Source: an optimization exercise on an open RTL-to-GDS flow (aim: small area, a short achievable clock period and few clock cycles). Production flows keep margins and buffers that such runs may drop.
Function was checked by simulation only, so behaviour that the tests miss may differ from the original.
Some runs may be left out. An edit can pass the tests and still lose a function that they never use.

==> design/flow/design.v <==
module alu(
    input logic clk,
    input logic rst,
    input logic in_alu,
    input logic[31:0] operand1,
    input logic[31:0] operand2,
    input logic [5:0]operation,
    input logic[5:0]op,
    input logic [4:0]shamt,
    output logic[31:0] result,
    output logic out_alu
);
logic [31:0]ii;
logic flag_shift;
logic flag_shift2;
logic [31:0]operand1_use;
logic signed [31:0]D;
always_ff @(posedge clk)
begin
if(rst==1'b1)
begin
    flag_shift <= 1'b0;
    flag_shift2 <= 1'b0;
    ii <= 32'd0;
    out_alu <= 1'b0;
end
else
begin
out_alu <= 1'b0;
if(in_alu==1'b1)
begin
    case(operation)
        6'b001101:
        begin
            result <= operand1+operand2;
            out_alu <= 1'b1;
        end
        6'b000001:
        begin
            result <= operand1-operand2;
            out_alu <= 1'b1;
        end
        6'b000010:
        begin
            if(flag_shift==1'b0)
            begin
                ii<=shamt;
            end
            flag_shift<=1'b1;
            operand1_use<=operand1;
            if(flag_shift==1'b1)
            begin
                operand1_use<={operand1_use[30:0],1'b0};
                ii<=ii-1;
                if(ii==0)
                begin
                    result<=operand1_use;
                    out_alu <= 1'b1;
                    flag_shift<=1'b0;
                end
            end
        end
        6'b000011:
        begin
            if(flag_shift==1'b0)
            begin
                ii<=shamt;
            end
            flag_shift<=1'b1;
            operand1_use<=operand1;
            if(flag_shift==1'b1)
            begin
                operand1_use<={1'b0,operand1_use[31:1]};
                ii<=ii-1;
                if(ii==0)
                begin
                    result<=operand1_use;
                    out_alu <= 1'b1;
                    flag_shift<=1'b0;
                end
            end
        end
        6'b000100:
        begin
            result<=operand1<operand2; 
            out_alu<=1'b1;
        end
        6'b000101:
        begin
            result<=operand1>operand2; 
            out_alu<=1'b1;
        end
        6'b000110:
        begin
            result<=(operand1==operand2); 
            out_alu<=1'b1;
        end
        6'b000111: 
        begin
            if(flag_shift==1'b0)
            begin
                ii<=shamt;
            end
            flag_shift<=1'b1;
            operand1_use<=operand1;
            if(flag_shift==1'b1)
            begin
                operand1_use<={operand1_use[31],operand1_use[31:1]};
                ii<=ii-1;
                if(ii==0)
                begin
                    result<=operand1_use;
                    out_alu <= 1'b1;
                    flag_shift<=1'b0;
                end
            end
        end
        6'b001000: 
        begin
            if(flag_shift==1'b0)
            begin
                ii<=shamt;
            end
            flag_shift<=1'b1;
            operand1_use<=operand1;
            if(flag_shift==1'b1)
            begin
                operand1_use<={operand1_use[30:0],operand1_use[31]};
                ii<=ii-1;
                if(ii==0)
                begin
                    result<=operand1_use;
                    out_alu <= 1'b1;
                    flag_shift<=1'b0;
                end
            end
        end
        6'b001001: 
        begin
            if(flag_shift==1'b0)
            begin
                ii<=shamt;
            end
            flag_shift<=1'b1;
            operand1_use<=operand1;
            if(flag_shift==1'b1)
            begin
                operand1_use<={operand1_use[0],operand1_use[31:1]};
                ii<=ii-1;
                if(ii==0)
                begin
                    result<=operand1_use;
                    out_alu <= 1'b1;
                    flag_shift<=1'b0;
                end
            end
        end
        6'b001010: 
        begin
            if(flag_shift==1'b0)
            begin
                ii<=shamt;
            end
            flag_shift<=1'b1;
            operand1_use<=operand1;
            if(flag_shift==1'b1)
            begin
                operand1_use<={operand1_use[30:0],operand1_use[31]};
                ii<=ii-1;
                if(ii==0)
                begin
                    result<=operand1_use;
                    out_alu <= 1'b1;
                    flag_shift<=1'b0;
                end
            end
        end
        6'b001011: 
        begin
            result<=operand1*operand2;
            out_alu<=1'b1;
        end
        6'b001100: 
        begin
            if(flag_shift2==1'b0)
            begin
                D<=(operand1-operand2);
                flag_shift2<=1'b1;
                ii<=0;
            end
            if(flag_shift2==1'b1)
            begin
                if(D>=0)
                begin
                    ii<=ii+1;
                    D<=D-operand2;
                end
                if(D<0)
                begin
                    result<=ii;
                    flag_shift2<=1'b0;
                    out_alu<=1'b1;
                end 
            end
        end
        default: ;
    endcase
end
end
end
endmodule
==> design/flow/run.sh <==
#!/bin/bash
# synth_recipe.tcl (not shown) runs the flow's synth.tcl, then flattens the netlist and writes it again
# the make line also repeats each setting of config.mk as NAME=value (left out here)
make -C /OpenROAD-flow-scripts/flow DESIGN_CONFIG=/design/flow/config.mk WORK_HOME=/design/flow/orfs CLKGATE_MAP_FILE= SYNTH_SCRIPT=/design/flow/synth_recipe.tcl finish
==> design/flow/config.mk <==
export PLATFORM = sky130hd
export DESIGN_NAME = alu
export DESIGN_NICKNAME = alu
export VERILOG_FILES = /design/flow/design.v
export SDC_FILE = /design/flow/constraint.sdc
export NUM_CORES = 4
export LEC_CHECK = 0
export CAP_MARGIN = 20
export CORE_MARGIN = 2
export CORE_UTILIZATION = 40
export PLACE_DENSITY = 0.6
export SLEW_MARGIN = 20
==> design/flow/constraint.sdc <==
create_clock -name core_clock -period 11.0 [get_ports {clk}]
set_input_delay 2.2000 -clock core_clock [delete_from_list [all_inputs] [get_ports {clk}]]
set_output_delay 2.2000 -clock core_clock [all_outputs]
set_load 0.01 [all_outputs]
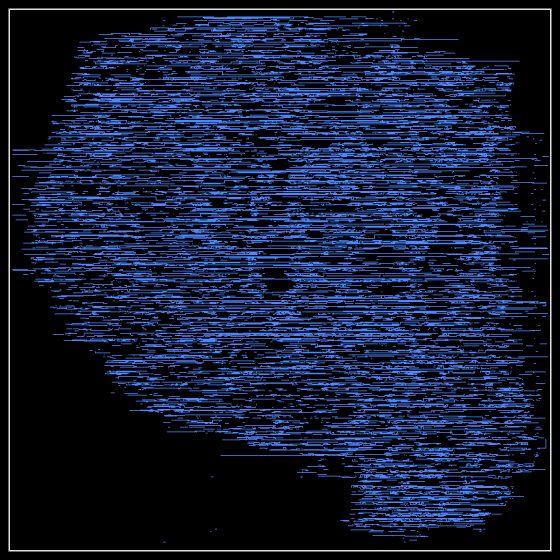
Figure 1: run 1, the metal 1 layer.
share of all routed wire: 44%
nets with wire on the layer: 3656
wire length on this layer: 42.7 mm
longest straight run: 75.9 um
main direction: horizontal
met1 usage: 0.3868
final wirelength: 97390 um
Vias: 24136

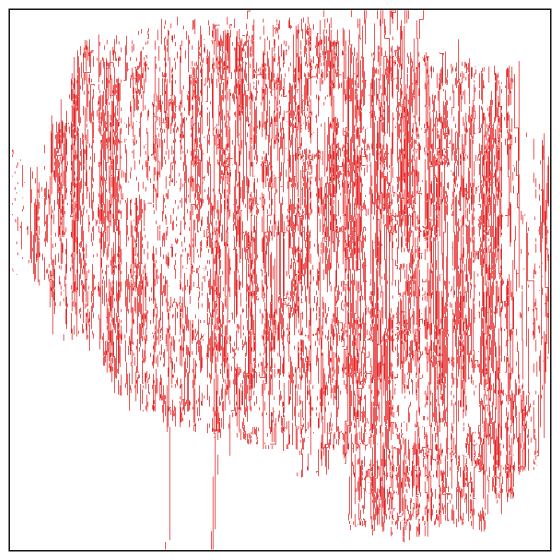
Figure 2: run 1, M2 wires.
share of all routed wire: 44%
longest straight run: 135 um
wire length on this layer: 43.0 mm
main direction: vertical
GR Util met2: 0.4178

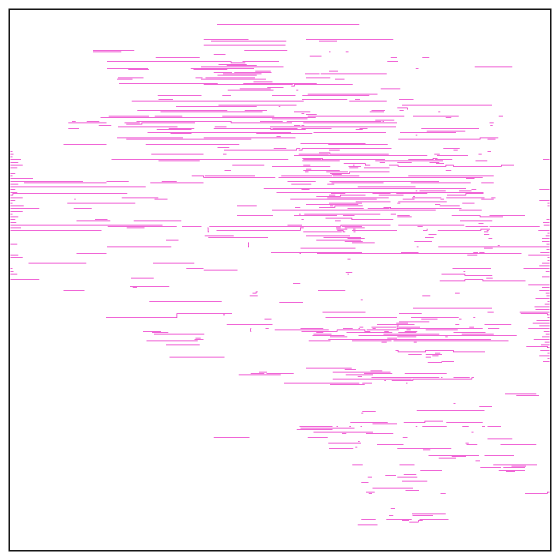
Figure 3: run 1, met3 routing.
longest straight run: 107 um
main direction: horizontal
wire length on this layer: 9000 um
share of all routed wire: 9.3%
grt met3 use: 0.04773

==> summary.txt, run 1 <==
Critical path
  • CP Launch Type: input pin
  • Arrival @ worst endpoint: ~10000 ps
  • R2R Setup Slk: just over 7000 ps
  • Worst reg2reg path depth: 13
  • Delay-heaviest family, CP: adder cells
  • Worst setup path class: in2reg
  • Crit path buffers/inverters: 5
  • Worst setup EP type: flop
  • Crit. Startpoint: operand1[10]
  • CP Capture Point: result[27]
  • Worst-path maximum fanout: 12
  • Cell depth of the worst setup path: 26
  • CP required: roughly 11000 ps
  • Top cell by count, worst path: fa_1
  • Reg2Reg Launch Point: D[31]
  • R2r endpoint: ii[31]
  • Max incr delay on CP: between 800 and 900 ps

Finish
  • Buffering overhead: 0.05909
  • Layout overhead on the synthesized area: 10.55%
  • CLK BUF: 23
  • Sequential cell area share: 0.1150
  • Nonclk inv count: around 470
  • Final design utilization: 0.4459
  • Seq_cells: 131
  • Top class by area: multi-input gates
  • Storage cell area: ~3600 um2
  • Post-route cell area: between 30000 and 40000 um2
  • Commonest non-fill, non-tap cell in the layout: inv_1
  • Most frequent cells in the layout: inv_1 (466), fa_1 (411), nand2_1 (339)
  • Fin cells: 4292
  • Layout clock area frac: 0.02067
  • Ratio of cells with drive above 1 in the final layout: 0.05101
  • Final nets: just over 4000

Global routing
  • Most Crowded Layer GR: met2
  • GRT Total Usage: 0.2693
  • Vias in the first global route: around 24000
  • First-pass GRT wire length: about 150000 um
  • Global route overflow: 0
  • Initial antenna violation count: 11

Timing
  • Fin. Hold Viols: 0
  • RSZ-0062 raised after global routing: no
  • Final setup margin: between 900 and 1000 ps
  • Worst Tran Pin Value: 1101 ps
  • Max Fclk: around 100 MHz
  • Tcrit/Tclk final: 0.9094
  • Final min period: approximately 10000 ps

Placed design
  • Area post-placement: between 30000 and 40000 um2
  • Pre-CTS WS: between 500 and 600 ps
  • DP Cell Count: between 4000 and 5000
  • Final HPWL DP: between 70000 and 80000 um

Floorplan
  • Core region area: 69910 um2
  • Total die area: 72630 um2
  • # rows: 97
  • Initial core utilization: 0.4033
  • Well-tap cell count: between 900 and 1000

Synth
  • Synthesized Nets: between 4000 and 5000
  • Count leader, synth: inv_1
  • Post-synthesis xor/xnor area fraction: 0.04877
  • Share of the synthesized area in the top cell type: 0.2918
  • Post-synth ARST share: 0
  • FF+latch count, synth: roughly 130
  • Mapped Area: between 20000 and 30000 um2
  • Synth Warn #: 1
  • Simple-gate share of the synthesized area: 0.1783
  • Post-synth EDFFs: 96
  • Synth area leader: fa_1
  • Commonest register cell after synthesis: edfxtp_1
  • Multiplexer share of the synthesized area: 0.01686
  • Post-synth top cells: inv_1 (466), fa_1 (411), nand2_1 (339)
  • Synth top area cells: fa_1 (29%), edfxtp_1 (10%), ha_1 (9.8%), inv_1 (6.2%), and2_1 (5.8%)

Status
  • Run status: complete, no violations

Routing
  • Wire length on met2: approximately 43000 um
  • Met3 WL: between 9000 and 10000 um
  • Post-route DRC: 0
  • Top routing layer used: met5
  • ANT nets after route: 0
  • Met1 WL: 42690 um
  • DRT iter0 DRCs: 2426
  • WL/cell: around 23 um

Clocking
  • Clk pin slew, worst setup/hold paths: 60 ps
  • Clock Tree Buf Depth: 2
  • Worst-skew pair later-pin latency: between 400 and 500 ps
  • Clk sinks: approximately 130
  • Post-CTS Setup Inserts: 0
  • Root Buffer: clkbuf_16

Hold path
  • Hold_sp: D[20]
  • Hold path endpoint: D[20]
Testbench counts for the RTL of run 1, summed over its fixed seeds: cycles 20,255.
Figure 4. Routing congestion map (run 1).
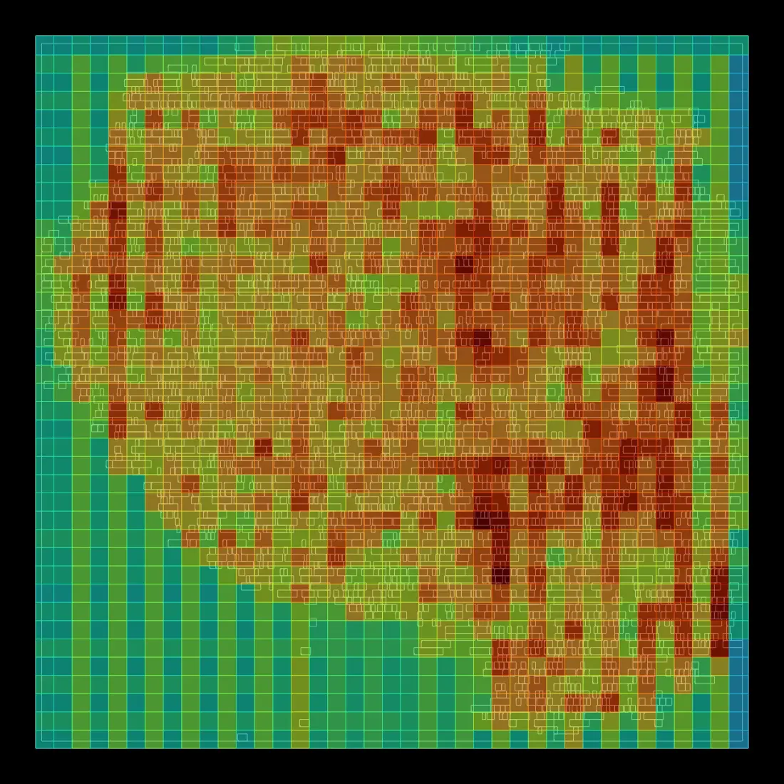

--- run 2 (diff from run 1) ---
==> design/flow/design.v (replaced) <==
module alu(
    input logic clk,
    input logic rst,
    input logic in_alu,
    input logic[31:0] operand1,
    input logic[31:0] operand2,
    input logic [5:0]operation,
    input logic[5:0]op,
    input logic [4:0]shamt,
    output logic[31:0] result,
    output logic out_alu
);
localparam logic [1:0] ST_IDLE = 2'd0, ST_MUL = 2'd1, ST_DINIT = 2'd2, ST_DIV = 2'd3;
logic [1:0]  st;
logic [4:0]  cnt;
logic [30:0] rem;
wire [31:0] A = operand1;
wire [31:0] B = operand2;
wire op_add = (operation == 6'd13);
wire op_sub = (operation == 6'd1);
wire op_lt  = (operation == 6'd4);
wire op_gt  = (operation == 6'd5);
wire op_eq  = (operation == 6'd6);
wire op_sll = (operation == 6'd2);
wire op_srl = (operation == 6'd3);
wire op_sra = (operation == 6'd7);
wire op_rol = (operation == 6'd8) | (operation == 6'd10);
wire op_ror = (operation == 6'd9);
wire op_mul = (operation == 6'd11);
wire op_div = (operation == 6'd12);
wire op_cmp = op_lt | op_gt | op_eq;
wire op_shf = op_sll | op_srl | op_sra | op_rol | op_ror;
wire idle = (st == ST_IDLE);
wire [2:0] grp = idle ? 3'd7 : cnt[2:0];
wire [32:0] bext = {B, 1'b0};
wire [4:0] bd = bext[{grp, 2'b00} +: 5];    
function automatic [32:0] booth_pp(input [2:0] d, input [31:0] a);
    logic one, two, neg;
    logic [31:0] m;
    one = d[1] ^ d[0];
    two = (d[2] & ~d[1] & ~d[0]) | (~d[2] & d[1] & d[0]);
    neg = d[2];
    m = one ? a : (two ? {a[30:0], 1'b0} : 32'd0);
    booth_pp = {neg, m ^ {32{neg}}};
endfunction
wire [32:0] pplo = booth_pp(bd[2:0], A);
wire [32:0] pphi = booth_pp(bd[4:2], A);
wire [31:0] acc  = idle ? 32'd0 : result;
wire [31:0] mx = {acc[27:0], 1'b0, pphi[32], 1'b0, pplo[32]};
wire [31:0] my = pplo[31:0];
wire [31:0] mz = {pphi[29:0], 2'b00};
wire [31:0] csa_s = mx ^ my ^ mz;
wire [31:0] csa_c = {(mx[30:0] & my[30:0]) | (mx[30:0] & mz[30:0]) | (my[30:0] & mz[30:0]), 1'b0};
wire in_mul = (st == ST_MUL) | (idle & op_mul);
wire in_div = (st == ST_DIV);
wire do_sub = ~in_mul & (in_div | ~op_add);
wire [31:0] ax = in_mul ? csa_s : (in_div ? {rem, result[31]} : A);
wire [31:0] ay = in_mul ? csa_c : (B ^ {32{do_sub}});
wire [32:0] asum = {1'b0, ax} + {1'b0, ay} + {32'd0, do_sub};
wire borrow = ~asum[32];             
wire eq = (A == B);
wire lt = borrow;
wire gt = ~borrow & ~eq;
wire dinit = (st == ST_DINIT);
wire left = dinit | op_sll | op_rol;
wire [4:0] samt = dinit ? cnt : shamt;
wire [4:0] t = (left & ~dinit) ? ~samt : samt;
wire [62:0] fv = left ? {A, ((op_rol | dinit) ? A[31:1] : 31'd0)}
                      : {(op_ror ? A[30:0] : (op_sra ? {31{A[31]}} : 31'd0)), A};
wire [62:0] fsh = fv >> t;
wire [31:0] shv = fsh[31:0];
logic [31:0] dmask;
genvar gj;
generate for (gj = 0; gj < 32; gj++) begin : g_dmask
    assign dmask[gj] = (6'(gj) + {1'b0, cnt}) >= 6'd31;
end endgenerate
function automatic [5:0] bitlen(input [31:0] x);
    bitlen = 6'd0;
    for (int j = 0; j < 32; j++) if (x[j]) bitlen = j[5:0] + 6'd1;
endfunction
wire [5:0] sdiff = bitlen(A) - bitlen(B);
always_ff @(posedge clk)
begin
if (rst | ~in_alu) begin
    st <= ST_IDLE;
    out_alu <= 1'b0;
end else begin
    out_alu <= 1'b0;
    case (st)
    ST_IDLE: begin
        if (op_add | op_sub) begin
            result <= asum[31:0];
            out_alu <= 1'b1;
        end else if (op_cmp) begin
            result <= {31'd0, (op_lt & lt) | (op_gt & gt) | (op_eq & eq)};
            out_alu <= 1'b1;
        end else if (op_shf) begin
            result <= shv;
            out_alu <= 1'b1;
        end else if (op_mul) begin
            result <= asum[31:0];
            cnt <= 5'd6;
            st <= ST_MUL;
        end else if (op_div) begin
            if (lt) begin
                result <= 32'd0;
                out_alu <= 1'b1;
            end else begin
                cnt <= sdiff[4:0];
                st <= ST_DINIT;
            end
        end
    end
    ST_MUL: begin
        result <= asum[31:0];
        cnt <= cnt - 5'd1;
        if (cnt[2:0] == 3'd0) begin
            out_alu <= 1'b1;
            st <= ST_IDLE;
        end
    end
    ST_DINIT: begin
        result <= shv & dmask;
        rem <= shv[30:0] & ~dmask[30:0];
        st <= ST_DIV;
    end
    ST_DIV: begin
        result <= {result[30:0], ~borrow};
        rem <= borrow ? {rem[29:0], result[31]} : asum[30:0];
        cnt <= cnt - 5'd1;
        if (cnt == 5'd0) begin
            out_alu <= 1'b1;
            st <= ST_IDLE;
        end
    end
    endcase
end
end
endmodule
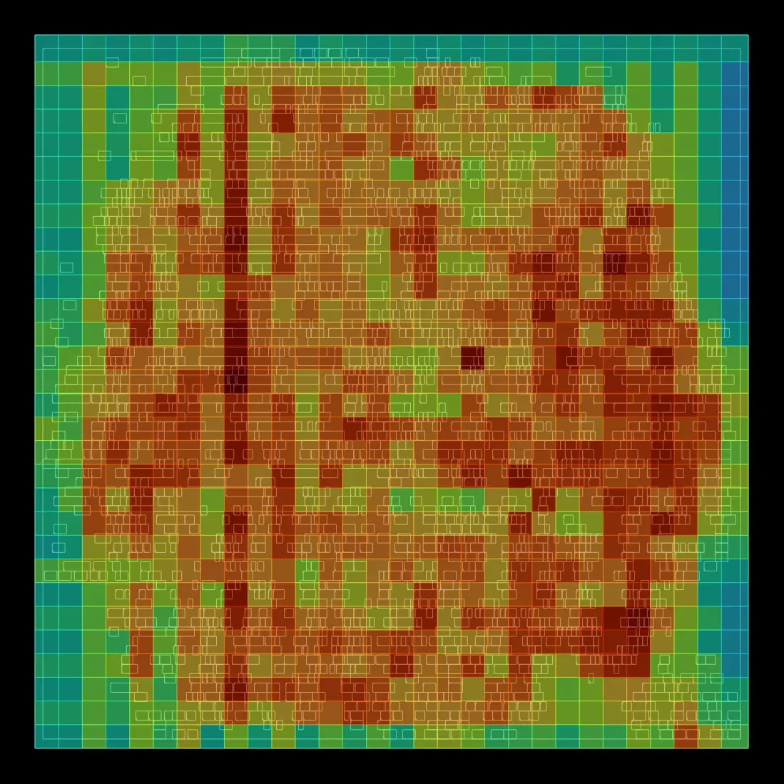
Figure 5: run 2, routing congestion map.
final design utilization: 0.4486
grt met3 use: 0.07547
met1 usage: 0.4916
Most Crowded Layer GR: met2
GRT Total Usage: 0.3392

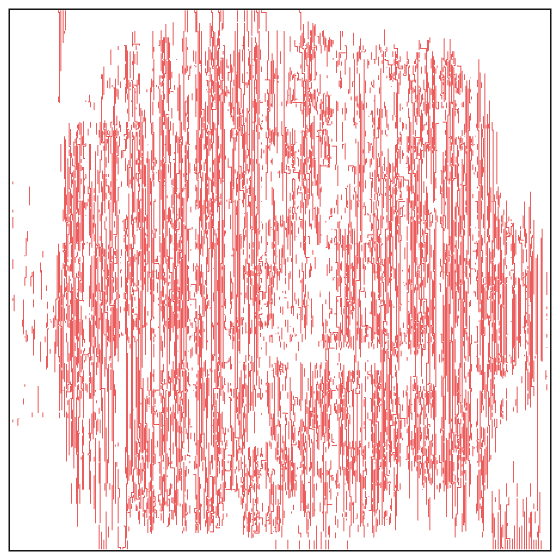
Figure 6: run 2, M2 wires.
wire length on this layer: 31.7 mm
main direction: vertical
share of all routed wire: 41%
nets with wire on the layer: 1928
longest straight run: 115 um
Vias: 18643
GR Util met2: 0.4916
final wirelength: 76580 um

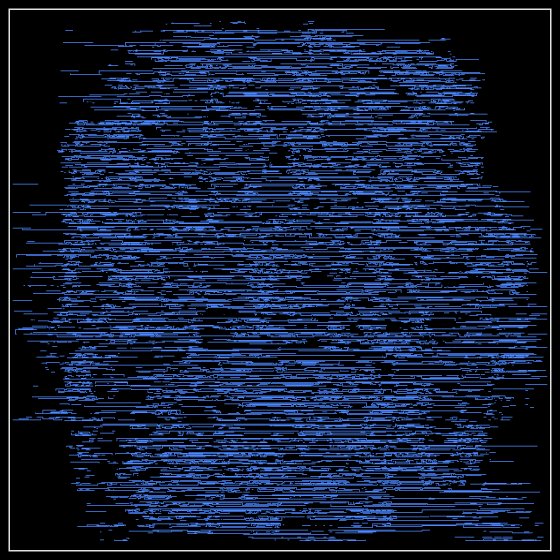
Figure 7: run 2, the metal 1 layer.
main direction: horizontal
share of all routed wire: 42%

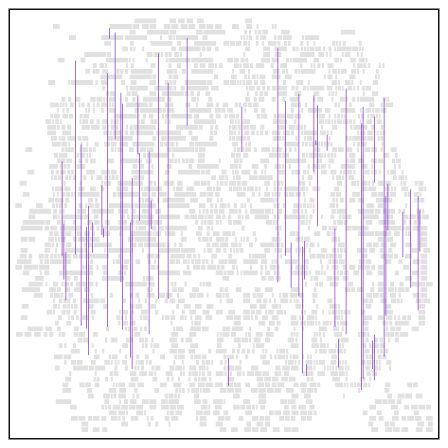
Figure 8: run 2, metal 4.
share of all routed wire: 3.7%
wire length on this layer: 2800 um
longest straight run: 132 um

==> run 2 against run 1 <==
Still clean. Largest cell class unchanged. Register-to-register slack lost 4300 ps. Die area shrank 40%. Routed wire length shrank 21%. Count of clock-buffer cells in the layout shrank 13. Critical path type unchanged. Cell area shrank 41%. Non-clock buffer count shrank 20. Setup slack gained 830 ps. Sequential share of layout area shrank 0.055 points. Maximum frequency grew 9.0%. Core utilization grew 0.27 points.
==> summary.txt, run 2 <==
Status
  • Run status: complete, no violations (unchanged)

Routing
  • ANT nets after route: 0 (unchanged)
  • DRT iter0 DRCs: 2996 (was 2426)
  • Met1 WL: 32260 um (was 42690 um)

Timing
  • Worst Tran Pin Value: 1144 ps (was 1101 ps)
  • Final min period: 9178 ps (was 10000 ps)
  • RSZ-0062 raised after global routing: no (unchanged)
  • Fin. Hold Viols: 0 (unchanged)
  • Max Fclk: 109.0 MHz (was 99.97 MHz)

Floorplan
  • Well-tap cell count: 532 (was 940)
  • Core region area: 40920 um2 (was 69910 um2)
  • Initial core utilization: 0.4065 (was 0.4033)
  • Total die area: 43230 um2 (was 72630 um2)

Hold path
  • Hold path endpoint: st[1] (was D[20])
  • Hold_sp: st[1] (was D[20])

Critical path
  • Worst-path maximum fanout: 32 (was 12)
  • CP Launch Type: input pin (unchanged)
  • R2r endpoint: result[18] (was ii[31])
  • CP required: 10970 ps (was 11170 ps)
  • Crit. Startpoint: operand2[17] (was operand1[10])
  • Arrival @ worst endpoint: 9150 ps (was 10170 ps)
  • Cell depth of the worst setup path: 22 (was 26)
  • CP Capture Point: result[18] (was result[27])
  • R2R Setup Slk: 2940 ps (was 7260 ps)
  • Worst reg2reg path depth: 24 (was 13)

Synth
  • Commonest register cell after synthesis: edfxtp_1 (unchanged)
  • Mapped Area: 16630 um2 (was 28200 um2)
  • Share of the synthesized area in the top cell type: 0.1228 (was 0.2918)
  • Post-synth EDFFs: 68 (was 96)
  • Simple-gate share of the synthesized area: 0.2050 (was 0.1783)
  • Post-synth ARST share: 0 (unchanged)
  • Synth Warn #: 1 (unchanged)

Finish
  • Nonclk inv count: 44 (was 468)
  • Final nets: 2431 (was 4054)
  • Layout clock area frac: 0.01581 (was 0.02067)

Placed design
  • Final HPWL DP: 57420 um (was 78380 um)
  • Area post-placement: 18070 um2 (was 30500 um2)

Clocking
  • Root Buffer: clkbuf_16 (unchanged)

Global routing
  • Initial antenna violation count: 1 (was 11)
Testbench counts for the RTL of run 2, summed over its fixed seeds: cycles 5,792.
Figure 9. Met3 routing (run 2).
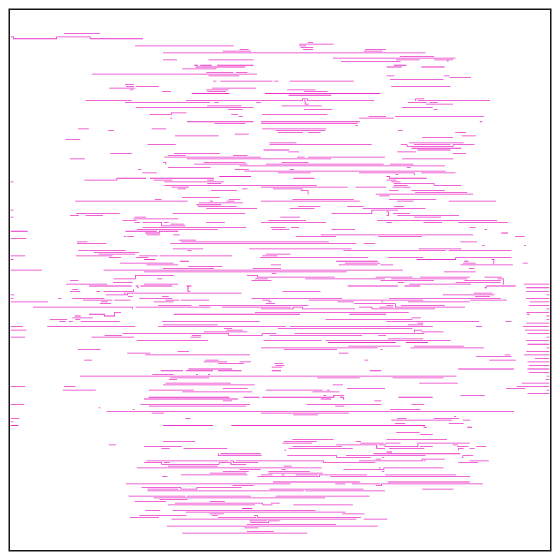

--- run 3 (diff from run 2) ---
--- a/design/flow/config.mk
+++ b/design/flow/config.mk
@@ -5,8 +5,10 @@
 export SDC_FILE = /design/flow/constraint.sdc
 export NUM_CORES = 4
 export LEC_CHECK = 0
+export ABC_CLOCK_PERIOD_IN_PS = 4000
 export CAP_MARGIN = 20
 export CORE_MARGIN = 2
 export CORE_UTILIZATION = 40
 export PLACE_DENSITY = 0.6
+export SETUP_SLACK_MARGIN = 5
 export SLEW_MARGIN = 20
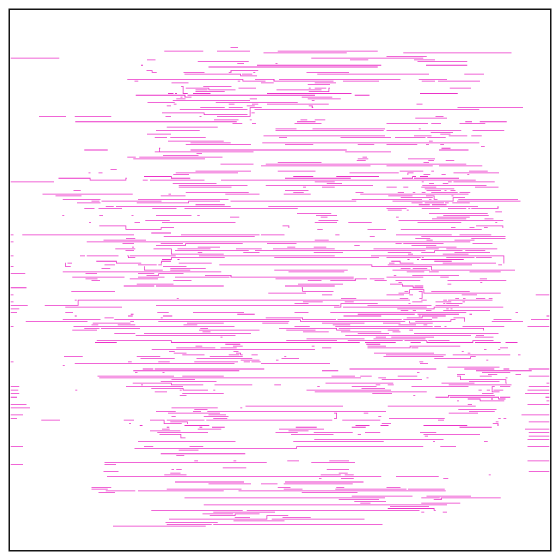
Figure 10: run 3, met3 routing.
nets with wire on the layer: 500
wire length on this layer: 11600 um
longest straight run: 147 um
main direction: horizontal
Vias: 20470
grt met3 use: 0.1005
final wirelength: 88290 um

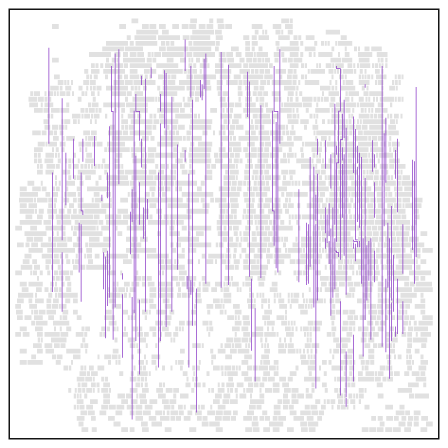
Figure 11: run 3, metal 4.

==> run 3 against run 2 <==
Synthesized area is the same. Clock skew barely moved. Hold slack got worse by 3.9 ps. Count of clock-buffer cells in the layout down 1. Largest cell class unchanged. Still clean on timing, DRC and antenna. Routed wire length grew 15%. First-iteration DRC count shrank 1.9%. Via count increased by 9.8%. Die area unchanged. Sequential cell count unchanged.
==> summary.txt, run 3 <==
Critical path
  • R2r endpoint: result[31] (was result[18])
  • Worst setup EP type: flop (unchanged)
  • CP Launch Type: input pin (unchanged)
  • Worst-path maximum fanout: 7 (was 32)
  • R2R Setup Slk: 4430 ps (was 2940 ps)
  • Worst reg2reg path depth: 25 (was 24)
  • Max incr delay on CP: 450 ps (was 760 ps)
  • Reg2Reg Launch Point: cnt[0] (was st[0])
  • Crit. Startpoint: operand2[23] (was operand2[17])
  • CP Capture Point: result[0] (was result[18])
  • CP required: 11070 ps (was 10970 ps)
  • Delay-heaviest family, CP: compound AO/OA/AOI/OAI gates (unchanged)
  • Cell depth of the worst setup path: 28 (was 22)
  • Worst setup path class: in2reg (unchanged)
  • Crit path buffers/inverters: 7 (was 3)
  • Arrival @ worst endpoint: 7190 ps (was 9150 ps)

Routing
  • Top routing layer used: met5 (unchanged)
  • First drt pass iteration count: 6 (was 10)
  • Met1 WL: 35350 um (was 32260 um)
  • Met3 WL: 11630 um (was 9794 um)
  • DRT iter0 DRCs: 2938 (was 2996)
  • WL/cell: 29.52 um (was 27.40 um)
  • Wire length on met2: 35770 um (was 31710 um)
  • Post-route DRC: 0 (unchanged)
  • ANT nets after route: 0 (unchanged)

Finish
  • Final design utilization: 0.5421 (was 0.4486)
  • Buffering overhead: 0.1666 (was 0.09023)
  • Largest registers: result (32), rem (31), cnt (5) (unchanged)
  • Seq_cells: 71 (unchanged)
  • Top class by area: multi-input gates (unchanged)
  • Non-clock buffer count: 365 (was 184)
  • Sequential cell area share: 0.09475 (was 0.1145)
  • Fin cells: 2991 (was 2795)
  • Most frequent cells in the layout: nand2_1 (279), nor2_1 (266), buf_4 (186) (was nand2_1 (299), nor2_1 (279), mux2i_1 (155))
  • Final nets: 2625 (was 2431)
  • Storage cell area: 2102 um2 (unchanged)
  • Nonclk inv count: 44 (unchanged)
  • Layout clock area frac: 0.01562 (was 0.01581)
  • Ratio of cells with drive above 1 in the final layout: 0.2739 (was 0.09456)
  • Layout overhead on the synthesized area: 33.37% (was 10.37%)
  • Commonest non-fill, non-tap cell in the layout: nand2_1 (unchanged)
  • Post-route cell area: 22190 um2 (was 18360 um2)
  • CLK BUF: 9 (was 10)

Placed design
  • Pre-CTS WS: 1539 ps (was 1611 ps)
  • Area post-placement: 18460 um2 (was 18070 um2)
  • Final HPWL DP: 59480 um (was 57420 um)

Clocking
  • Clock Tree Buf Depth: 2 (unchanged)
  • Worst-skew pair later-pin latency: 350 ps (was 340 ps)
  • Post-CTS Setup Inserts: 118 (was 0)
  • Clk sinks: 71 (unchanged)
  • Root Buffer: clkbuf_16 (unchanged)
  • Clk pin slew, worst setup/hold paths: 60 ps (about the same)

Synth
  • Simple-gate share of the synthesized area: 0.2050 (unchanged)
  • Synth Warn #: 1 (unchanged)
  • Synth top area cells: edfxtp_1 (12%), mux2i_1 (9.4%), nand2_1 (6.7%), nor2_1 (6.4%), a21oi_1 (4.6%) (unchanged)
  • Multiplexer share of the synthesized area: 0.1511 (unchanged)
  • Count leader, synth: nand2_1 (unchanged)
  • Post-synth top cells: nand2_1 (299), nor2_1 (284), clkbuf_1 (164) (unchanged)
  • Synth area leader: edfxtp_1 (unchanged)
  • Post-synth EDFFs: 68 (unchanged)
  • Commonest register cell after synthesis: edfxtp_1 (unchanged)
  • Post-synthesis xor/xnor area fraction: 0.06002 (unchanged)
  • Share of the synthesized area in the top cell type: 0.1228 (unchanged)
  • Mapped Area: 16630 um2 (unchanged)
  • Avg Inst Size Synth: 7.248 um2 (unchanged)
  • Post-synth ARST share: 0 (unchanged)
  • FF+latch count, synth: 71 (unchanged)
  • Synthesized Nets: 2468 (unchanged)
  • Unique masters post-synth: 92 (unchanged)

Hold path
  • Hold_sp: st[1] (unchanged)
  • Hold path endpoint: st[1] (unchanged)

Timing
  • Final setup margin: 3880 ps (was 1822 ps)
  • RSZ-0062 raised after global routing: yes (was no)
  • Final min period: 7120 ps (was 9178 ps)
  • Fin. Hold Viols: 0 (unchanged)
  • Tcrit/Tclk final: 0.6473 (was 0.8343)
  • Max Fclk: 140.4 MHz (was 109.0 MHz)
  • Worst Tran Pin Value: 1206 ps (was 1144 ps)
  • Max-slew headroom: 0.1962 (was 0.2371)

Floorplan
  • Well-tap cell count: 532 (unchanged)
  • Die X: 207.9 um (unchanged)
  • # rows: 74 (unchanged)
  • Initial core utilization: 0.4065 (unchanged)
  • Core region area: 40920 um2 (unchanged)
  • Total die area: 43230 um2 (unchanged)

Global routing
  • First-pass GRT wire length: 125100 um (was 112100 um)
  • Global route overflow: 0 (unchanged)
  • Initial antenna violation count: 3 (was 1)
  • Vias in the first global route: 18379 (was 16785)
  • GRT Total Usage: 0.3824 (was 0.3392)
  • Most Crowded Layer GR: met2 (unchanged)

Status
  • Run status: complete, no violations (unchanged)
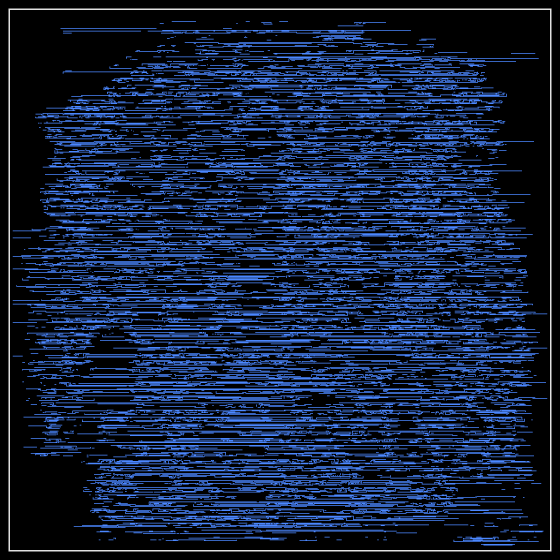
Figure 12: run 3, the metal 1 layer.
met1 usage: 0.5314

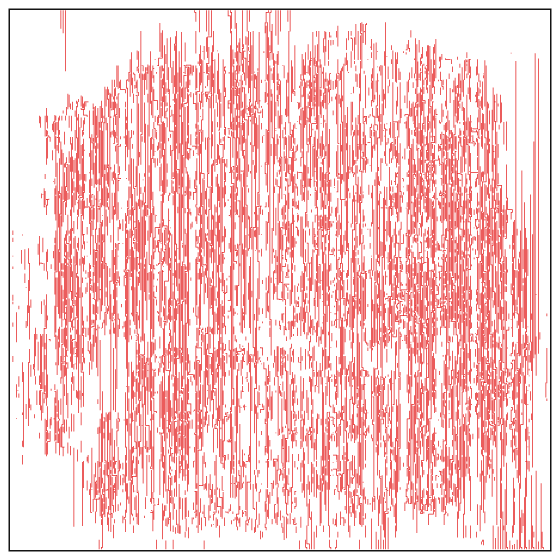
Figure 13: run 3, M2 wires.
GR Util met2: 0.5482

Figure 14. Routing congestion map (run 3).
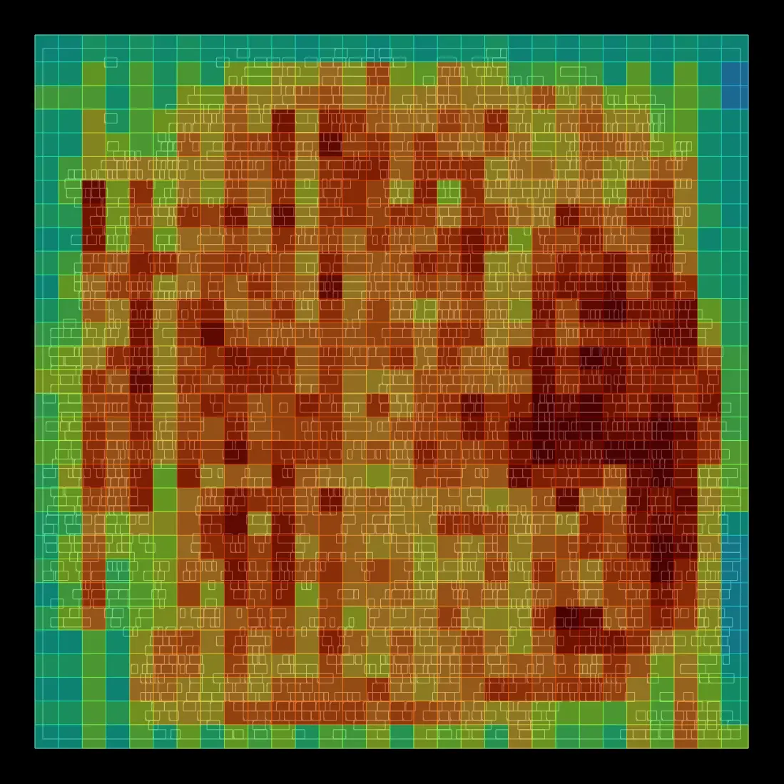

==> run 4: a larger rewrite; changed files in full <==
==> design/flow/design.v <==
module alu(
    input logic clk,
    input logic rst,
    input logic in_alu,
    input logic[31:0] operand1,
    input logic[31:0] operand2,
    input logic [5:0]operation,
    input logic[5:0]op,
    input logic [4:0]shamt,
    output logic[31:0] result,
    output logic out_alu
);
localparam logic [1:0] ST_IDLE = 2'd0, ST_MUL = 2'd1, ST_DINIT = 2'd2, ST_DIV = 2'd3;
logic [1:0]  st;
logic [4:0]  cnt;
logic [30:0] rem;
logic [4:0]  bdr;      
logic        swp;      
wire [31:0] A = operand1;
wire [31:0] B = operand2;
wire [3:0]  oc = operation[3:0];
wire op_add = (oc == 4'd13);
wire op_sub = (oc == 4'd1);
wire op_lt  = (oc == 4'd4);
wire op_gt  = (oc == 4'd5);
wire op_eq  = (oc == 4'd6);
wire op_sll = (oc == 4'd2);
wire op_srl = (oc == 4'd3);
wire op_sra = (oc == 4'd7);
wire op_rol = (oc == 4'd8) | (oc == 4'd10);
wire op_ror = (oc == 4'd9);
wire op_mul = (oc == 4'd11);
wire op_div = (oc == 4'd12);
wire op_cmp = op_lt | op_gt | op_eq;
wire idle    = (st == ST_IDLE);
wire s_mul   = (st == ST_MUL);
wire s_dinit = (st == ST_DINIT);
wire s_div   = (st == ST_DIV);
function automatic [2:0] tstar(input [31:0] x);
    logic [2:0] t;
    logic [31:0] d;
    d = x ^ {32{x[31]}};
    t = 3'd7;
    for (int g = 6; g >= 0; g--)
        if ((d >> (4*g+3)) == 32'd0) t = g[2:0];
    tstar = t;
endfunction
function automatic [4:0] group_bits(input [31:0] x, input [2:0] g);
    logic [32:0] xe;
    xe = {x, 1'b0};
    group_bits = xe[{g, 2'b00} +: 5];
endfunction
wire [2:0] ta = tstar(A);
wire [2:0] tb = tstar(B);
wire       swp_n = (ta < tb);
wire [2:0] t0 = swp_n ? ta : tb;
wire [31:0] dsrc0 = swp_n ? A : B;
wire [31:0] dsrc  = swp ? A : B;
wire [31:0] mcand = swp ? B : A;
function automatic [32:0] booth_pp(input [2:0] d, input [31:0] a);
    logic one, two, neg;
    logic [31:0] m;
    one = d[1] ^ d[0];
    two = (d[2] & ~d[1] & ~d[0]) | (~d[2] & d[1] & d[0]);
    neg = d[2];
    m = one ? a : (two ? {a[30:0], 1'b0} : 32'd0);
    booth_pp = {neg, m ^ {32{neg}}};
endfunction
wire [32:0] pplo = booth_pp(bdr[2:0], mcand);
wire [32:0] pphi = booth_pp(bdr[4:2], mcand);
wire [31:0] mx = {result[27:0], 1'b0, pphi[32], 1'b0, pplo[32]};
wire [31:0] my = pplo[31:0];
wire [31:0] mz = {pphi[29:0], 2'b00};
wire [31:0] csa_s = mx ^ my ^ mz;
wire [31:0] csa_c = {(mx[30:0] & my[30:0]) | (mx[30:0] & mz[30:0]) | (my[30:0] & mz[30:0]), 1'b0};
wire do_sub = ~s_mul & (s_div | ~op_add);
wire [31:0] ax = s_mul ? csa_s : (s_div ? {rem, result[31]} : A);
wire [31:0] ay = s_mul ? csa_c : (B ^ {32{do_sub}});
wire [32:0] asum = {1'b0, ax} + {1'b0, ay} + {32'd0, do_sub};
wire borrow = ~asum[32];             
wire eq = (A == B);
wire lt = borrow;
wire gt = ~borrow & ~eq;
wire cmp_bit = (op_lt & lt) | (op_gt & gt) | (op_eq & eq);
wire left = s_dinit | op_sll | op_rol;
wire [4:0] samt = s_dinit ? ~cnt : shamt;
wire [4:0] n = left ? (~samt + 5'd1) : samt;
wire [63:0] rr = {A, A} >> n;
wire [31:0] rot = rr[31:0];
logic [31:0] m;
genvar gj;
generate for (gj = 0; gj < 32; gj++) begin : g_mask
    assign m[gj] = left ? (5'(gj) >= samt) : ((6'(gj) + {1'b0, samt}) <= 6'd31);
end endgenerate
wire is_rot = op_rol | op_ror;
wire [31:0] shv = is_rot ? rot : ((rot & m) | (~m & {32{op_sra & A[31]}}));
function automatic [5:0] bitlen(input [31:0] x);
    bitlen = 6'd0;
    for (int j = 0; j < 32; j++) if (x[j]) bitlen = j[5:0] + 6'd1;
endfunction
wire [5:0] sdiff = bitlen(A) - bitlen(B);
logic [31:0] res_n;
logic        out_n;
logic [1:0]  st_n;
logic [4:0]  cnt_n;
always_comb begin
    res_n = asum[31:0];
    out_n = 1'b0;
    st_n  = st;
    cnt_n = cnt - 5'd1;
    case (st)
    ST_IDLE: begin
        out_n = 1'b1;
        if (op_cmp) res_n = {31'd0, cmp_bit};
        else if (op_mul) begin
            res_n = 32'd0;
            out_n = 1'b0;
            st_n = ST_MUL;
            cnt_n = {2'b00, t0};
        end else if (op_div) begin
            res_n = 32'd0;
            out_n = lt;
            st_n = lt ? ST_IDLE : ST_DINIT;
            cnt_n = sdiff[4:0];
        end else if (!(op_add | op_sub)) res_n = shv;
    end
    ST_MUL: begin
        if (cnt[2:0] == 3'd0) begin
            out_n = 1'b1;
            st_n = ST_IDLE;
        end
    end
    ST_DINIT: begin
        res_n = rot & m;
        cnt_n = cnt;
        st_n = ST_DIV;
    end
    default: begin
        res_n = {result[30:0], ~borrow};
        if (cnt == 5'd0) begin
            out_n = 1'b1;
            st_n = ST_IDLE;
        end
    end
    endcase
end
always_ff @(posedge clk) begin
    result <= res_n;
    cnt <= cnt_n;
    rem <= s_dinit ? (rot[30:0] & ~m[30:0]) : (borrow ? {rem[29:0], result[31]} : asum[30:0]);
    bdr <= idle ? group_bits(dsrc0, t0) : group_bits(dsrc, cnt[2:0] - 3'd1);
    swp <= idle ? swp_n : swp;
    if (rst | ~in_alu) begin
        st <= ST_IDLE;
        out_alu <= 1'b0;
    end else begin
        st <= st_n;
        out_alu <= out_n;
    end
end
endmodule
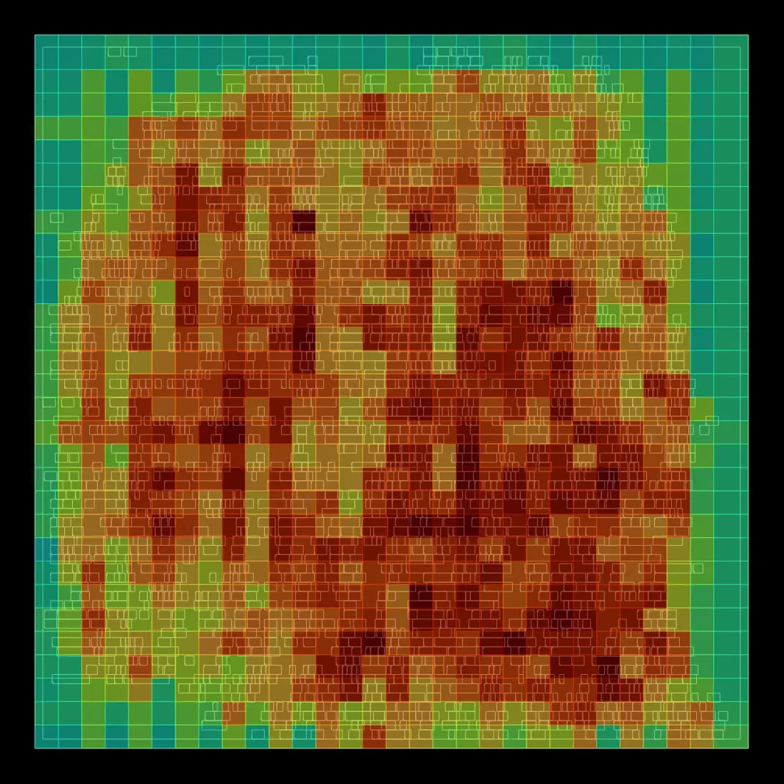
Figure 15: run 4, routing congestion map.
grt met3 use: 0.1091
GRT Total Usage: 0.3820

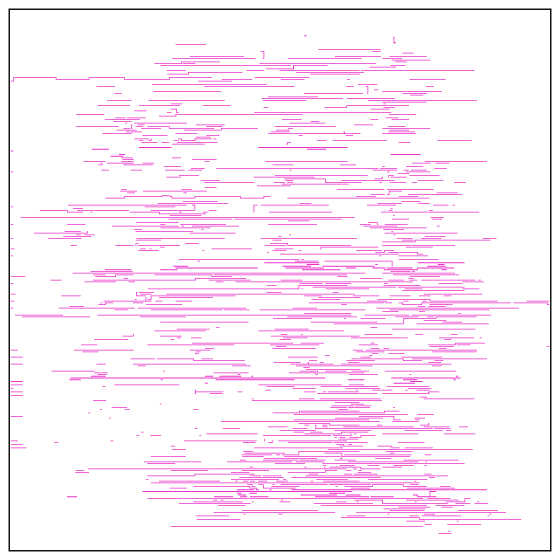
Figure 16: run 4, met3 routing.
nets with wire on the layer: 450
longest straight run: 130 um
share of all routed wire: 13%
final wirelength: 87190 um
Vias: 21136

==> run 4 against run 3 <==
Die area grew 2.3%. Setup slack gained 680 ps. Still clean on timing, DRC and antenna. Cell area decreased by 2.1%. Maximum frequency rose by 11%. Clock skew up 5.7 ps.
==> summary.txt, run 4 <==
Status
  • Run status: complete, no violations (unchanged)

Critical path
  • Max incr delay on CP: 490 ps (was 450 ps)
  • Crit path buffers/inverters: 7 (unchanged)
  • Arrival @ worst endpoint: 6640 ps (was 7190 ps)
  • Delay-heaviest family, CP: compound AO/OA/AOI/OAI gates (unchanged)
  • CP required: 11210 ps (was 11070 ps)
  • Worst setup EP type: flop (unchanged)
  • Worst reg2reg path depth: 20 (was 25)
  • CP Capture Point: rem[8] (was result[0])
  • R2R Setup Slk: 4740 ps (was 4430 ps)
  • CP Launch Type: input pin (unchanged)
  • R2r endpoint: st[1] (was result[31])
  • Reg2Reg Launch Point: bdr[2] (was cnt[0])
  • Worst-path maximum fanout: 5 (was 7)
  • Crit. Startpoint: operand1[6] (was operand2[23])

Timing
  • Max Fclk: 155.4 MHz (was 140.4 MHz)
  • RSZ-0062 raised after global routing: yes (unchanged)
  • Tcrit/Tclk final: 0.5851 (was 0.6473)
  • Final min period: 6436 ps (was 7120 ps)
  • Final setup margin: 4564 ps (was 3880 ps)
  • Worst Tran Pin Value: 1077 ps (was 1206 ps)
  • Fin. Hold Viols: 0 (unchanged)

Finish
  • Final design utilization: 0.5179 (was 0.5421)
  • Sequential cell area share: 0.07458 (was 0.09475)
  • Buffering overhead: 0.1580 (was 0.1666)
  • Top class by area: multi-input gates (unchanged)
  • Commonest non-fill, non-tap cell in the layout: a21oi_1 (was nand2_1)
  • Final nets: 2747 (was 2625)
  • Post-route cell area: 21720 um2 (was 22190 um2)
  • Layout clock area frac: 0.01342 (was 0.01562)
  • Most frequent cells in the layout: a21oi_1 (263), nand2_1 (257), mux2i_1 (229) (was nand2_1 (279), nor2_1 (266), buf_4 (186))
  • Layout overhead on the synthesized area: 27.62% (was 33.37%)
  • Storage cell area: 1620 um2 (was 2102 um2)
  • Non-clock buffer count: 371 (was 365)
  • Largest registers: result (32), rem (31) (was result (32), rem (31), cnt (5))
  • CLK BUF: 11 (was 9)
  • Seq_cells: 77 (was 71)

Global routing
  • Vias in the first global route: 19188 (was 18379)
  • First-pass GRT wire length: 126300 um (was 125100 um)
  • GR Util met2: 0.5514 (was 0.5482)
  • Initial antenna violation count: 3 (unchanged)
  • Most Crowded Layer GR: met2 (unchanged)
  • Global route overflow: 0 (unchanged)

Synth
  • Post-synth ARST share: 0 (unchanged)
  • Mapped Area: 17020 um2 (was 16630 um2)
  • Post-synth EDFFs: 6 (was 68)
  • Count leader, synth: a21oi_1 (was nand2_1)
  • Simple-gate share of the synthesized area: 0.1727 (was 0.2050)
  • Post-synth top cells: a21oi_1 (330), nand2_1 (277), mux2i_1 (238) (was nand2_1 (299), nor2_1 (284), clkbuf_1 (164))
  • Synthesized Nets: 2619 (was 2468)
  • Commonest register cell after synthesis: dfxtp_1 (was edfxtp_1)
  • Synth area leader: mux2i_1 (was edfxtp_1)
  • Share of the synthesized area in the top cell type: 0.1399 (was 0.1228)
  • Multiplexer share of the synthesized area: 0.2196 (was 0.1511)
  • Synth Warn #: 1 (unchanged)
  • Synth top area cells: mux2i_1 (14%), a21oi_1 (9.7%), dfxtp_1 (8.3%), nand2_1 (6.1%), o21ai_0 (5.6%) (was edfxtp_1 (12%), mux2i_1 (9.4%), nand2_1 (6.7%), nor2_1 (6.4%), a21oi_1 (4.6%))
  • FF+latch count, synth: 77 (was 71)
  • Post-synthesis xor/xnor area fraction: 0.03749 (was 0.06002)
  • Unique masters post-synth: 83 (was 92)

Routing
  • ANT nets after route: 0 (unchanged)
  • Wire length on met2: 35290 um (was 35770 um)
  • Met1 WL: 33180 um (was 35350 um)
  • WL/cell: 27.89 um (was 29.52 um)
  • Post-route DRC: 0 (unchanged)
  • Top routing layer used: met5 (unchanged)

Floorplan
  • Core region area: 41950 um2 (was 40920 um2)
  • Well-tap cell count: 539 (was 532)
  • Die X: 210.3 um (was 207.9 um)
  • Total die area: 44220 um2 (was 43230 um2)
  • Initial core utilization: 0.4058 (was 0.4065)
  • # rows: 75 (was 74)

Placed design
  • Pre-CTS WS: 3139 ps (was 1539 ps)
  • DP Cell Count: 2933 (was 2775)

Clocking
  • Root Buffer: clkbuf_16 (unchanged)
  • Clock Tree Buf Depth: 2 (unchanged)
  • Worst-skew pair later-pin latency: 370 ps (was 350 ps)
  • Clk sinks: 77 (was 71)
  • Clk pin slew, worst setup/hold paths: 70 ps (was 60 ps)

Hold path
  • Hold path endpoint: result[30] (was st[1])
Testbench counts for the RTL of run 4, summed over its fixed seeds: cycles 4,604.
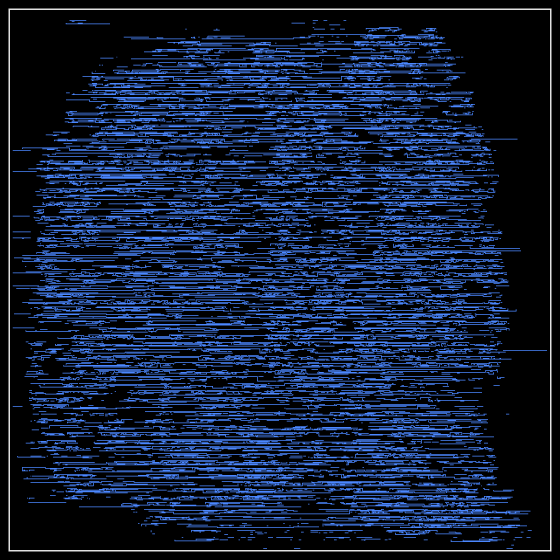
Figure 17: run 4, the metal 1 layer.
longest straight run: 63.9 um
wire length on this layer: 33.2 mm
met1 usage: 0.4853

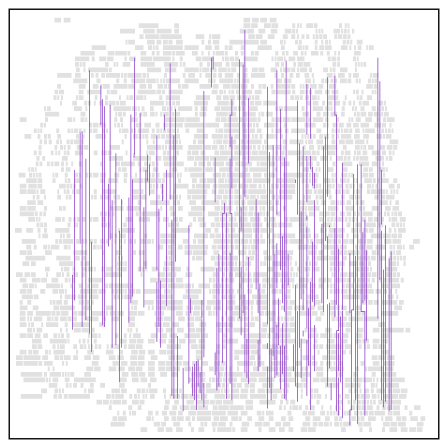
Figure 18: run 4, metal 4.
main direction: vertical
longest straight run: 167 um

Figure 19. M2 wires (run 4).
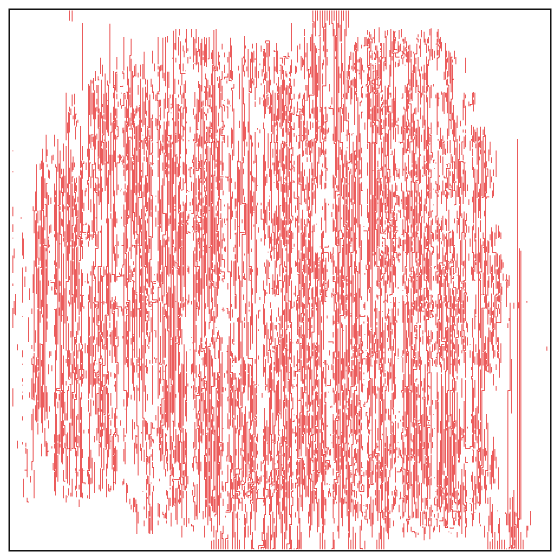

--- run 5 (diff from run 4) ---
==> design/flow/config.mk (replaced) <==
export PLATFORM = sky130hd
export DESIGN_NAME = alu
export DESIGN_NICKNAME = alu
export VERILOG_FILES = /design/flow/design.v
export SDC_FILE = /design/flow/constraint.sdc
export NUM_CORES = 4
export LEC_CHECK = 0
export CAP_MARGIN = 20
export CORE_MARGIN = 2
export CORE_UTILIZATION = 40
export PLACE_DENSITY = 0.6
export SLEW_MARGIN = 20
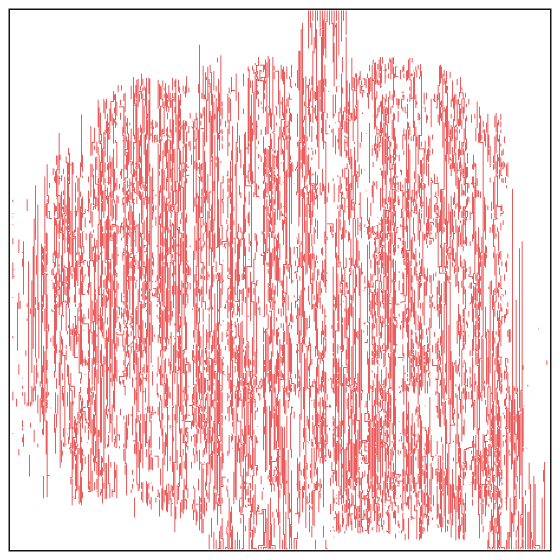
Figure 20: run 5, M2 wires.
nets with wire on the layer: 2019
main direction: vertical
GR Util met2: 0.5092
final wirelength: 78400 um

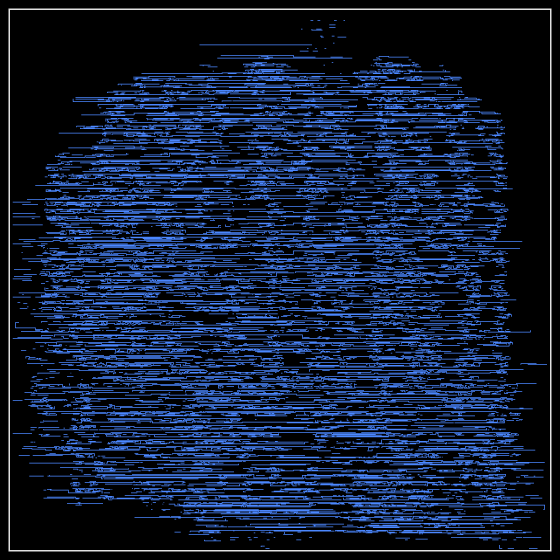
Figure 21: run 5, the metal 1 layer.
met1 usage: 0.4781
Vias: 19804

==> run 5 against run 4 <==
Still clean. Synthesized area is the same. Global-route usage down 3.7 points. Setup slack lost 1800 ps. Core utilization decreased by 7.1 points. Cell area shrank 14%. Sequential share of layout area grew 1.2 points. Clock skew is 1.9 ps higher. First-iteration DRC count is 3.6% lower. Critical endpoint is now st[1].
==> summary.txt, run 5 <==
Status
  • Run status: complete, no violations (unchanged)

Floorplan
  • # rows: 75 (unchanged)
  • Core region area: 41950 um2 (unchanged)
  • Initial core utilization: 0.4058 (unchanged)
  • Die X: 210.3 um (unchanged)

Placed design
  • DP Cell Count: 2920 (was 2933)
  • Pre-CTS WS: 2515 ps (was 3139 ps)
  • Final HPWL DP: 56470 um (was 56320 um)

Finish
  • Top class by area: multi-input gates (unchanged)
  • Seq_cells: 77 (unchanged)
  • Nonclk inv count: 41 (unchanged)
  • Layout clock area frac: 0.01590 (was 0.01342)
  • Storage cell area: 1620 um2 (unchanged)
  • Most frequent cells in the layout: a21oi_1 (327), nand2_1 (277), mux2i_1 (238) (was a21oi_1 (263), nand2_1 (257), mux2i_1 (229))
  • Sequential cell area share: 0.08650 (was 0.07458)
  • Buffering overhead: 0.08657 (was 0.1580)
  • Fin cells: 2937 (was 3126)
  • Commonest non-fill, non-tap cell in the layout: a21oi_1 (unchanged)
  • Ratio of cells with drive above 1 in the final layout: 0.08719 (was 0.2489)
  • Non-clock buffer count: 180 (was 371)
  • Layout overhead on the synthesized area: 10.04% (was 27.62%)

Global routing
  • Global route overflow: 0 (unchanged)
  • Initial antenna violation count: 2 (was 3)

Critical path
  • Crit. Startpoint: operation[1] (was operand1[6])
  • Delay-heaviest family, CP: buffers and inverters (was compound AO/OA/AOI/OAI gates)
  • R2r endpoint: st[1] (unchanged)
  • Top cell by count, worst path: buf_4
  • Worst reg2reg path depth: 22 (was 20)
  • CP Capture Point: st[1] (was rem[8])
  • CP required: 11290 ps (was 11210 ps)
  • Worst setup EP type: flop (unchanged)
  • Crit path buffers/inverters: 5 (was 7)
  • Cell depth of the worst setup path: 21 (was 26)
  • Worst setup path class: in2reg (unchanged)
  • CP Launch Type: input pin (unchanged)
  • Reg2Reg Launch Point: swp (was bdr[2])
  • Max incr delay on CP: 730 ps (was 490 ps)

Timing
  • Fin. Hold Viols: 0 (unchanged)
  • Final setup margin: 2796 ps (was 4564 ps)
  • Final min period: 8204 ps (was 6436 ps)
  • Max-slew headroom: 0.2700 (was 0.2791)
  • Worst Tran Pin Value: 1092 ps (was 1077 ps)
  • RSZ-0062 raised after global routing: no (was yes)

Synth
  • Commonest register cell after synthesis: dfxtp_1 (unchanged)
  • Post-synth ARST share: 0 (unchanged)
  • Synth area leader: mux2i_1 (unchanged)
  • Avg Inst Size Synth: 6.934 um2 (unchanged)
  • Multiplexer share of the synthesized area: 0.2196 (unchanged)
  • Share of the synthesized area in the top cell type: 0.1399 (unchanged)
  • Post-synth top cells: a21oi_1 (330), nand2_1 (277), mux2i_1 (238) (unchanged)

Routing
  • Wire length on met2: 32230 um (was 35290 um)
  • ANT nets after route: 0 (unchanged)
  • Met1 WL: 32130 um (was 33180 um)
  • First drt pass iteration count: 8 (was 6)
  • Met3 WL: 9795 um (was 10980 um)

Clocking
  • Post-CTS Setup Inserts: 0 (was 149)
  • Worst-skew pair later-pin latency: 380 ps (was 370 ps)
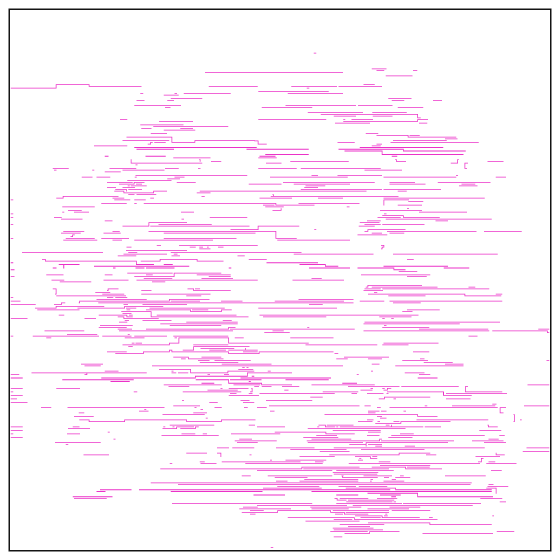
Figure 22: run 5, met3 routing.
main direction: horizontal
nets with wire on the layer: 369
wire length on this layer: 9800 um
longest straight run: 125 um
grt met3 use: 0.07434

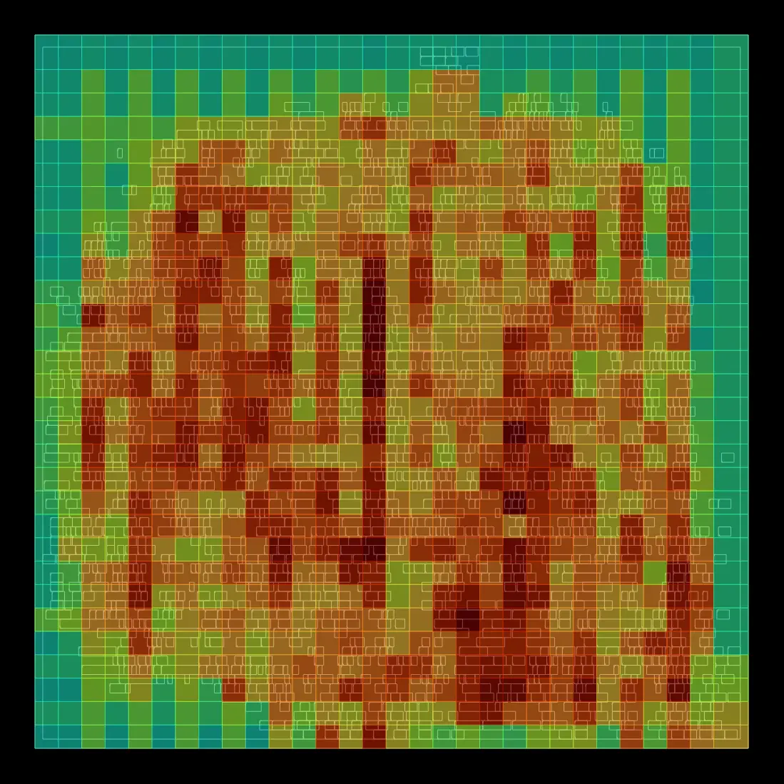
Figure 23: run 5, routing congestion map.
final design utilization: 0.4466
GRT Total Usage: 0.3454
WL/cell: 26.69 um

Figure 24. Metal 4 (run 5).
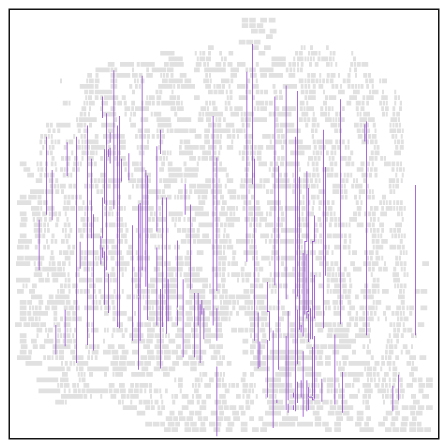

--- run 6 (diff from run 5) ---
--- a/design/flow/design.v
+++ b/design/flow/design.v
@@ -13,7 +13,7 @@
 localparam logic [1:0] ST_IDLE = 2'd0, ST_MUL = 2'd1, ST_DINIT = 2'd2, ST_DIV = 2'd3;
 logic [1:0]  st;
 logic [4:0]  cnt;
-logic [30:0] rem;
+logic [31:0] rem;      
 logic [4:0]  bdr;      
 logic        swp;      
 wire [31:0] A = operand1;
@@ -56,7 +56,7 @@
 wire [2:0] t0 = swp_n ? ta : tb;
 wire [31:0] dsrc0 = swp_n ? A : B;
 wire [31:0] dsrc  = swp ? A : B;
-wire [31:0] mcand = swp ? B : A;
+wire [31:0] mcand = rem;
 function automatic [32:0] booth_pp(input [2:0] d, input [31:0] a);
     logic one, two, neg;
     logic [31:0] m;
@@ -73,8 +73,8 @@
 wire [31:0] mz = {pphi[29:0], 2'b00};
 wire [31:0] csa_s = mx ^ my ^ mz;
 wire [31:0] csa_c = {(mx[30:0] & my[30:0]) | (mx[30:0] & mz[30:0]) | (my[30:0] & mz[30:0]), 1'b0};
-wire do_sub = ~s_mul & (s_div | ~op_add);
-wire [31:0] ax = s_mul ? csa_s : (s_div ? {rem, result[31]} : A);
+wire do_sub = s_div ? ~rem[31] : (~s_mul & ~op_add);
+wire [31:0] ax = s_mul ? csa_s : (s_div ? {rem[30:0], result[31]} : A);
 wire [31:0] ay = s_mul ? csa_c : (B ^ {32{do_sub}});
 wire [32:0] asum = {1'b0, ax} + {1'b0, ay} + {32'd0, do_sub};
 wire borrow = ~asum[32];             
@@ -136,7 +136,7 @@
         st_n = ST_DIV;
     end
     default: begin
-        res_n = {result[30:0], ~borrow};
+        res_n = {result[30:0], ~asum[31]};
         if (cnt == 5'd0) begin
             out_n = 1'b1;
             st_n = ST_IDLE;
@@ -147,7 +147,9 @@
 always_ff @(posedge clk) begin
     result <= res_n;
     cnt <= cnt_n;
-    rem <= s_dinit ? (rot[30:0] & ~m[30:0]) : (borrow ? {rem[29:0], result[31]} : asum[30:0]);
+    if (idle)         rem <= swp_n ? B : A;
+    else if (s_dinit) rem <= rot & ~m;
+    else if (s_div)   rem <= asum[31:0];
     bdr <= idle ? group_bits(dsrc0, t0) : group_bits(dsrc, cnt[2:0] - 3'd1);
     swp <= idle ? swp_n : swp;
     if (rst | ~in_alu) begin
--- a/design/flow/config.mk
+++ b/design/flow/config.mk
@@ -5,8 +5,10 @@
 export SDC_FILE = /design/flow/constraint.sdc
 export NUM_CORES = 4
 export LEC_CHECK = 0
+export ABC_CLOCK_PERIOD_IN_PS = 4000
 export CAP_MARGIN = 20
 export CORE_MARGIN = 2
 export CORE_UTILIZATION = 40
 export PLACE_DENSITY = 0.6
+export SETUP_SLACK_MARGIN = 5
 export SLEW_MARGIN = 20
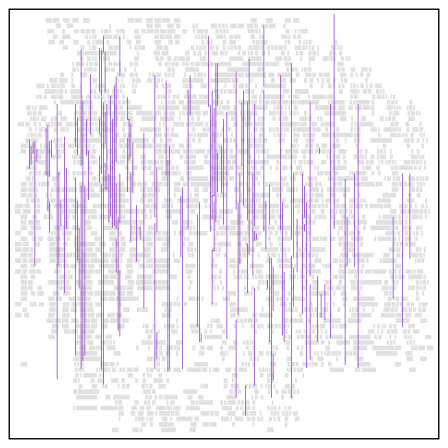
Figure 25: run 6, metal 4.
wire length on this layer: 6000 um
longest straight run: 137 um
main direction: vertical
share of all routed wire: 7.6%
nets with wire on the layer: 110
final wirelength: 79000 um
Vias: 19572

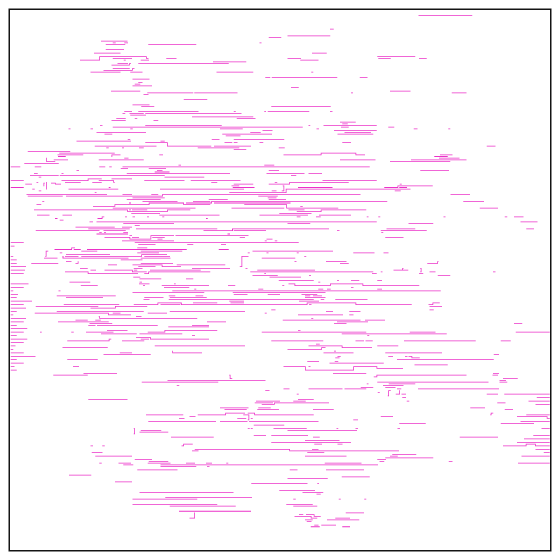
Figure 26: run 6, met3 routing.
longest straight run: 110 um
nets with wire on the layer: 368
grt met3 use: 0.05251

==> run 6 against run 5 <==
Sequential cell count grew 1. Register-to-register slack gained 1500 ps. Highest routed layer unchanged. Sequential share of layout area grew 1.3 points. Via count shrank 1.2%. Clock skew shrank 2.3 ps. Non-clock buffer count grew 24. Die area grew 2.8%.
==> summary.txt, run 6 <==
Status
  • Run status: complete, no violations (unchanged)

Routing
  • Met3 WL: 7051 um (was 9795 um)
  • WL/cell: 26.44 um (was 26.69 um)
  • DRT iter0 DRCs: 2253 (was 2711)
  • Post-route DRC: 0 (unchanged)
  • Met1 WL: 31850 um (was 32130 um)
  • Wire length on met2: 34100 um (was 32230 um)
  • Top routing layer used: met4 (unchanged)

Floorplan
  • Total die area: 45470 um2 (was 44220 um2)
  • Initial core utilization: 0.4056 (was 0.4058)
  • # rows: 76 (was 75)
  • Well-tap cell count: 585 (was 539)
  • Die X: 213.2 um (was 210.3 um)
  • Core region area: 43170 um2 (was 41950 um2)
  • I/O Pins: 117 (unchanged)

Critical path
  • Worst setup path class: in2reg (unchanged)
  • Max incr delay on CP: 720 ps (was 730 ps)
  • Reg2Reg Launch Point: st[1] (was swp)
  • Worst setup EP type: flop (unchanged)
  • Cell depth of the worst setup path: 13 (was 21)
  • Crit. Startpoint: operand1[15] (was operation[1])
  • R2R Setup Slk: 5220 ps (was 3740 ps)
  • CP required: 11110 ps (was 11290 ps)
  • R2r endpoint: result[30] (was st[1])
  • Arrival @ worst endpoint: 6040 ps (was 8490 ps)
  • Crit path buffers/inverters: 4 (was 5)
  • Worst-path maximum fanout: 15 (was 37)
  • CP Capture Point: rem[10] (was st[1])
  • Worst reg2reg path depth: 17 (was 22)
  • Delay-heaviest family, CP: simple AND/OR/NAND/NOR gates (was buffers and inverters)
  • CP Launch Type: input pin (unchanged)

Finish
  • Final nets: 2562 (was 2556)
  • Buffering overhead: 0.09742 (was 0.08657)
  • Top class by area: multi-input gates (unchanged)
  • Largest registers: rem (32), result (32) (was result (32), rem (31))
  • CLK BUF: 9 (was 10)
  • Commonest non-fill, non-tap cell in the layout: a21oi_1 (unchanged)
  • Sequential cell area share: 0.09997 (was 0.08650)
  • Layout overhead on the synthesized area: 12.15% (was 10.04%)
  • Layout clock area frac: 0.01408 (was 0.01590)
  • Ratio of cells with drive above 1 in the final layout: 0.1053 (was 0.08719)
  • Final design utilization: 0.4549 (was 0.4466)
  • Non-clock buffer count: 204 (was 180)
  • Post-route cell area: 19640 um2 (was 18730 um2)
  • Fin cells: 2988 (was 2937)
  • Seq_cells: 78 (was 77)
  • Nonclk inv count: 50 (was 41)

Synth
  • Post-synth ARST share: 0 (unchanged)
  • Synth top area cells: mux2i_1 (12%), a21oi_1 (7.9%), edfxtp_1 (6.5%), nor2_1 (5.4%), nand2_1 (5.3%) (was mux2i_1 (14%), a21oi_1 (9.7%), dfxtp_1 (8.3%), nand2_1 (6.1%), o21ai_0 (5.6%))
  • Post-synth EDFFs: 38 (was 6)
  • Avg Inst Size Synth: 7.112 um2 (was 6.934 um2)
  • Synthesized Nets: 2626 (was 2619)
  • FF+latch count, synth: 78 (was 77)
  • Simple-gate share of the synthesized area: 0.1886 (was 0.1727)
  • Commonest register cell after synthesis: dfxtp_1 (unchanged)
  • Synth Warn #: 1 (unchanged)
  • Count leader, synth: a21oi_1 (unchanged)
  • Synth area leader: mux2i_1 (unchanged)
  • Share of the synthesized area in the top cell type: 0.1189 (was 0.1399)
  • Post-synth top cells: a21oi_1 (278), nor2_1 (252), nand2_1 (246) (was a21oi_1 (330), nand2_1 (277), mux2i_1 (238))
  • Unique masters post-synth: 87 (was 83)
  • Multiplexer share of the synthesized area: 0.1851 (was 0.2196)
  • Post-synthesis xor/xnor area fraction: 0.05445 (was 0.03749)

Timing
  • Final min period: 5937 ps (was 8204 ps)
  • Tcrit/Tclk final: 0.5398 (was 0.7458)
  • Max-slew headroom: 0.2442 (was 0.2700)
  • Fin. Hold Viols: 0 (unchanged)
  • Final setup margin: 5063 ps (was 2796 ps)
  • Max Fclk: 168.4 MHz (was 121.9 MHz)
  • Worst Tran Pin Value: 1133 ps (was 1092 ps)
  • Pins Over Slew Limit: 0 (unchanged)
  • RSZ-0062 raised after global routing: yes (was no)

Clocking
  • Clk sinks: 78 (was 77)
  • Root Buffer: clkbuf_16 (unchanged)
  • Clk pin slew, worst setup/hold paths: 70 ps (about the same)
  • Clock Tree Buf Depth: 2 (unchanged)
  • Post-CTS Setup Inserts: 6 (was 0)
  • Worst-skew pair later-pin latency: 370 ps (was 380 ps)

Placed design
  • Pre-CTS WS: 3102 ps (was 2515 ps)
  • DP Cell Count: 2949 (was 2920)
  • Area post-placement: 18790 um2 (was 18420 um2)
  • Final HPWL DP: 57270 um (was 56470 um)

Hold path
  • Hold_sp: result[29] (was rem[5])
  • Hold path endpoint: result[30] (was rem[6])

Global routing
  • Vias in the first global route: 17836 (was 18114)
  • First-pass GRT wire length: 113800 um (was 115300 um)
  • GRT Total Usage: 0.3383 (was 0.3454)
  • Most Crowded Layer GR: met2 (unchanged)
  • Global route overflow: 0 (unchanged)
  • Initial antenna violation count: 1 (was 2)
Testbench counts for the RTL of run 6, summed over its fixed seeds: cycles 4,604.
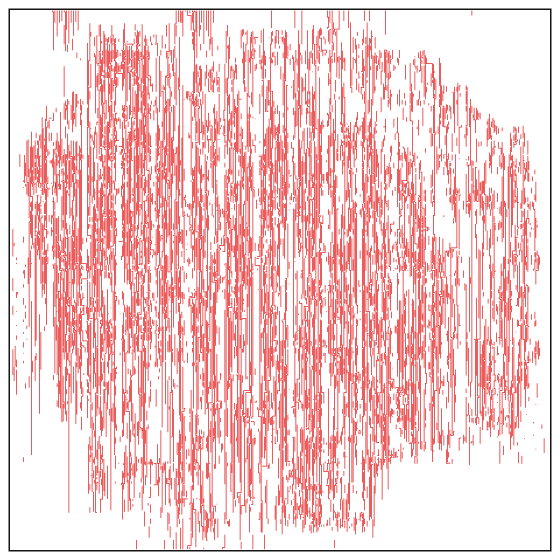
Figure 27: run 6, M2 wires.
main direction: vertical
nets with wire on the layer: 2034
GR Util met2: 0.5180

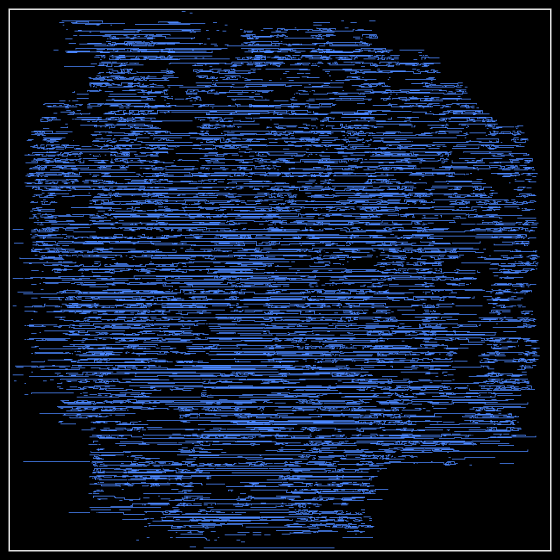
Figure 28: run 6, the metal 1 layer.
met1 usage: 0.4385

Figure 29. Routing congestion map (run 6).
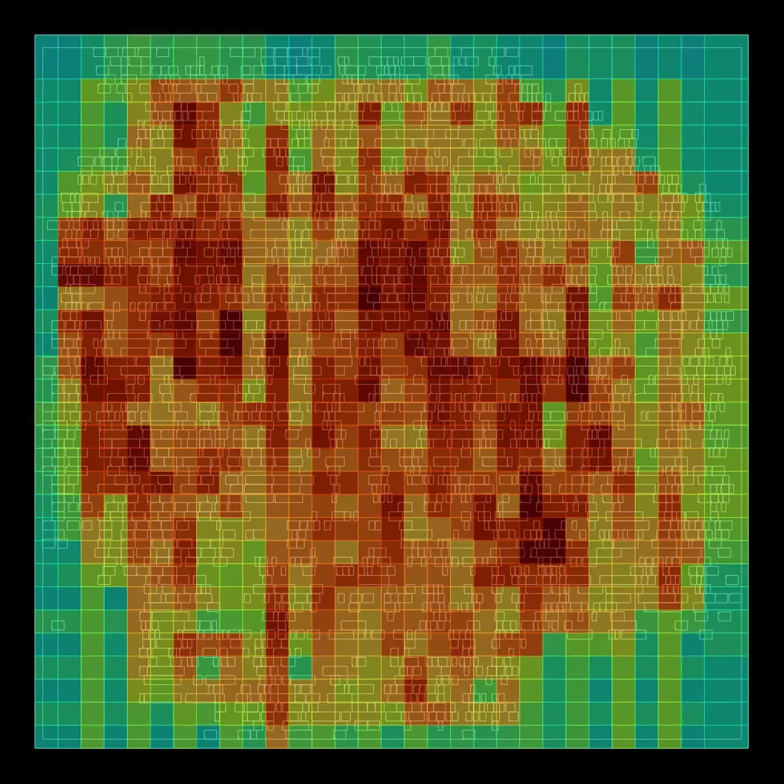

--- run 7 (diff from run 6) ---
--- a/design/flow/config.mk
+++ b/design/flow/config.mk
@@ -5,7 +5,7 @@
 export SDC_FILE = /design/flow/constraint.sdc
 export NUM_CORES = 4
 export LEC_CHECK = 0
-export ABC_CLOCK_PERIOD_IN_PS = 4000
+export ABC_AREA = 1
 export CAP_MARGIN = 20
 export CORE_MARGIN = 2
 export CORE_UTILIZATION = 40
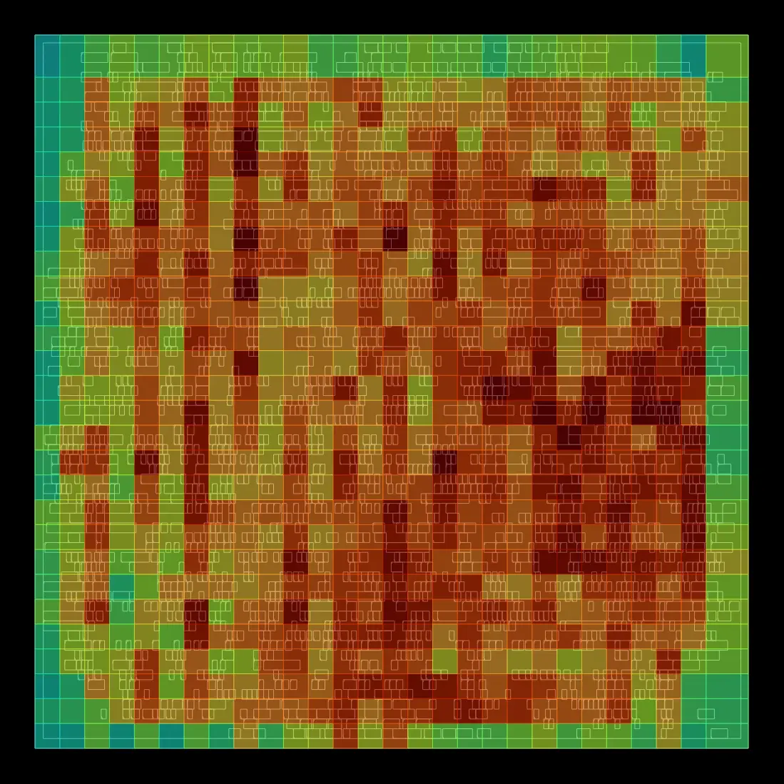
Figure 30: run 7, routing congestion map.
GRT Total Usage: 0.4143
WL/cell: 26.76 um

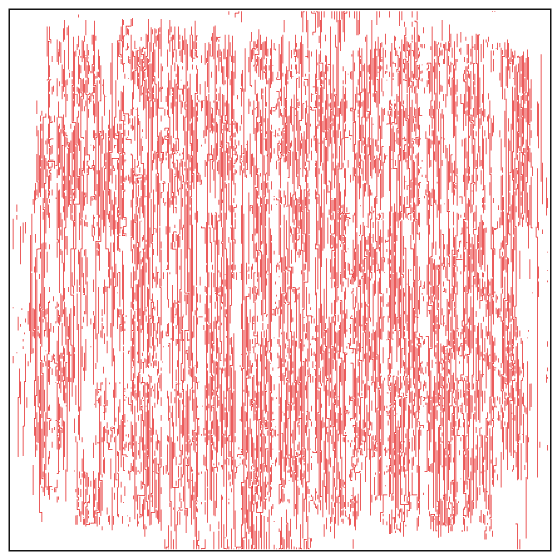
Figure 31: run 7, M2 wires.
share of all routed wire: 40%
main direction: vertical
GR Util met2: 0.5846
Vias: 19557

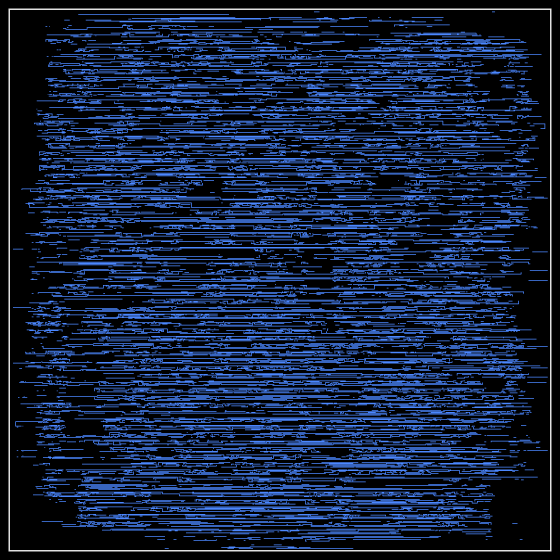
Figure 32: run 7, the metal 1 layer.
wire length on this layer: 33.8 mm
share of all routed wire: 40%
final wirelength: 83850 um
met1 usage: 0.5671

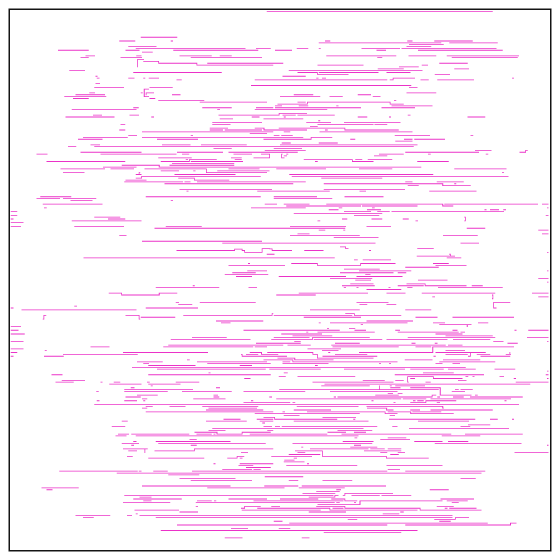
Figure 33: run 7, met3 routing.
nets with wire on the layer: 414
share of all routed wire: 13%
wire length on this layer: 10500 um
main direction: horizontal
longest straight run: 156 um
grt met3 use: 0.09487

==> run 7 against run 6 <==
Core utilization grew 1.5 points. Critical path depth increased by 8. Register-to-register slack hardly changed. Critical path type unchanged. Critical endpoint is now bdr[0]. Hold slack worse by 1.7 ps. Setup slack improved by 50 ps. Maximum frequency grew 0.85%.
==> summary.txt, run 7 <==
Routing
  • DRT iter0 DRCs: 2817 (was 2253)
  • ANT nets after route: 0 (unchanged)
  • Post-route DRC: 0 (unchanged)
  • First drt pass iteration count: 6 (unchanged)
  • Wire length on met2: 33140 um (was 34100 um)
  • Top routing layer used: met5 (was met4)
  • Met3 WL: 10520 um (was 7051 um)

Clocking
  • Clk pin slew, worst setup/hold paths: 80 ps (was 70 ps)
  • CTS Buf Count: 9 (unchanged)
  • Root Buffer: clkbuf_16 (unchanged)
  • Post-CTS Setup Inserts: 17 (was 6)
  • Worst-skew pair later-pin latency: 390 ps (was 370 ps)
  • Clk sinks: 78 (unchanged)

Global routing
  • Vias in the first global route: 17448 (was 17836)
  • Initial antenna violation count: 2 (was 1)
  • First-pass GRT wire length: 117600 um (was 113800 um)
  • Most Crowded Layer GR: met2 (unchanged)
  • Global route overflow: 0 (unchanged)

Timing
  • RSZ-0062 raised after global routing: no (was yes)
  • Max-slew headroom: 0.2341 (was 0.2442)
  • Max Fclk: 169.9 MHz (was 168.4 MHz)
  • Worst Tran Pin Value: 1148 ps (was 1133 ps)
  • Fin. Hold Viols: 0 (unchanged)
  • Tcrit/Tclk final: 0.5352 (was 0.5398)
  • Pins Over Slew Limit: 0 (unchanged)
  • Final min period: 5887 ps (was 5937 ps)
  • Final setup margin: 5113 ps (was 5063 ps)

Critical path
  • CP Capture Point: bdr[0] (was rem[10])
  • Delay-heaviest family, CP: simple AND/OR/NAND/NOR gates (unchanged)
  • Worst reg2reg path depth: 24 (was 17)
  • Crit path buffers/inverters: 6 (was 4)
  • Crit. Startpoint: operand1[31] (was operand1[15])
  • Worst setup EP type: flop (unchanged)
  • Cell depth of the worst setup path: 21 (was 13)
  • Reg2Reg Launch Point: bdr[2] (was st[1])
  • R2r endpoint: rem[31] (was result[30])
  • Top cell by count, worst path: nand2_1
  • CP required: 11200 ps (was 11110 ps)
  • CP Launch Type: input pin (unchanged)
  • Worst-path maximum fanout: 23 (was 15)

Synth
  • Post-synth ARST share: 0 (unchanged)
  • Post-synthesis xor/xnor area fraction: 0.06681 (was 0.05445)
  • Simple-gate share of the synthesized area: 0.2760 (was 0.1886)
  • Share of the synthesized area in the top cell type: 0.1638 (was 0.1189)
  • Mapped Area: 15060 um2 (was 17510 um2)
  • Avg Inst Size Synth: 5.841 um2 (was 7.112 um2)
  • Synth Warn #: 1 (unchanged)
  • Synth area leader: nand2_1 (was mux2i_1)
  • Synthesized Nets: 2742 (was 2626)
  • Unique masters post-synth: 64 (was 87)
  • Multiplexer share of the synthesized area: 0.003324 (was 0.1851)
  • Count leader, synth: nand2_1 (was a21oi_1)
  • Post-synth EDFFs: 38 (unchanged)
  • FF+latch count, synth: 78 (unchanged)

Finish
  • Post-route cell area: 17570 um2 (was 19640 um2)
  • Top class by area: multi-input gates (unchanged)
  • Final design utilization: 0.4697 (was 0.4549)
  • Storage cell area: 1944 um2 (was 1963 um2)
  • Sequential cell area share: 0.1107 (was 0.09997)
  • Buffering overhead: 0.1018 (was 0.09742)
  • Largest registers: rem (32), result (32) (unchanged)
  • CLK BUF: 10 (was 9)
  • Final nets: 2782 (was 2562)
  • Seq_cells: 78 (unchanged)
  • Fin cells: 3133 (was 2988)
  • Layout overhead on the synthesized area: 16.67% (was 12.15%)
  • Non-clock buffer count: 183 (was 204)
  • Layout clock area frac: 0.01638 (was 0.01408)
  • Commonest non-fill, non-tap cell in the layout: nand2_1 (was a21oi_1)
  • Nonclk inv count: 328 (was 50)

Floorplan
  • Total die area: 39210 um2 (was 45470 um2)
  • Well-tap cell count: 511 (was 585)
  • # rows: 71 (was 76)
  • Initial core utilization: 0.4026 (was 0.4056)
  • I/O Pins: 117 (unchanged)
  • Core region area: 37400 um2 (was 43170 um2)

Status
  • Run status: complete, no violations (unchanged)

Placed design
  • DP Cell Count: 3071 (was 2949)
  • Area post-placement: 16370 um2 (was 18790 um2)

Hold path
  • Hold path endpoint: result[30] (unchanged)
Figure 34. Metal 4 (run 7).
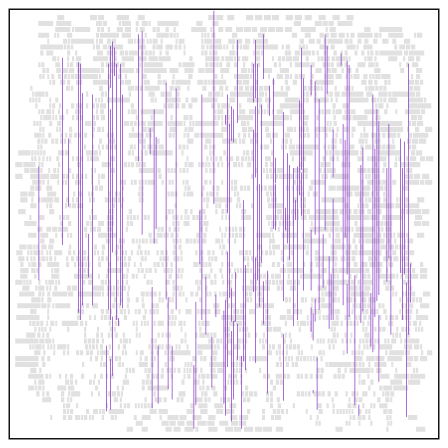

--- run 8 (diff from run 7) ---
--- a/design/flow/config.mk
+++ b/design/flow/config.mk
@@ -8,7 +8,7 @@
 export ABC_AREA = 1
 export CAP_MARGIN = 20
 export CORE_MARGIN = 2
-export CORE_UTILIZATION = 40
-export PLACE_DENSITY = 0.6
+export CORE_UTILIZATION = 60
+export PLACE_DENSITY = 0.75
 export SETUP_SLACK_MARGIN = 5
 export SLEW_MARGIN = 20
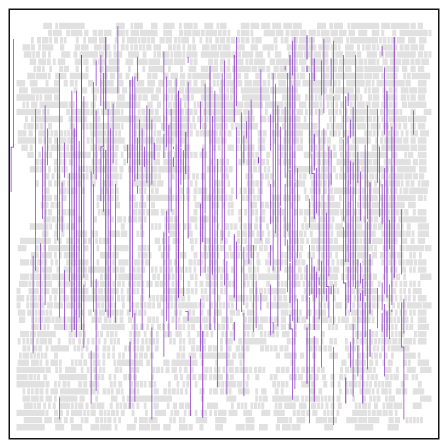
Figure 35: run 8, metal 4.
share of all routed wire: 10%
longest straight run: 104 um
main direction: vertical
nets with wire on the layer: 162
wire length on this layer: 7220 um
Vias: 19914
final wirelength: 71990 um

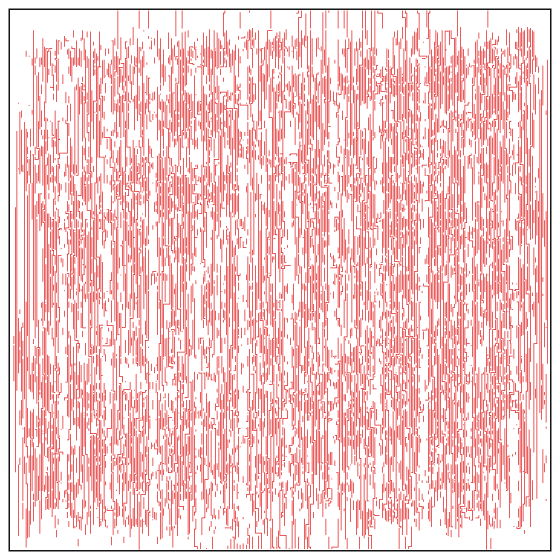
Figure 36: run 8, M2 wires.
share of all routed wire: 39%
main direction: vertical
nets with wire on the layer: 2222
GR Util met2: 0.7476

==> run 8 against run 7 <==
Critical path depth is 4 higher. Via count grew 1.8%. Maximum frequency shrank 2.1%. Critical endpoint is now rem[29]. Highest routed layer unchanged.
==> summary.txt, run 8 <==
Synth
  • FF+latch count, synth: 78 (unchanged)
  • Commonest register cell after synthesis: dfxtp_1 (unchanged)
  • Synthesized Nets: 2742 (unchanged)
  • Post-synth top cells: nand2_1 (657), inv_1 (305), o21ai_0 (258) (unchanged)
  • Synth Warn #: 1 (unchanged)
  • Synth top area cells: nand2_1 (16%), o21ai_0 (8.6%), inv_1 (7.6%), edfxtp_1 (7.6%), a21oi_1 (5.4%) (unchanged)
  • Multiplexer share of the synthesized area: 0.003324 (unchanged)
  • Count leader, synth: nand2_1 (unchanged)
  • Share of the synthesized area in the top cell type: 0.1638 (unchanged)
  • Post-synth ARST share: 0 (unchanged)
  • Post-synthesis xor/xnor area fraction: 0.06681 (unchanged)
  • Post-synth EDFFs: 38 (unchanged)
  • Simple-gate share of the synthesized area: 0.2760 (unchanged)
  • Avg Inst Size Synth: 5.841 um2 (unchanged)
  • Mapped Area: 15060 um2 (unchanged)

Finish
  • Commonest non-fill, non-tap cell in the layout: nand2_1 (unchanged)
  • Seq_cells: 78 (unchanged)
  • Storage cell area: 1947 um2 (was 1944 um2)
  • Ratio of cells with drive above 1 in the final layout: 0.08234 (was 0.09077)
  • Nonclk inv count: 329 (was 328)
  • Buffering overhead: 0.09809 (was 0.1018)
  • Largest registers: rem (32), result (32) (unchanged)
  • Layout clock area frac: 0.01674 (was 0.01638)
  • Multi-input logic area: 11530 um2 (was 11640 um2)
  • Post-route cell area: 17120 um2 (was 17570 um2)
  • Layout overhead on the synthesized area: 13.68% (was 16.67%)
  • Non-clock buffer count: 174 (was 183)
  • Top class by area: multi-input gates (unchanged)
  • Final nets: 2770 (was 2782)
  • Sequential cell area share: 0.1137 (was 0.1107)
  • Most frequent cells in the layout: nand2_1 (652), inv_1 (297), o21ai_0 (248) (was nand2_1 (649), inv_1 (290), o21ai_0 (244))
  • CLK BUF: 9 (was 10)
  • Fin cells: 2936 (was 3133)

Clocking
  • Clock Tree Buf Depth: 2 (unchanged)
  • Root Buffer: clkbuf_16 (unchanged)
  • CTS Buf Count: 9 (unchanged)
  • Worst-skew pair later-pin latency: 380 ps (was 390 ps)

Placed design
  • DP Cell Count: 2876 (was 3071)
  • Final HPWL DP: 52470 um (was 61470 um)
  • Area post-placement: 16060 um2 (was 16370 um2)
  • Pre-CTS WS: 2964 ps (was 3248 ps)

Critical path
  • Cell depth of the worst setup path: 25 (was 21)
  • R2r endpoint: rem[29] (was rem[31])
  • Arrival @ worst endpoint: 6090 ps (was 6080 ps)
  • Crit path buffers/inverters: 7 (was 6)
  • Worst reg2reg path depth: 23 (was 24)
  • Max incr delay on CP: 330 ps (was 490 ps)
  • CP Launch Type: input pin (unchanged)
  • Worst setup EP type: flop (unchanged)
  • Delay-heaviest family, CP: compound AO/OA/AOI/OAI gates (was simple AND/OR/NAND/NOR gates)
  • CP Capture Point: rem[29] (was bdr[0])
  • Reg2Reg Launch Point: bdr[2] (unchanged)
  • Worst-path maximum fanout: 11 (was 23)
  • Worst setup path class: in2reg (unchanged)
  • R2R Setup Slk: 5170 ps (was 5230 ps)
  • CP required: 11080 ps (was 11200 ps)

Floorplan
  • I/O Pins: 117 (unchanged)
  • Well-tap cell count: 324 (was 511)
  • Total die area: 26380 um2 (was 39210 um2)
  • Initial core utilization: 0.6156 (was 0.4026)

Status
  • Run status: complete, no violations (unchanged)

Timing
  • Max-slew headroom: 0.2160 (was 0.2341)
  • Final min period: 6012 ps (was 5887 ps)
  • Pins Over Slew Limit: 0 (unchanged)
  • RSZ-0062 raised after global routing: no (unchanged)
  • Tcrit/Tclk final: 0.5466 (was 0.5352)
  • Final setup margin: 4988 ps (was 5113 ps)

Hold path
  • Hold_sp: result[28] (was result[29])
  • Hold path endpoint: result[29] (was result[30])
  • Hold crit path type: reg2reg (unchanged)

Routing
  • ANT nets after route: 0 (unchanged)
  • WL/cell: 24.52 um (was 26.76 um)
  • Wire length on met2: 28030 um (was 33140 um)
  • Top routing layer used: met5 (unchanged)

Global routing
  • Most Crowded Layer GR: met2 (unchanged)
  • Global route overflow: 0 (unchanged)
  • Vias in the first global route: 17919 (was 17448)
  • First-pass GRT wire length: 104900 um (was 117600 um)
  • Initial antenna violation count: 2 (unchanged)
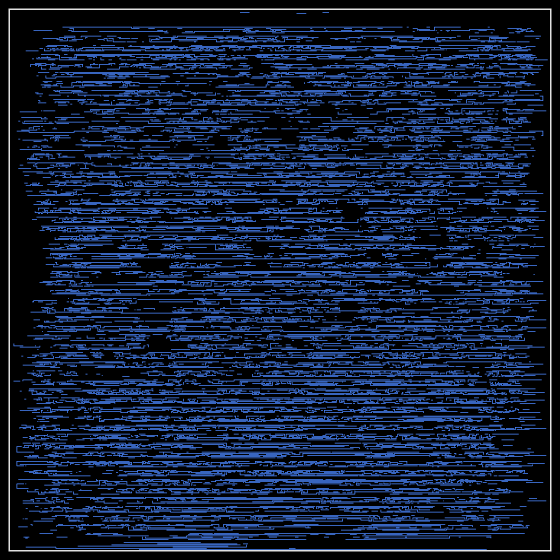
Figure 37: run 8, the metal 1 layer.
wire length on this layer: 24.7 mm
longest straight run: 104 um
main direction: horizontal
nets with wire on the layer: 2604
met1 usage: 0.6412

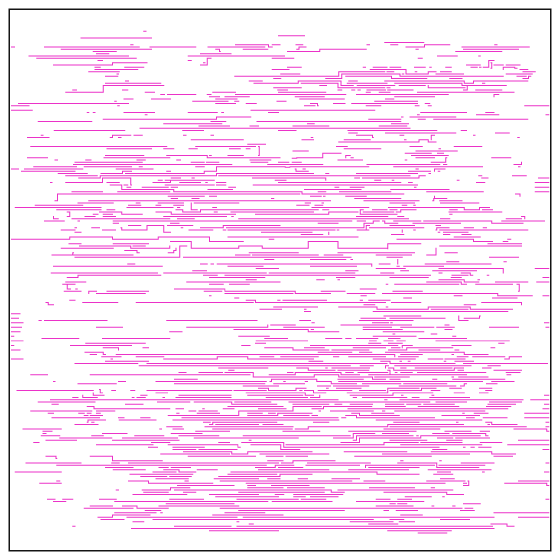
Figure 38: run 8, met3 routing.
main direction: horizontal
nets with wire on the layer: 557
share of all routed wire: 17%
grt met3 use: 0.1925

Figure 39. Routing congestion map (run 8).
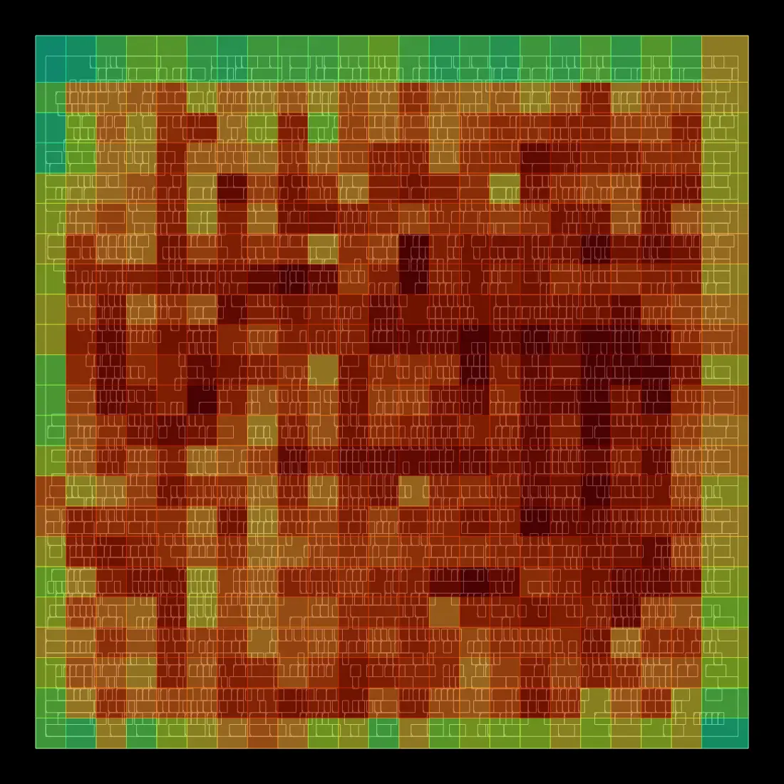

--- run 9 (diff from run 8) ---
--- a/design/flow/design.v
+++ b/design/flow/design.v
@@ -36,25 +36,38 @@
 wire s_mul   = (st == ST_MUL);
 wire s_dinit = (st == ST_DINIT);
 wire s_div   = (st == ST_DIV);
-function automatic [2:0] tstar(input [31:0] x);
-    logic [2:0] t;
+function automatic [7:0] sign_groups(input [31:0] x);
     logic [31:0] d;
     d = x ^ {32{x[31]}};
-    t = 3'd7;
-    for (int g = 6; g >= 0; g--)
-        if ((d >> (4*g+3)) == 32'd0) t = g[2:0];
-    tstar = t;
+    for (int g = 0; g < 7; g++) sign_groups[g] = ((d >> (4*g+3)) == 32'd0);
+    sign_groups[7] = 1'b1;
 endfunction
 function automatic [4:0] group_bits(input [31:0] x, input [2:0] g);
     logic [32:0] xe;
     xe = {x, 1'b0};
     group_bits = xe[{g, 2'b00} +: 5];
 endfunction
-wire [2:0] ta = tstar(A);
-wire [2:0] tb = tstar(B);
-wire       swp_n = (ta < tb);
-wire [2:0] t0 = swp_n ? ta : tb;
-wire [31:0] dsrc0 = swp_n ? A : B;
+function automatic [7:0] top_group(input [31:0] x, input [7:0] sgn);
+    logic [32:0] xe;
+    logic [4:0] b;
+    logic [2:0] t;
+    xe = {x, 1'b0};
+    b = 5'd0;
+    t = 3'd0;
+    for (int g = 0; g < 8; g++)
+        if (sgn[g] & ((g == 0) | ~sgn[(g == 0) ? 0 : g-1])) begin
+            b = b | xe[4*g +: 5];
+            t = t | g[2:0];
+        end
+    top_group = {t, b};
+endfunction
+wire [7:0] sga = sign_groups(A);
+wire [7:0] sgb = sign_groups(B);
+wire [7:0] tga = top_group(A, sga);
+wire [7:0] tgb = top_group(B, sgb);
+wire       swp_n = |(sga & ~sgb);     
+wire [2:0] t0 = swp_n ? tga[7:5] : tgb[7:5];
+wire [4:0] bd0 = swp_n ? tga[4:0] : tgb[4:0];
 wire [31:0] dsrc  = swp ? A : B;
 wire [31:0] mcand = rem;
 function automatic [32:0] booth_pp(input [2:0] d, input [31:0] a);
@@ -76,9 +89,28 @@
 wire do_sub = s_div ? ~rem[31] : (~s_mul & ~op_add);
 wire [31:0] ax = s_mul ? csa_s : (s_div ? {rem[30:0], result[31]} : A);
 wire [31:0] ay = s_mul ? csa_c : (B ^ {32{do_sub}});
-wire [32:0] asum = {1'b0, ax} + {1'b0, ay} + {32'd0, do_sub};
+wire [31:0] pp = ax ^ ay;
+wire [31:0] gg = ax & ay;
+logic [31:0] pg [0:5];
+logic [31:0] gl [0:5];
+assign gl[0] = {gg[31:1], gg[0] | (pp[0] & do_sub)};
+assign pg[0] = {pp[31:1], 1'b0};
+genvar lv, bi;
+generate for (lv = 0; lv < 5; lv++) begin : g_lv
+    for (bi = 0; bi < 32; bi++) begin : g_bi
+        if (((bi >> lv) & 1) == 1) begin : g_op
+            localparam integer J = ((bi >> lv) << lv) - 1;
+            assign gl[lv+1][bi] = gl[lv][bi] | (pg[lv][bi] & gl[lv][J]);
+            assign pg[lv+1][bi] = pg[lv][bi] & pg[lv][J];
+        end else begin : g_pass
+            assign gl[lv+1][bi] = gl[lv][bi];
+            assign pg[lv+1][bi] = pg[lv][bi];
+        end
+    end
+end endgenerate
+wire [32:0] asum = {gl[5][31], pp ^ {gl[5][30:0], do_sub}};
 wire borrow = ~asum[32];             
-wire eq = (A == B);
+wire eq = &pp;                       
 wire lt = borrow;
 wire gt = ~borrow & ~eq;
 wire cmp_bit = (op_lt & lt) | (op_gt & gt) | (op_eq & eq);
@@ -131,7 +163,7 @@
         end
     end
     ST_DINIT: begin
-        res_n = rot & m;
+        res_n = shv;           
         cnt_n = cnt;
         st_n = ST_DIV;
     end
@@ -150,7 +182,7 @@
     if (idle)         rem <= swp_n ? B : A;
     else if (s_dinit) rem <= rot & ~m;
     else if (s_div)   rem <= asum[31:0];
-    bdr <= idle ? group_bits(dsrc0, t0) : group_bits(dsrc, cnt[2:0] - 3'd1);
+    bdr <= idle ? bd0 : group_bits(dsrc, cnt[2:0] - 3'd1);
     swp <= idle ? swp_n : swp;
     if (rst | ~in_alu) begin
         st <= ST_IDLE;
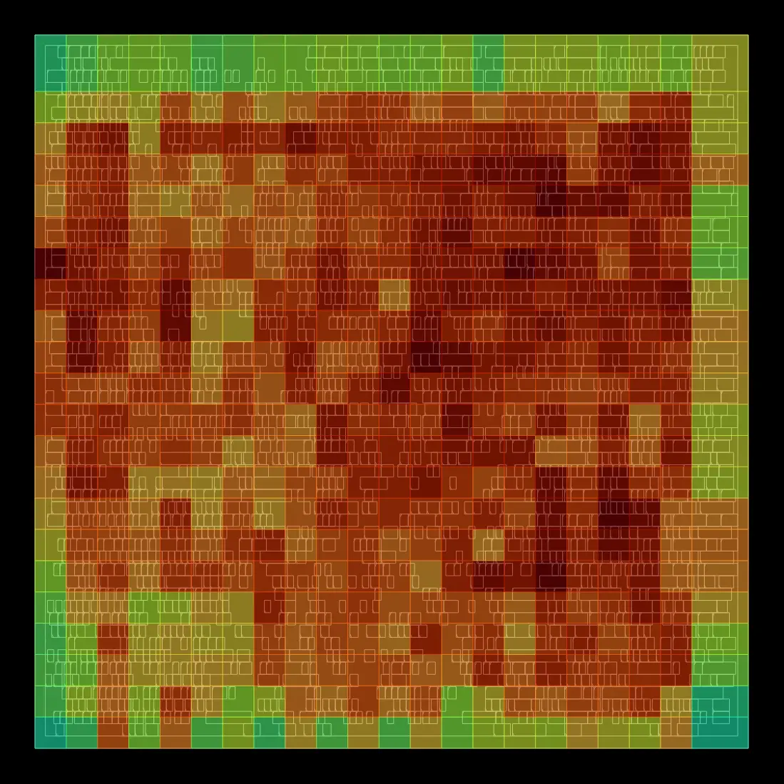
Figure 40: run 9, routing congestion map.
grt met3 use: 0.2098
WL/cell: 24.26 um
GR Util met2: 0.7340
GRT Total Usage: 0.5229

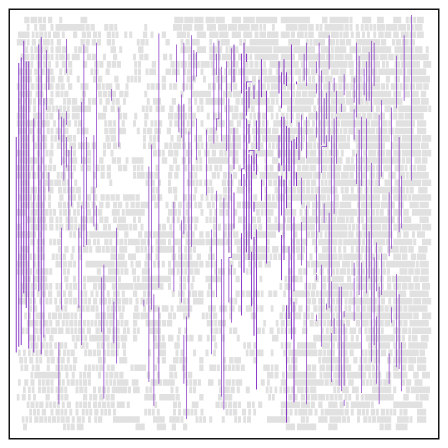
Figure 41: run 9, metal 4.
share of all routed wire: 8.3%
wire length on this layer: 5620 um
nets with wire on the layer: 169
longest straight run: 116 um
Vias: 18913
final wirelength: 68100 um

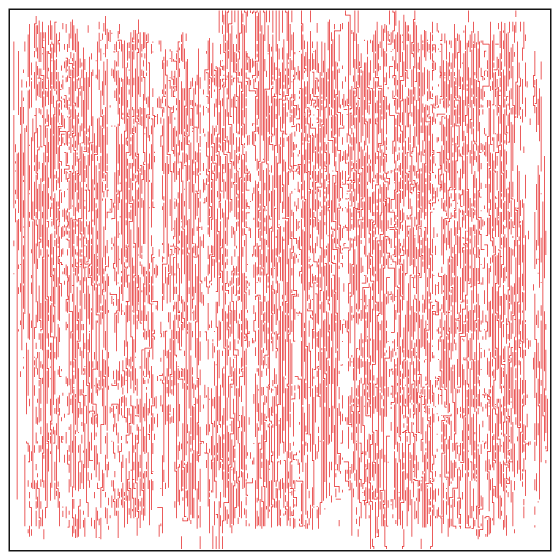
Figure 42: run 9, M2 wires.
main direction: vertical
nets with wire on the layer: 2159

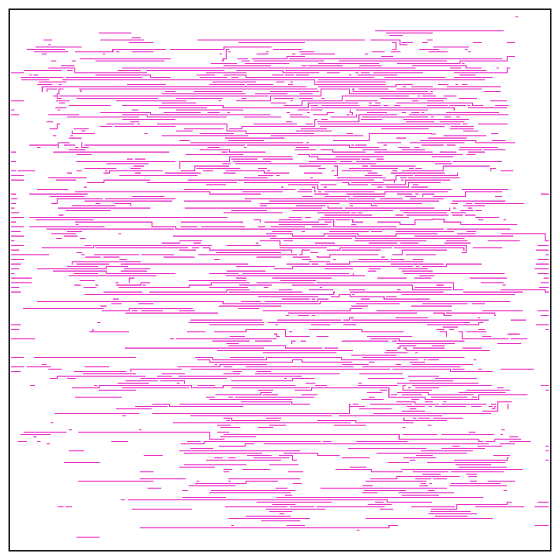
Figure 43: run 9, met3 routing.
wire length on this layer: 12100 um
main direction: horizontal

==> run 9 against run 8 <==
Routed wire length shrank 5.4%. Clock skew shrank 6.3 ps. Register-to-register slack lost 110 ps. First-iteration DRC count fell by 4.5%. Count of clock-buffer cells in the layout increased by 2. Final cell count fell by 4.4%. Hold slack got worse by 6.0 ps.
==> summary.txt, run 9 <==
Status
  • Run status: complete, no violations (unchanged)

Finish
  • Multi-input logic area: 10520 um2 (was 11530 um2)
  • Storage cell area: 1944 um2 (was 1947 um2)
  • Ratio of cells with drive above 1 in the final layout: 0.06967 (was 0.08234)
  • Post-route cell area: 16180 um2 (was 17120 um2)
  • Seq_cells: 78 (unchanged)
  • Layout clock area frac: 0.01671 (was 0.01674)
  • Sequential cell area share: 0.1202 (was 0.1137)
  • Top class by area: multi-input gates (unchanged)
  • Fin cells: 2807 (was 2936)
  • Non-clock buffer count: 155 (was 174)
  • Buffering overhead: 0.09420 (was 0.09809)
  • Final design utilization: 0.6955 (was 0.6998)
  • CLK BUF: 11 (was 9)
  • Final nets: 2644 (was 2770)
  • Largest registers: rem (32), result (32) (unchanged)
  • Layout overhead on the synthesized area: 14.66% (was 13.68%)
  • Nonclk inv count: 379 (was 329)

Critical path
  • Slowest CP cell: fa_1 (was a32oi_2)
  • Max incr delay on CP: 380 ps (was 330 ps)
  • Worst-path maximum fanout: 9 (was 11)
  • Crit path buffers/inverters: 6 (was 7)
  • CP Capture Point: result[17] (was rem[29])
  • Arrival @ worst endpoint: 6290 ps (was 6090 ps)
  • Delay-heaviest family, CP: compound AO/OA/AOI/OAI gates (unchanged)
  • Worst reg2reg path depth: 28 (was 23)
  • Reg2Reg Launch Point: bdr[2] (unchanged)
  • Top cell by count, worst path: nand2_2
  • CP Launch Type: input pin (unchanged)
  • Worst setup path class: in2reg (unchanged)
  • R2r endpoint: result[17] (was rem[29])
  • Worst setup EP type: flop (unchanged)
  • Cell depth of the worst setup path: 30 (was 25)
  • R2R Setup Slk: 5060 ps (was 5170 ps)
  • Crit. Startpoint: operation[1] (was operation[0])

Global routing
  • First-pass GRT wire length: 96410 um (was 104900 um)
  • Most Crowded Layer GR: met2 (unchanged)
  • Met1 usage: 0.6672 (was 0.6412)
  • Global route overflow: 0 (unchanged)
  • Vias in the first global route: 15982 (was 17919)

Floorplan
  • Core region area: 23260 um2 (was 24460 um2)
  • Die X: 157.4 um (was 162.4 um)
  • I/O Pins: 117 (unchanged)
  • Total die area: 24760 um2 (was 26380 um2)
  • Initial core utilization: 0.6066 (was 0.6156)
  • # rows: 56 (was 57)
  • Well-tap cell count: 319 (was 324)

Synth
  • Simple-gate share of the synthesized area: 0.2803 (was 0.2760)
  • Share of the synthesized area in the top cell type: 0.1378 (was 0.1638)
  • Commonest register cell after synthesis: dfxtp_1 (unchanged)
  • Avg Inst Size Synth: 5.787 um2 (was 5.841 um2)
  • FF+latch count, synth: 78 (unchanged)
  • Mapped Area: 14110 um2 (was 15060 um2)
  • Synth area leader: nand2_1 (unchanged)
  • Post-synthesis xor/xnor area fraction: 0.05019 (was 0.06681)
  • Synth top area cells: nand2_1 (14%), inv_1 (9.5%), o21ai_0 (8.5%), edfxtp_1 (8.1%), a21oi_1 (6.9%) (was nand2_1 (16%), o21ai_0 (8.6%), inv_1 (7.6%), edfxtp_1 (7.6%), a21oi_1 (5.4%))
  • Post-synth top cells: nand2_1 (518), inv_1 (356), o21ai_0 (240) (was nand2_1 (657), inv_1 (305), o21ai_0 (258))
  • Multiplexer share of the synthesized area: 0.0007094 (was 0.003324)
  • Synthesized Nets: 2604 (was 2742)
  • Post-synth EDFFs: 38 (unchanged)

Timing
  • Final min period: 6045 ps (was 6012 ps)
  • Worst Tran Pin Value: 1129 ps (was 1164 ps)
  • RSZ-0062 raised after global routing: yes (was no)
  • Fin. Hold Viols: 0 (unchanged)
  • Max Fclk: 165.4 MHz (was 166.3 MHz)
  • Pins Over Slew Limit: 0 (unchanged)
  • Max-slew headroom: 0.2424 (was 0.2160)
  • Tcrit/Tclk final: 0.5496 (was 0.5466)
  • Final setup margin: 4955 ps (was 4988 ps)

Clocking
  • Post-CTS Setup Inserts: 9 (was 16)
  • Clock Tree Buf Depth: 2 (unchanged)
  • Worst-skew pair later-pin latency: 370 ps (was 380 ps)
  • Clk pin slew, worst setup/hold paths: 70 ps (about the same)
  • CTS Buf Count: 9 (unchanged)
  • Root Buffer: clkbuf_16 (unchanged)

Routing
  • Wire length on met2: 26970 um (was 28030 um)
  • First drt pass iteration count: 13 (was 9)
  • DRT iter0 DRCs: 3667 (was 3840)
  • ANT nets after route: 0 (unchanged)
  • Met1 WL: 23410 um (was 24690 um)

Placed design
  • Pre-CTS WS: 2954 ps (was 2964 ps)
  • Final HPWL DP: 50860 um (was 52470 um)
  • Area post-placement: 15260 um2 (was 16060 um2)
  • DP Cell Count: 2755 (was 2876)

Hold path
  • Hold crit path type: reg2reg (unchanged)
  • Hold_sp: result[28] (unchanged)
Testbench counts for the RTL of run 9, summed over its fixed seeds: cycles 4,604.
--- run 10 (diff from run 9) ---
==> design/flow/flow/run.sh (new file) <==
#!/bin/bash
export SETUP_SLACK_MARGIN=6
bash standard.sh > standard.log 2>&1
==> design/flow/standard.sh (new file) <==
#!/bin/bash
# synth_recipe.tcl (not shown) runs the flow's synth.tcl, then flattens the netlist and writes it again
# the make line also repeats each setting of config.mk as NAME=value (left out here)
make -C /OpenROAD-flow-scripts/flow DESIGN_CONFIG=/design/flow/config.mk WORK_HOME=/design/flow/orfs CLKGATE_MAP_FILE= SYNTH_SCRIPT=/design/flow/synth_recipe.tcl "${@:-finish}"
--- a/design/flow/config.mk
+++ b/design/flow/config.mk
@@ -10,5 +10,4 @@
 export CORE_MARGIN = 2
 export CORE_UTILIZATION = 60
 export PLACE_DENSITY = 0.75
-export SETUP_SLACK_MARGIN = 5
 export SLEW_MARGIN = 20
removed: design/flow/run.sh
==> run 10 against run 9 <==
The run now fails in global routing. Synthesized cell count unchanged. Synthesized area unchanged.
==> summary.txt, run 10 <==
Synth
  • Synth Area in Compound Gates: 0.3014 (unchanged)
  • Post-synthesis xor/xnor area fraction: 0.05019 (unchanged)
  • Synthesized Nets: 2604 (unchanged)
  • Combinational family with the most area after synthesis: compound AO/OA/AOI/OAI gates (unchanged)
  • Post-synth top cells: nand2_1 (518), inv_1 (356), o21ai_0 (240) (unchanged)
  • Adder-cell area share of the yosys netlist: 0.09080 (unchanged)
  • Count leader, synth: nand2_1 (unchanged)
  • Sequential cell area fraction in the yosys report: 0.1376 (unchanged)
  • Post-synth EDFFs: 38 (unchanged)
  • Simple-gate share of the synthesized area: 0.2803 (unchanged)
  • Share of the synthesized area in the top cell type: 0.1378 (unchanged)
  • Mapped Area: 14110 um2 (unchanged)
  • Unique masters post-synth: 59 (unchanged)
  • Synth area leader: nand2_1 (unchanged)
  • Synth top area cells: nand2_1 (14%), inv_1 (9.5%), o21ai_0 (8.5%), edfxtp_1 (8.1%), a21oi_1 (6.9%) (unchanged)
  • Multiplexer share of the synthesized area: 0.0007094 (unchanged)
  • Post-synth ARST share: 0 (unchanged)
  • FF+latch count, synth: 78 (unchanged)
  • Synth Warn #: 3 (unchanged)
  • Commonest register cell after synthesis: dfxtp_1 (unchanged)
  • Post-Syn Instances: 2438 (unchanged)
  • Avg Inst Size Synth: 5.787 um2 (unchanged)

Clocking
  • CTS Buf Count: 9 (unchanged)
  • Hold_buf cts: 0 (unchanged)
  • Clk sinks: 78 (unchanged)
  • Root Buffer: clkbuf_16 (unchanged)
  • Clock Tree Buf Depth: 2 (unchanged)
  • Post-CTS Resized: 371 (was 48)
  • Post-CTS Setup Inserts: 94 (was 9)
  • Htree depth: 3 (unchanged)

Floorplan
  • Die Height: 157.4 um (unchanged)
  • Initial core utilization: 0.6066 (unchanged)
  • # rows: 56 (unchanged)
  • Die X: 157.4 um (unchanged)
  • I/O Pins: 117 (unchanged)

Timing
  • Worst endpoint after global-route timing repair: rem[12]$_DFFE_PP_/D
  • Worst endpoint type: register input

Global routing
  • Grt met3 use: 0.6553
  • Largest net degree at the start of global routing: between 80 and 90
  • GRT Total Usage: 0.7737
  • Global route overflow: 6
  • Met1 usage: 0.7836
  • GR Util met2: 0.9062
  • Most Crowded Layer GR: met2

Placed design
  • GP Congestion: 1.103 (was 1.138)
  • DP Cell Count: 2755 (unchanged)
  • Pre-CTS WS: 2998 ps (was 2954 ps)
  • Final HPWL DP: 50770 um (was 50860 um)
  • Area post-placement: 15270 um2 (was 15260 um2)
  • I/O Buffers: 108 (unchanged)

Status
  • Err: [ERROR GRT-0232] Routing congestion too high. Check the congestion heatmap in the GUI.
  • Run status: aborted with a tool error (was complete, no violations)
  • Fail Step: global routing

## what the ideal ports hide
No port has a modelled driver above. Below, the same layouts with a new extraction and two added sets of constraints.
Step 1 (the two cells are an assumption about what drives the block):
set clk [get_ports {clk}]
set_driving_cell -lib_cell sky130_fd_sc_hd__clkbuf_16 $clk
set_driving_cell -lib_cell sky130_fd_sc_hd__buf_2 [delete_from_list [all_inputs] $clk]
Step 2 moves the port delays by t, midway between the first and last clock arrival at a register: inputs arrive t later, outputs are due t later. That takes back most of the time a late clock gives input paths.
a / b / c = ideal ports / drivers / drivers and shift; a / b = the first two.
run	t, ns	setup WS [ns]	worst hold slack (ns)	worst setup path at the end	latest minus earliest clock arrival (ns)
run 1	0.504	0.997 / 1.026 / 0.522	0.615 / 0.615 / 0.615	input to register	0.011 / 0.011
run 2	0.372	1.822 / 1.831 / 1.459	0.570 / 0.570 / 0.570	input to register	0.009 / 0.010
run 3	0.382	3.880 / 3.870 / 3.488	0.567 / 0.567 / 0.567	input to register	0.009 / 0.009
run 4	0.410	4.564 / 4.589 / 4.178	0.509 / 0.509 / 0.509	input to register	0.015 / 0.015
run 5	0.426	2.796 / 2.824 / 2.398	0.524 / 0.524 / 0.524	input to register	0.017 / 0.017
run 6	0.418	5.063 / 5.092 / 4.673	0.491 / 0.491 / 0.491	input to register	0.015 / 0.015
run 7	0.431	5.113 / 5.138 / 4.707	0.489 / 0.489 / 0.489	input to register	0.018 / 0.018
run 8	0.411	4.988 / 5.009 / 4.598	0.504 / 0.504 / 0.504	input to register	0.026 / 0.026
run 9	0.412	4.955 / 4.967 / 4.555	0.498 / 0.498 / 0.498	input to register	0.021 / 0.021
After both steps setup and hold are still met in every run listed. For run 1, which loses most, drivers alone change the setup slack by +0.029 ns; drivers and shift together by -0.475 ns.
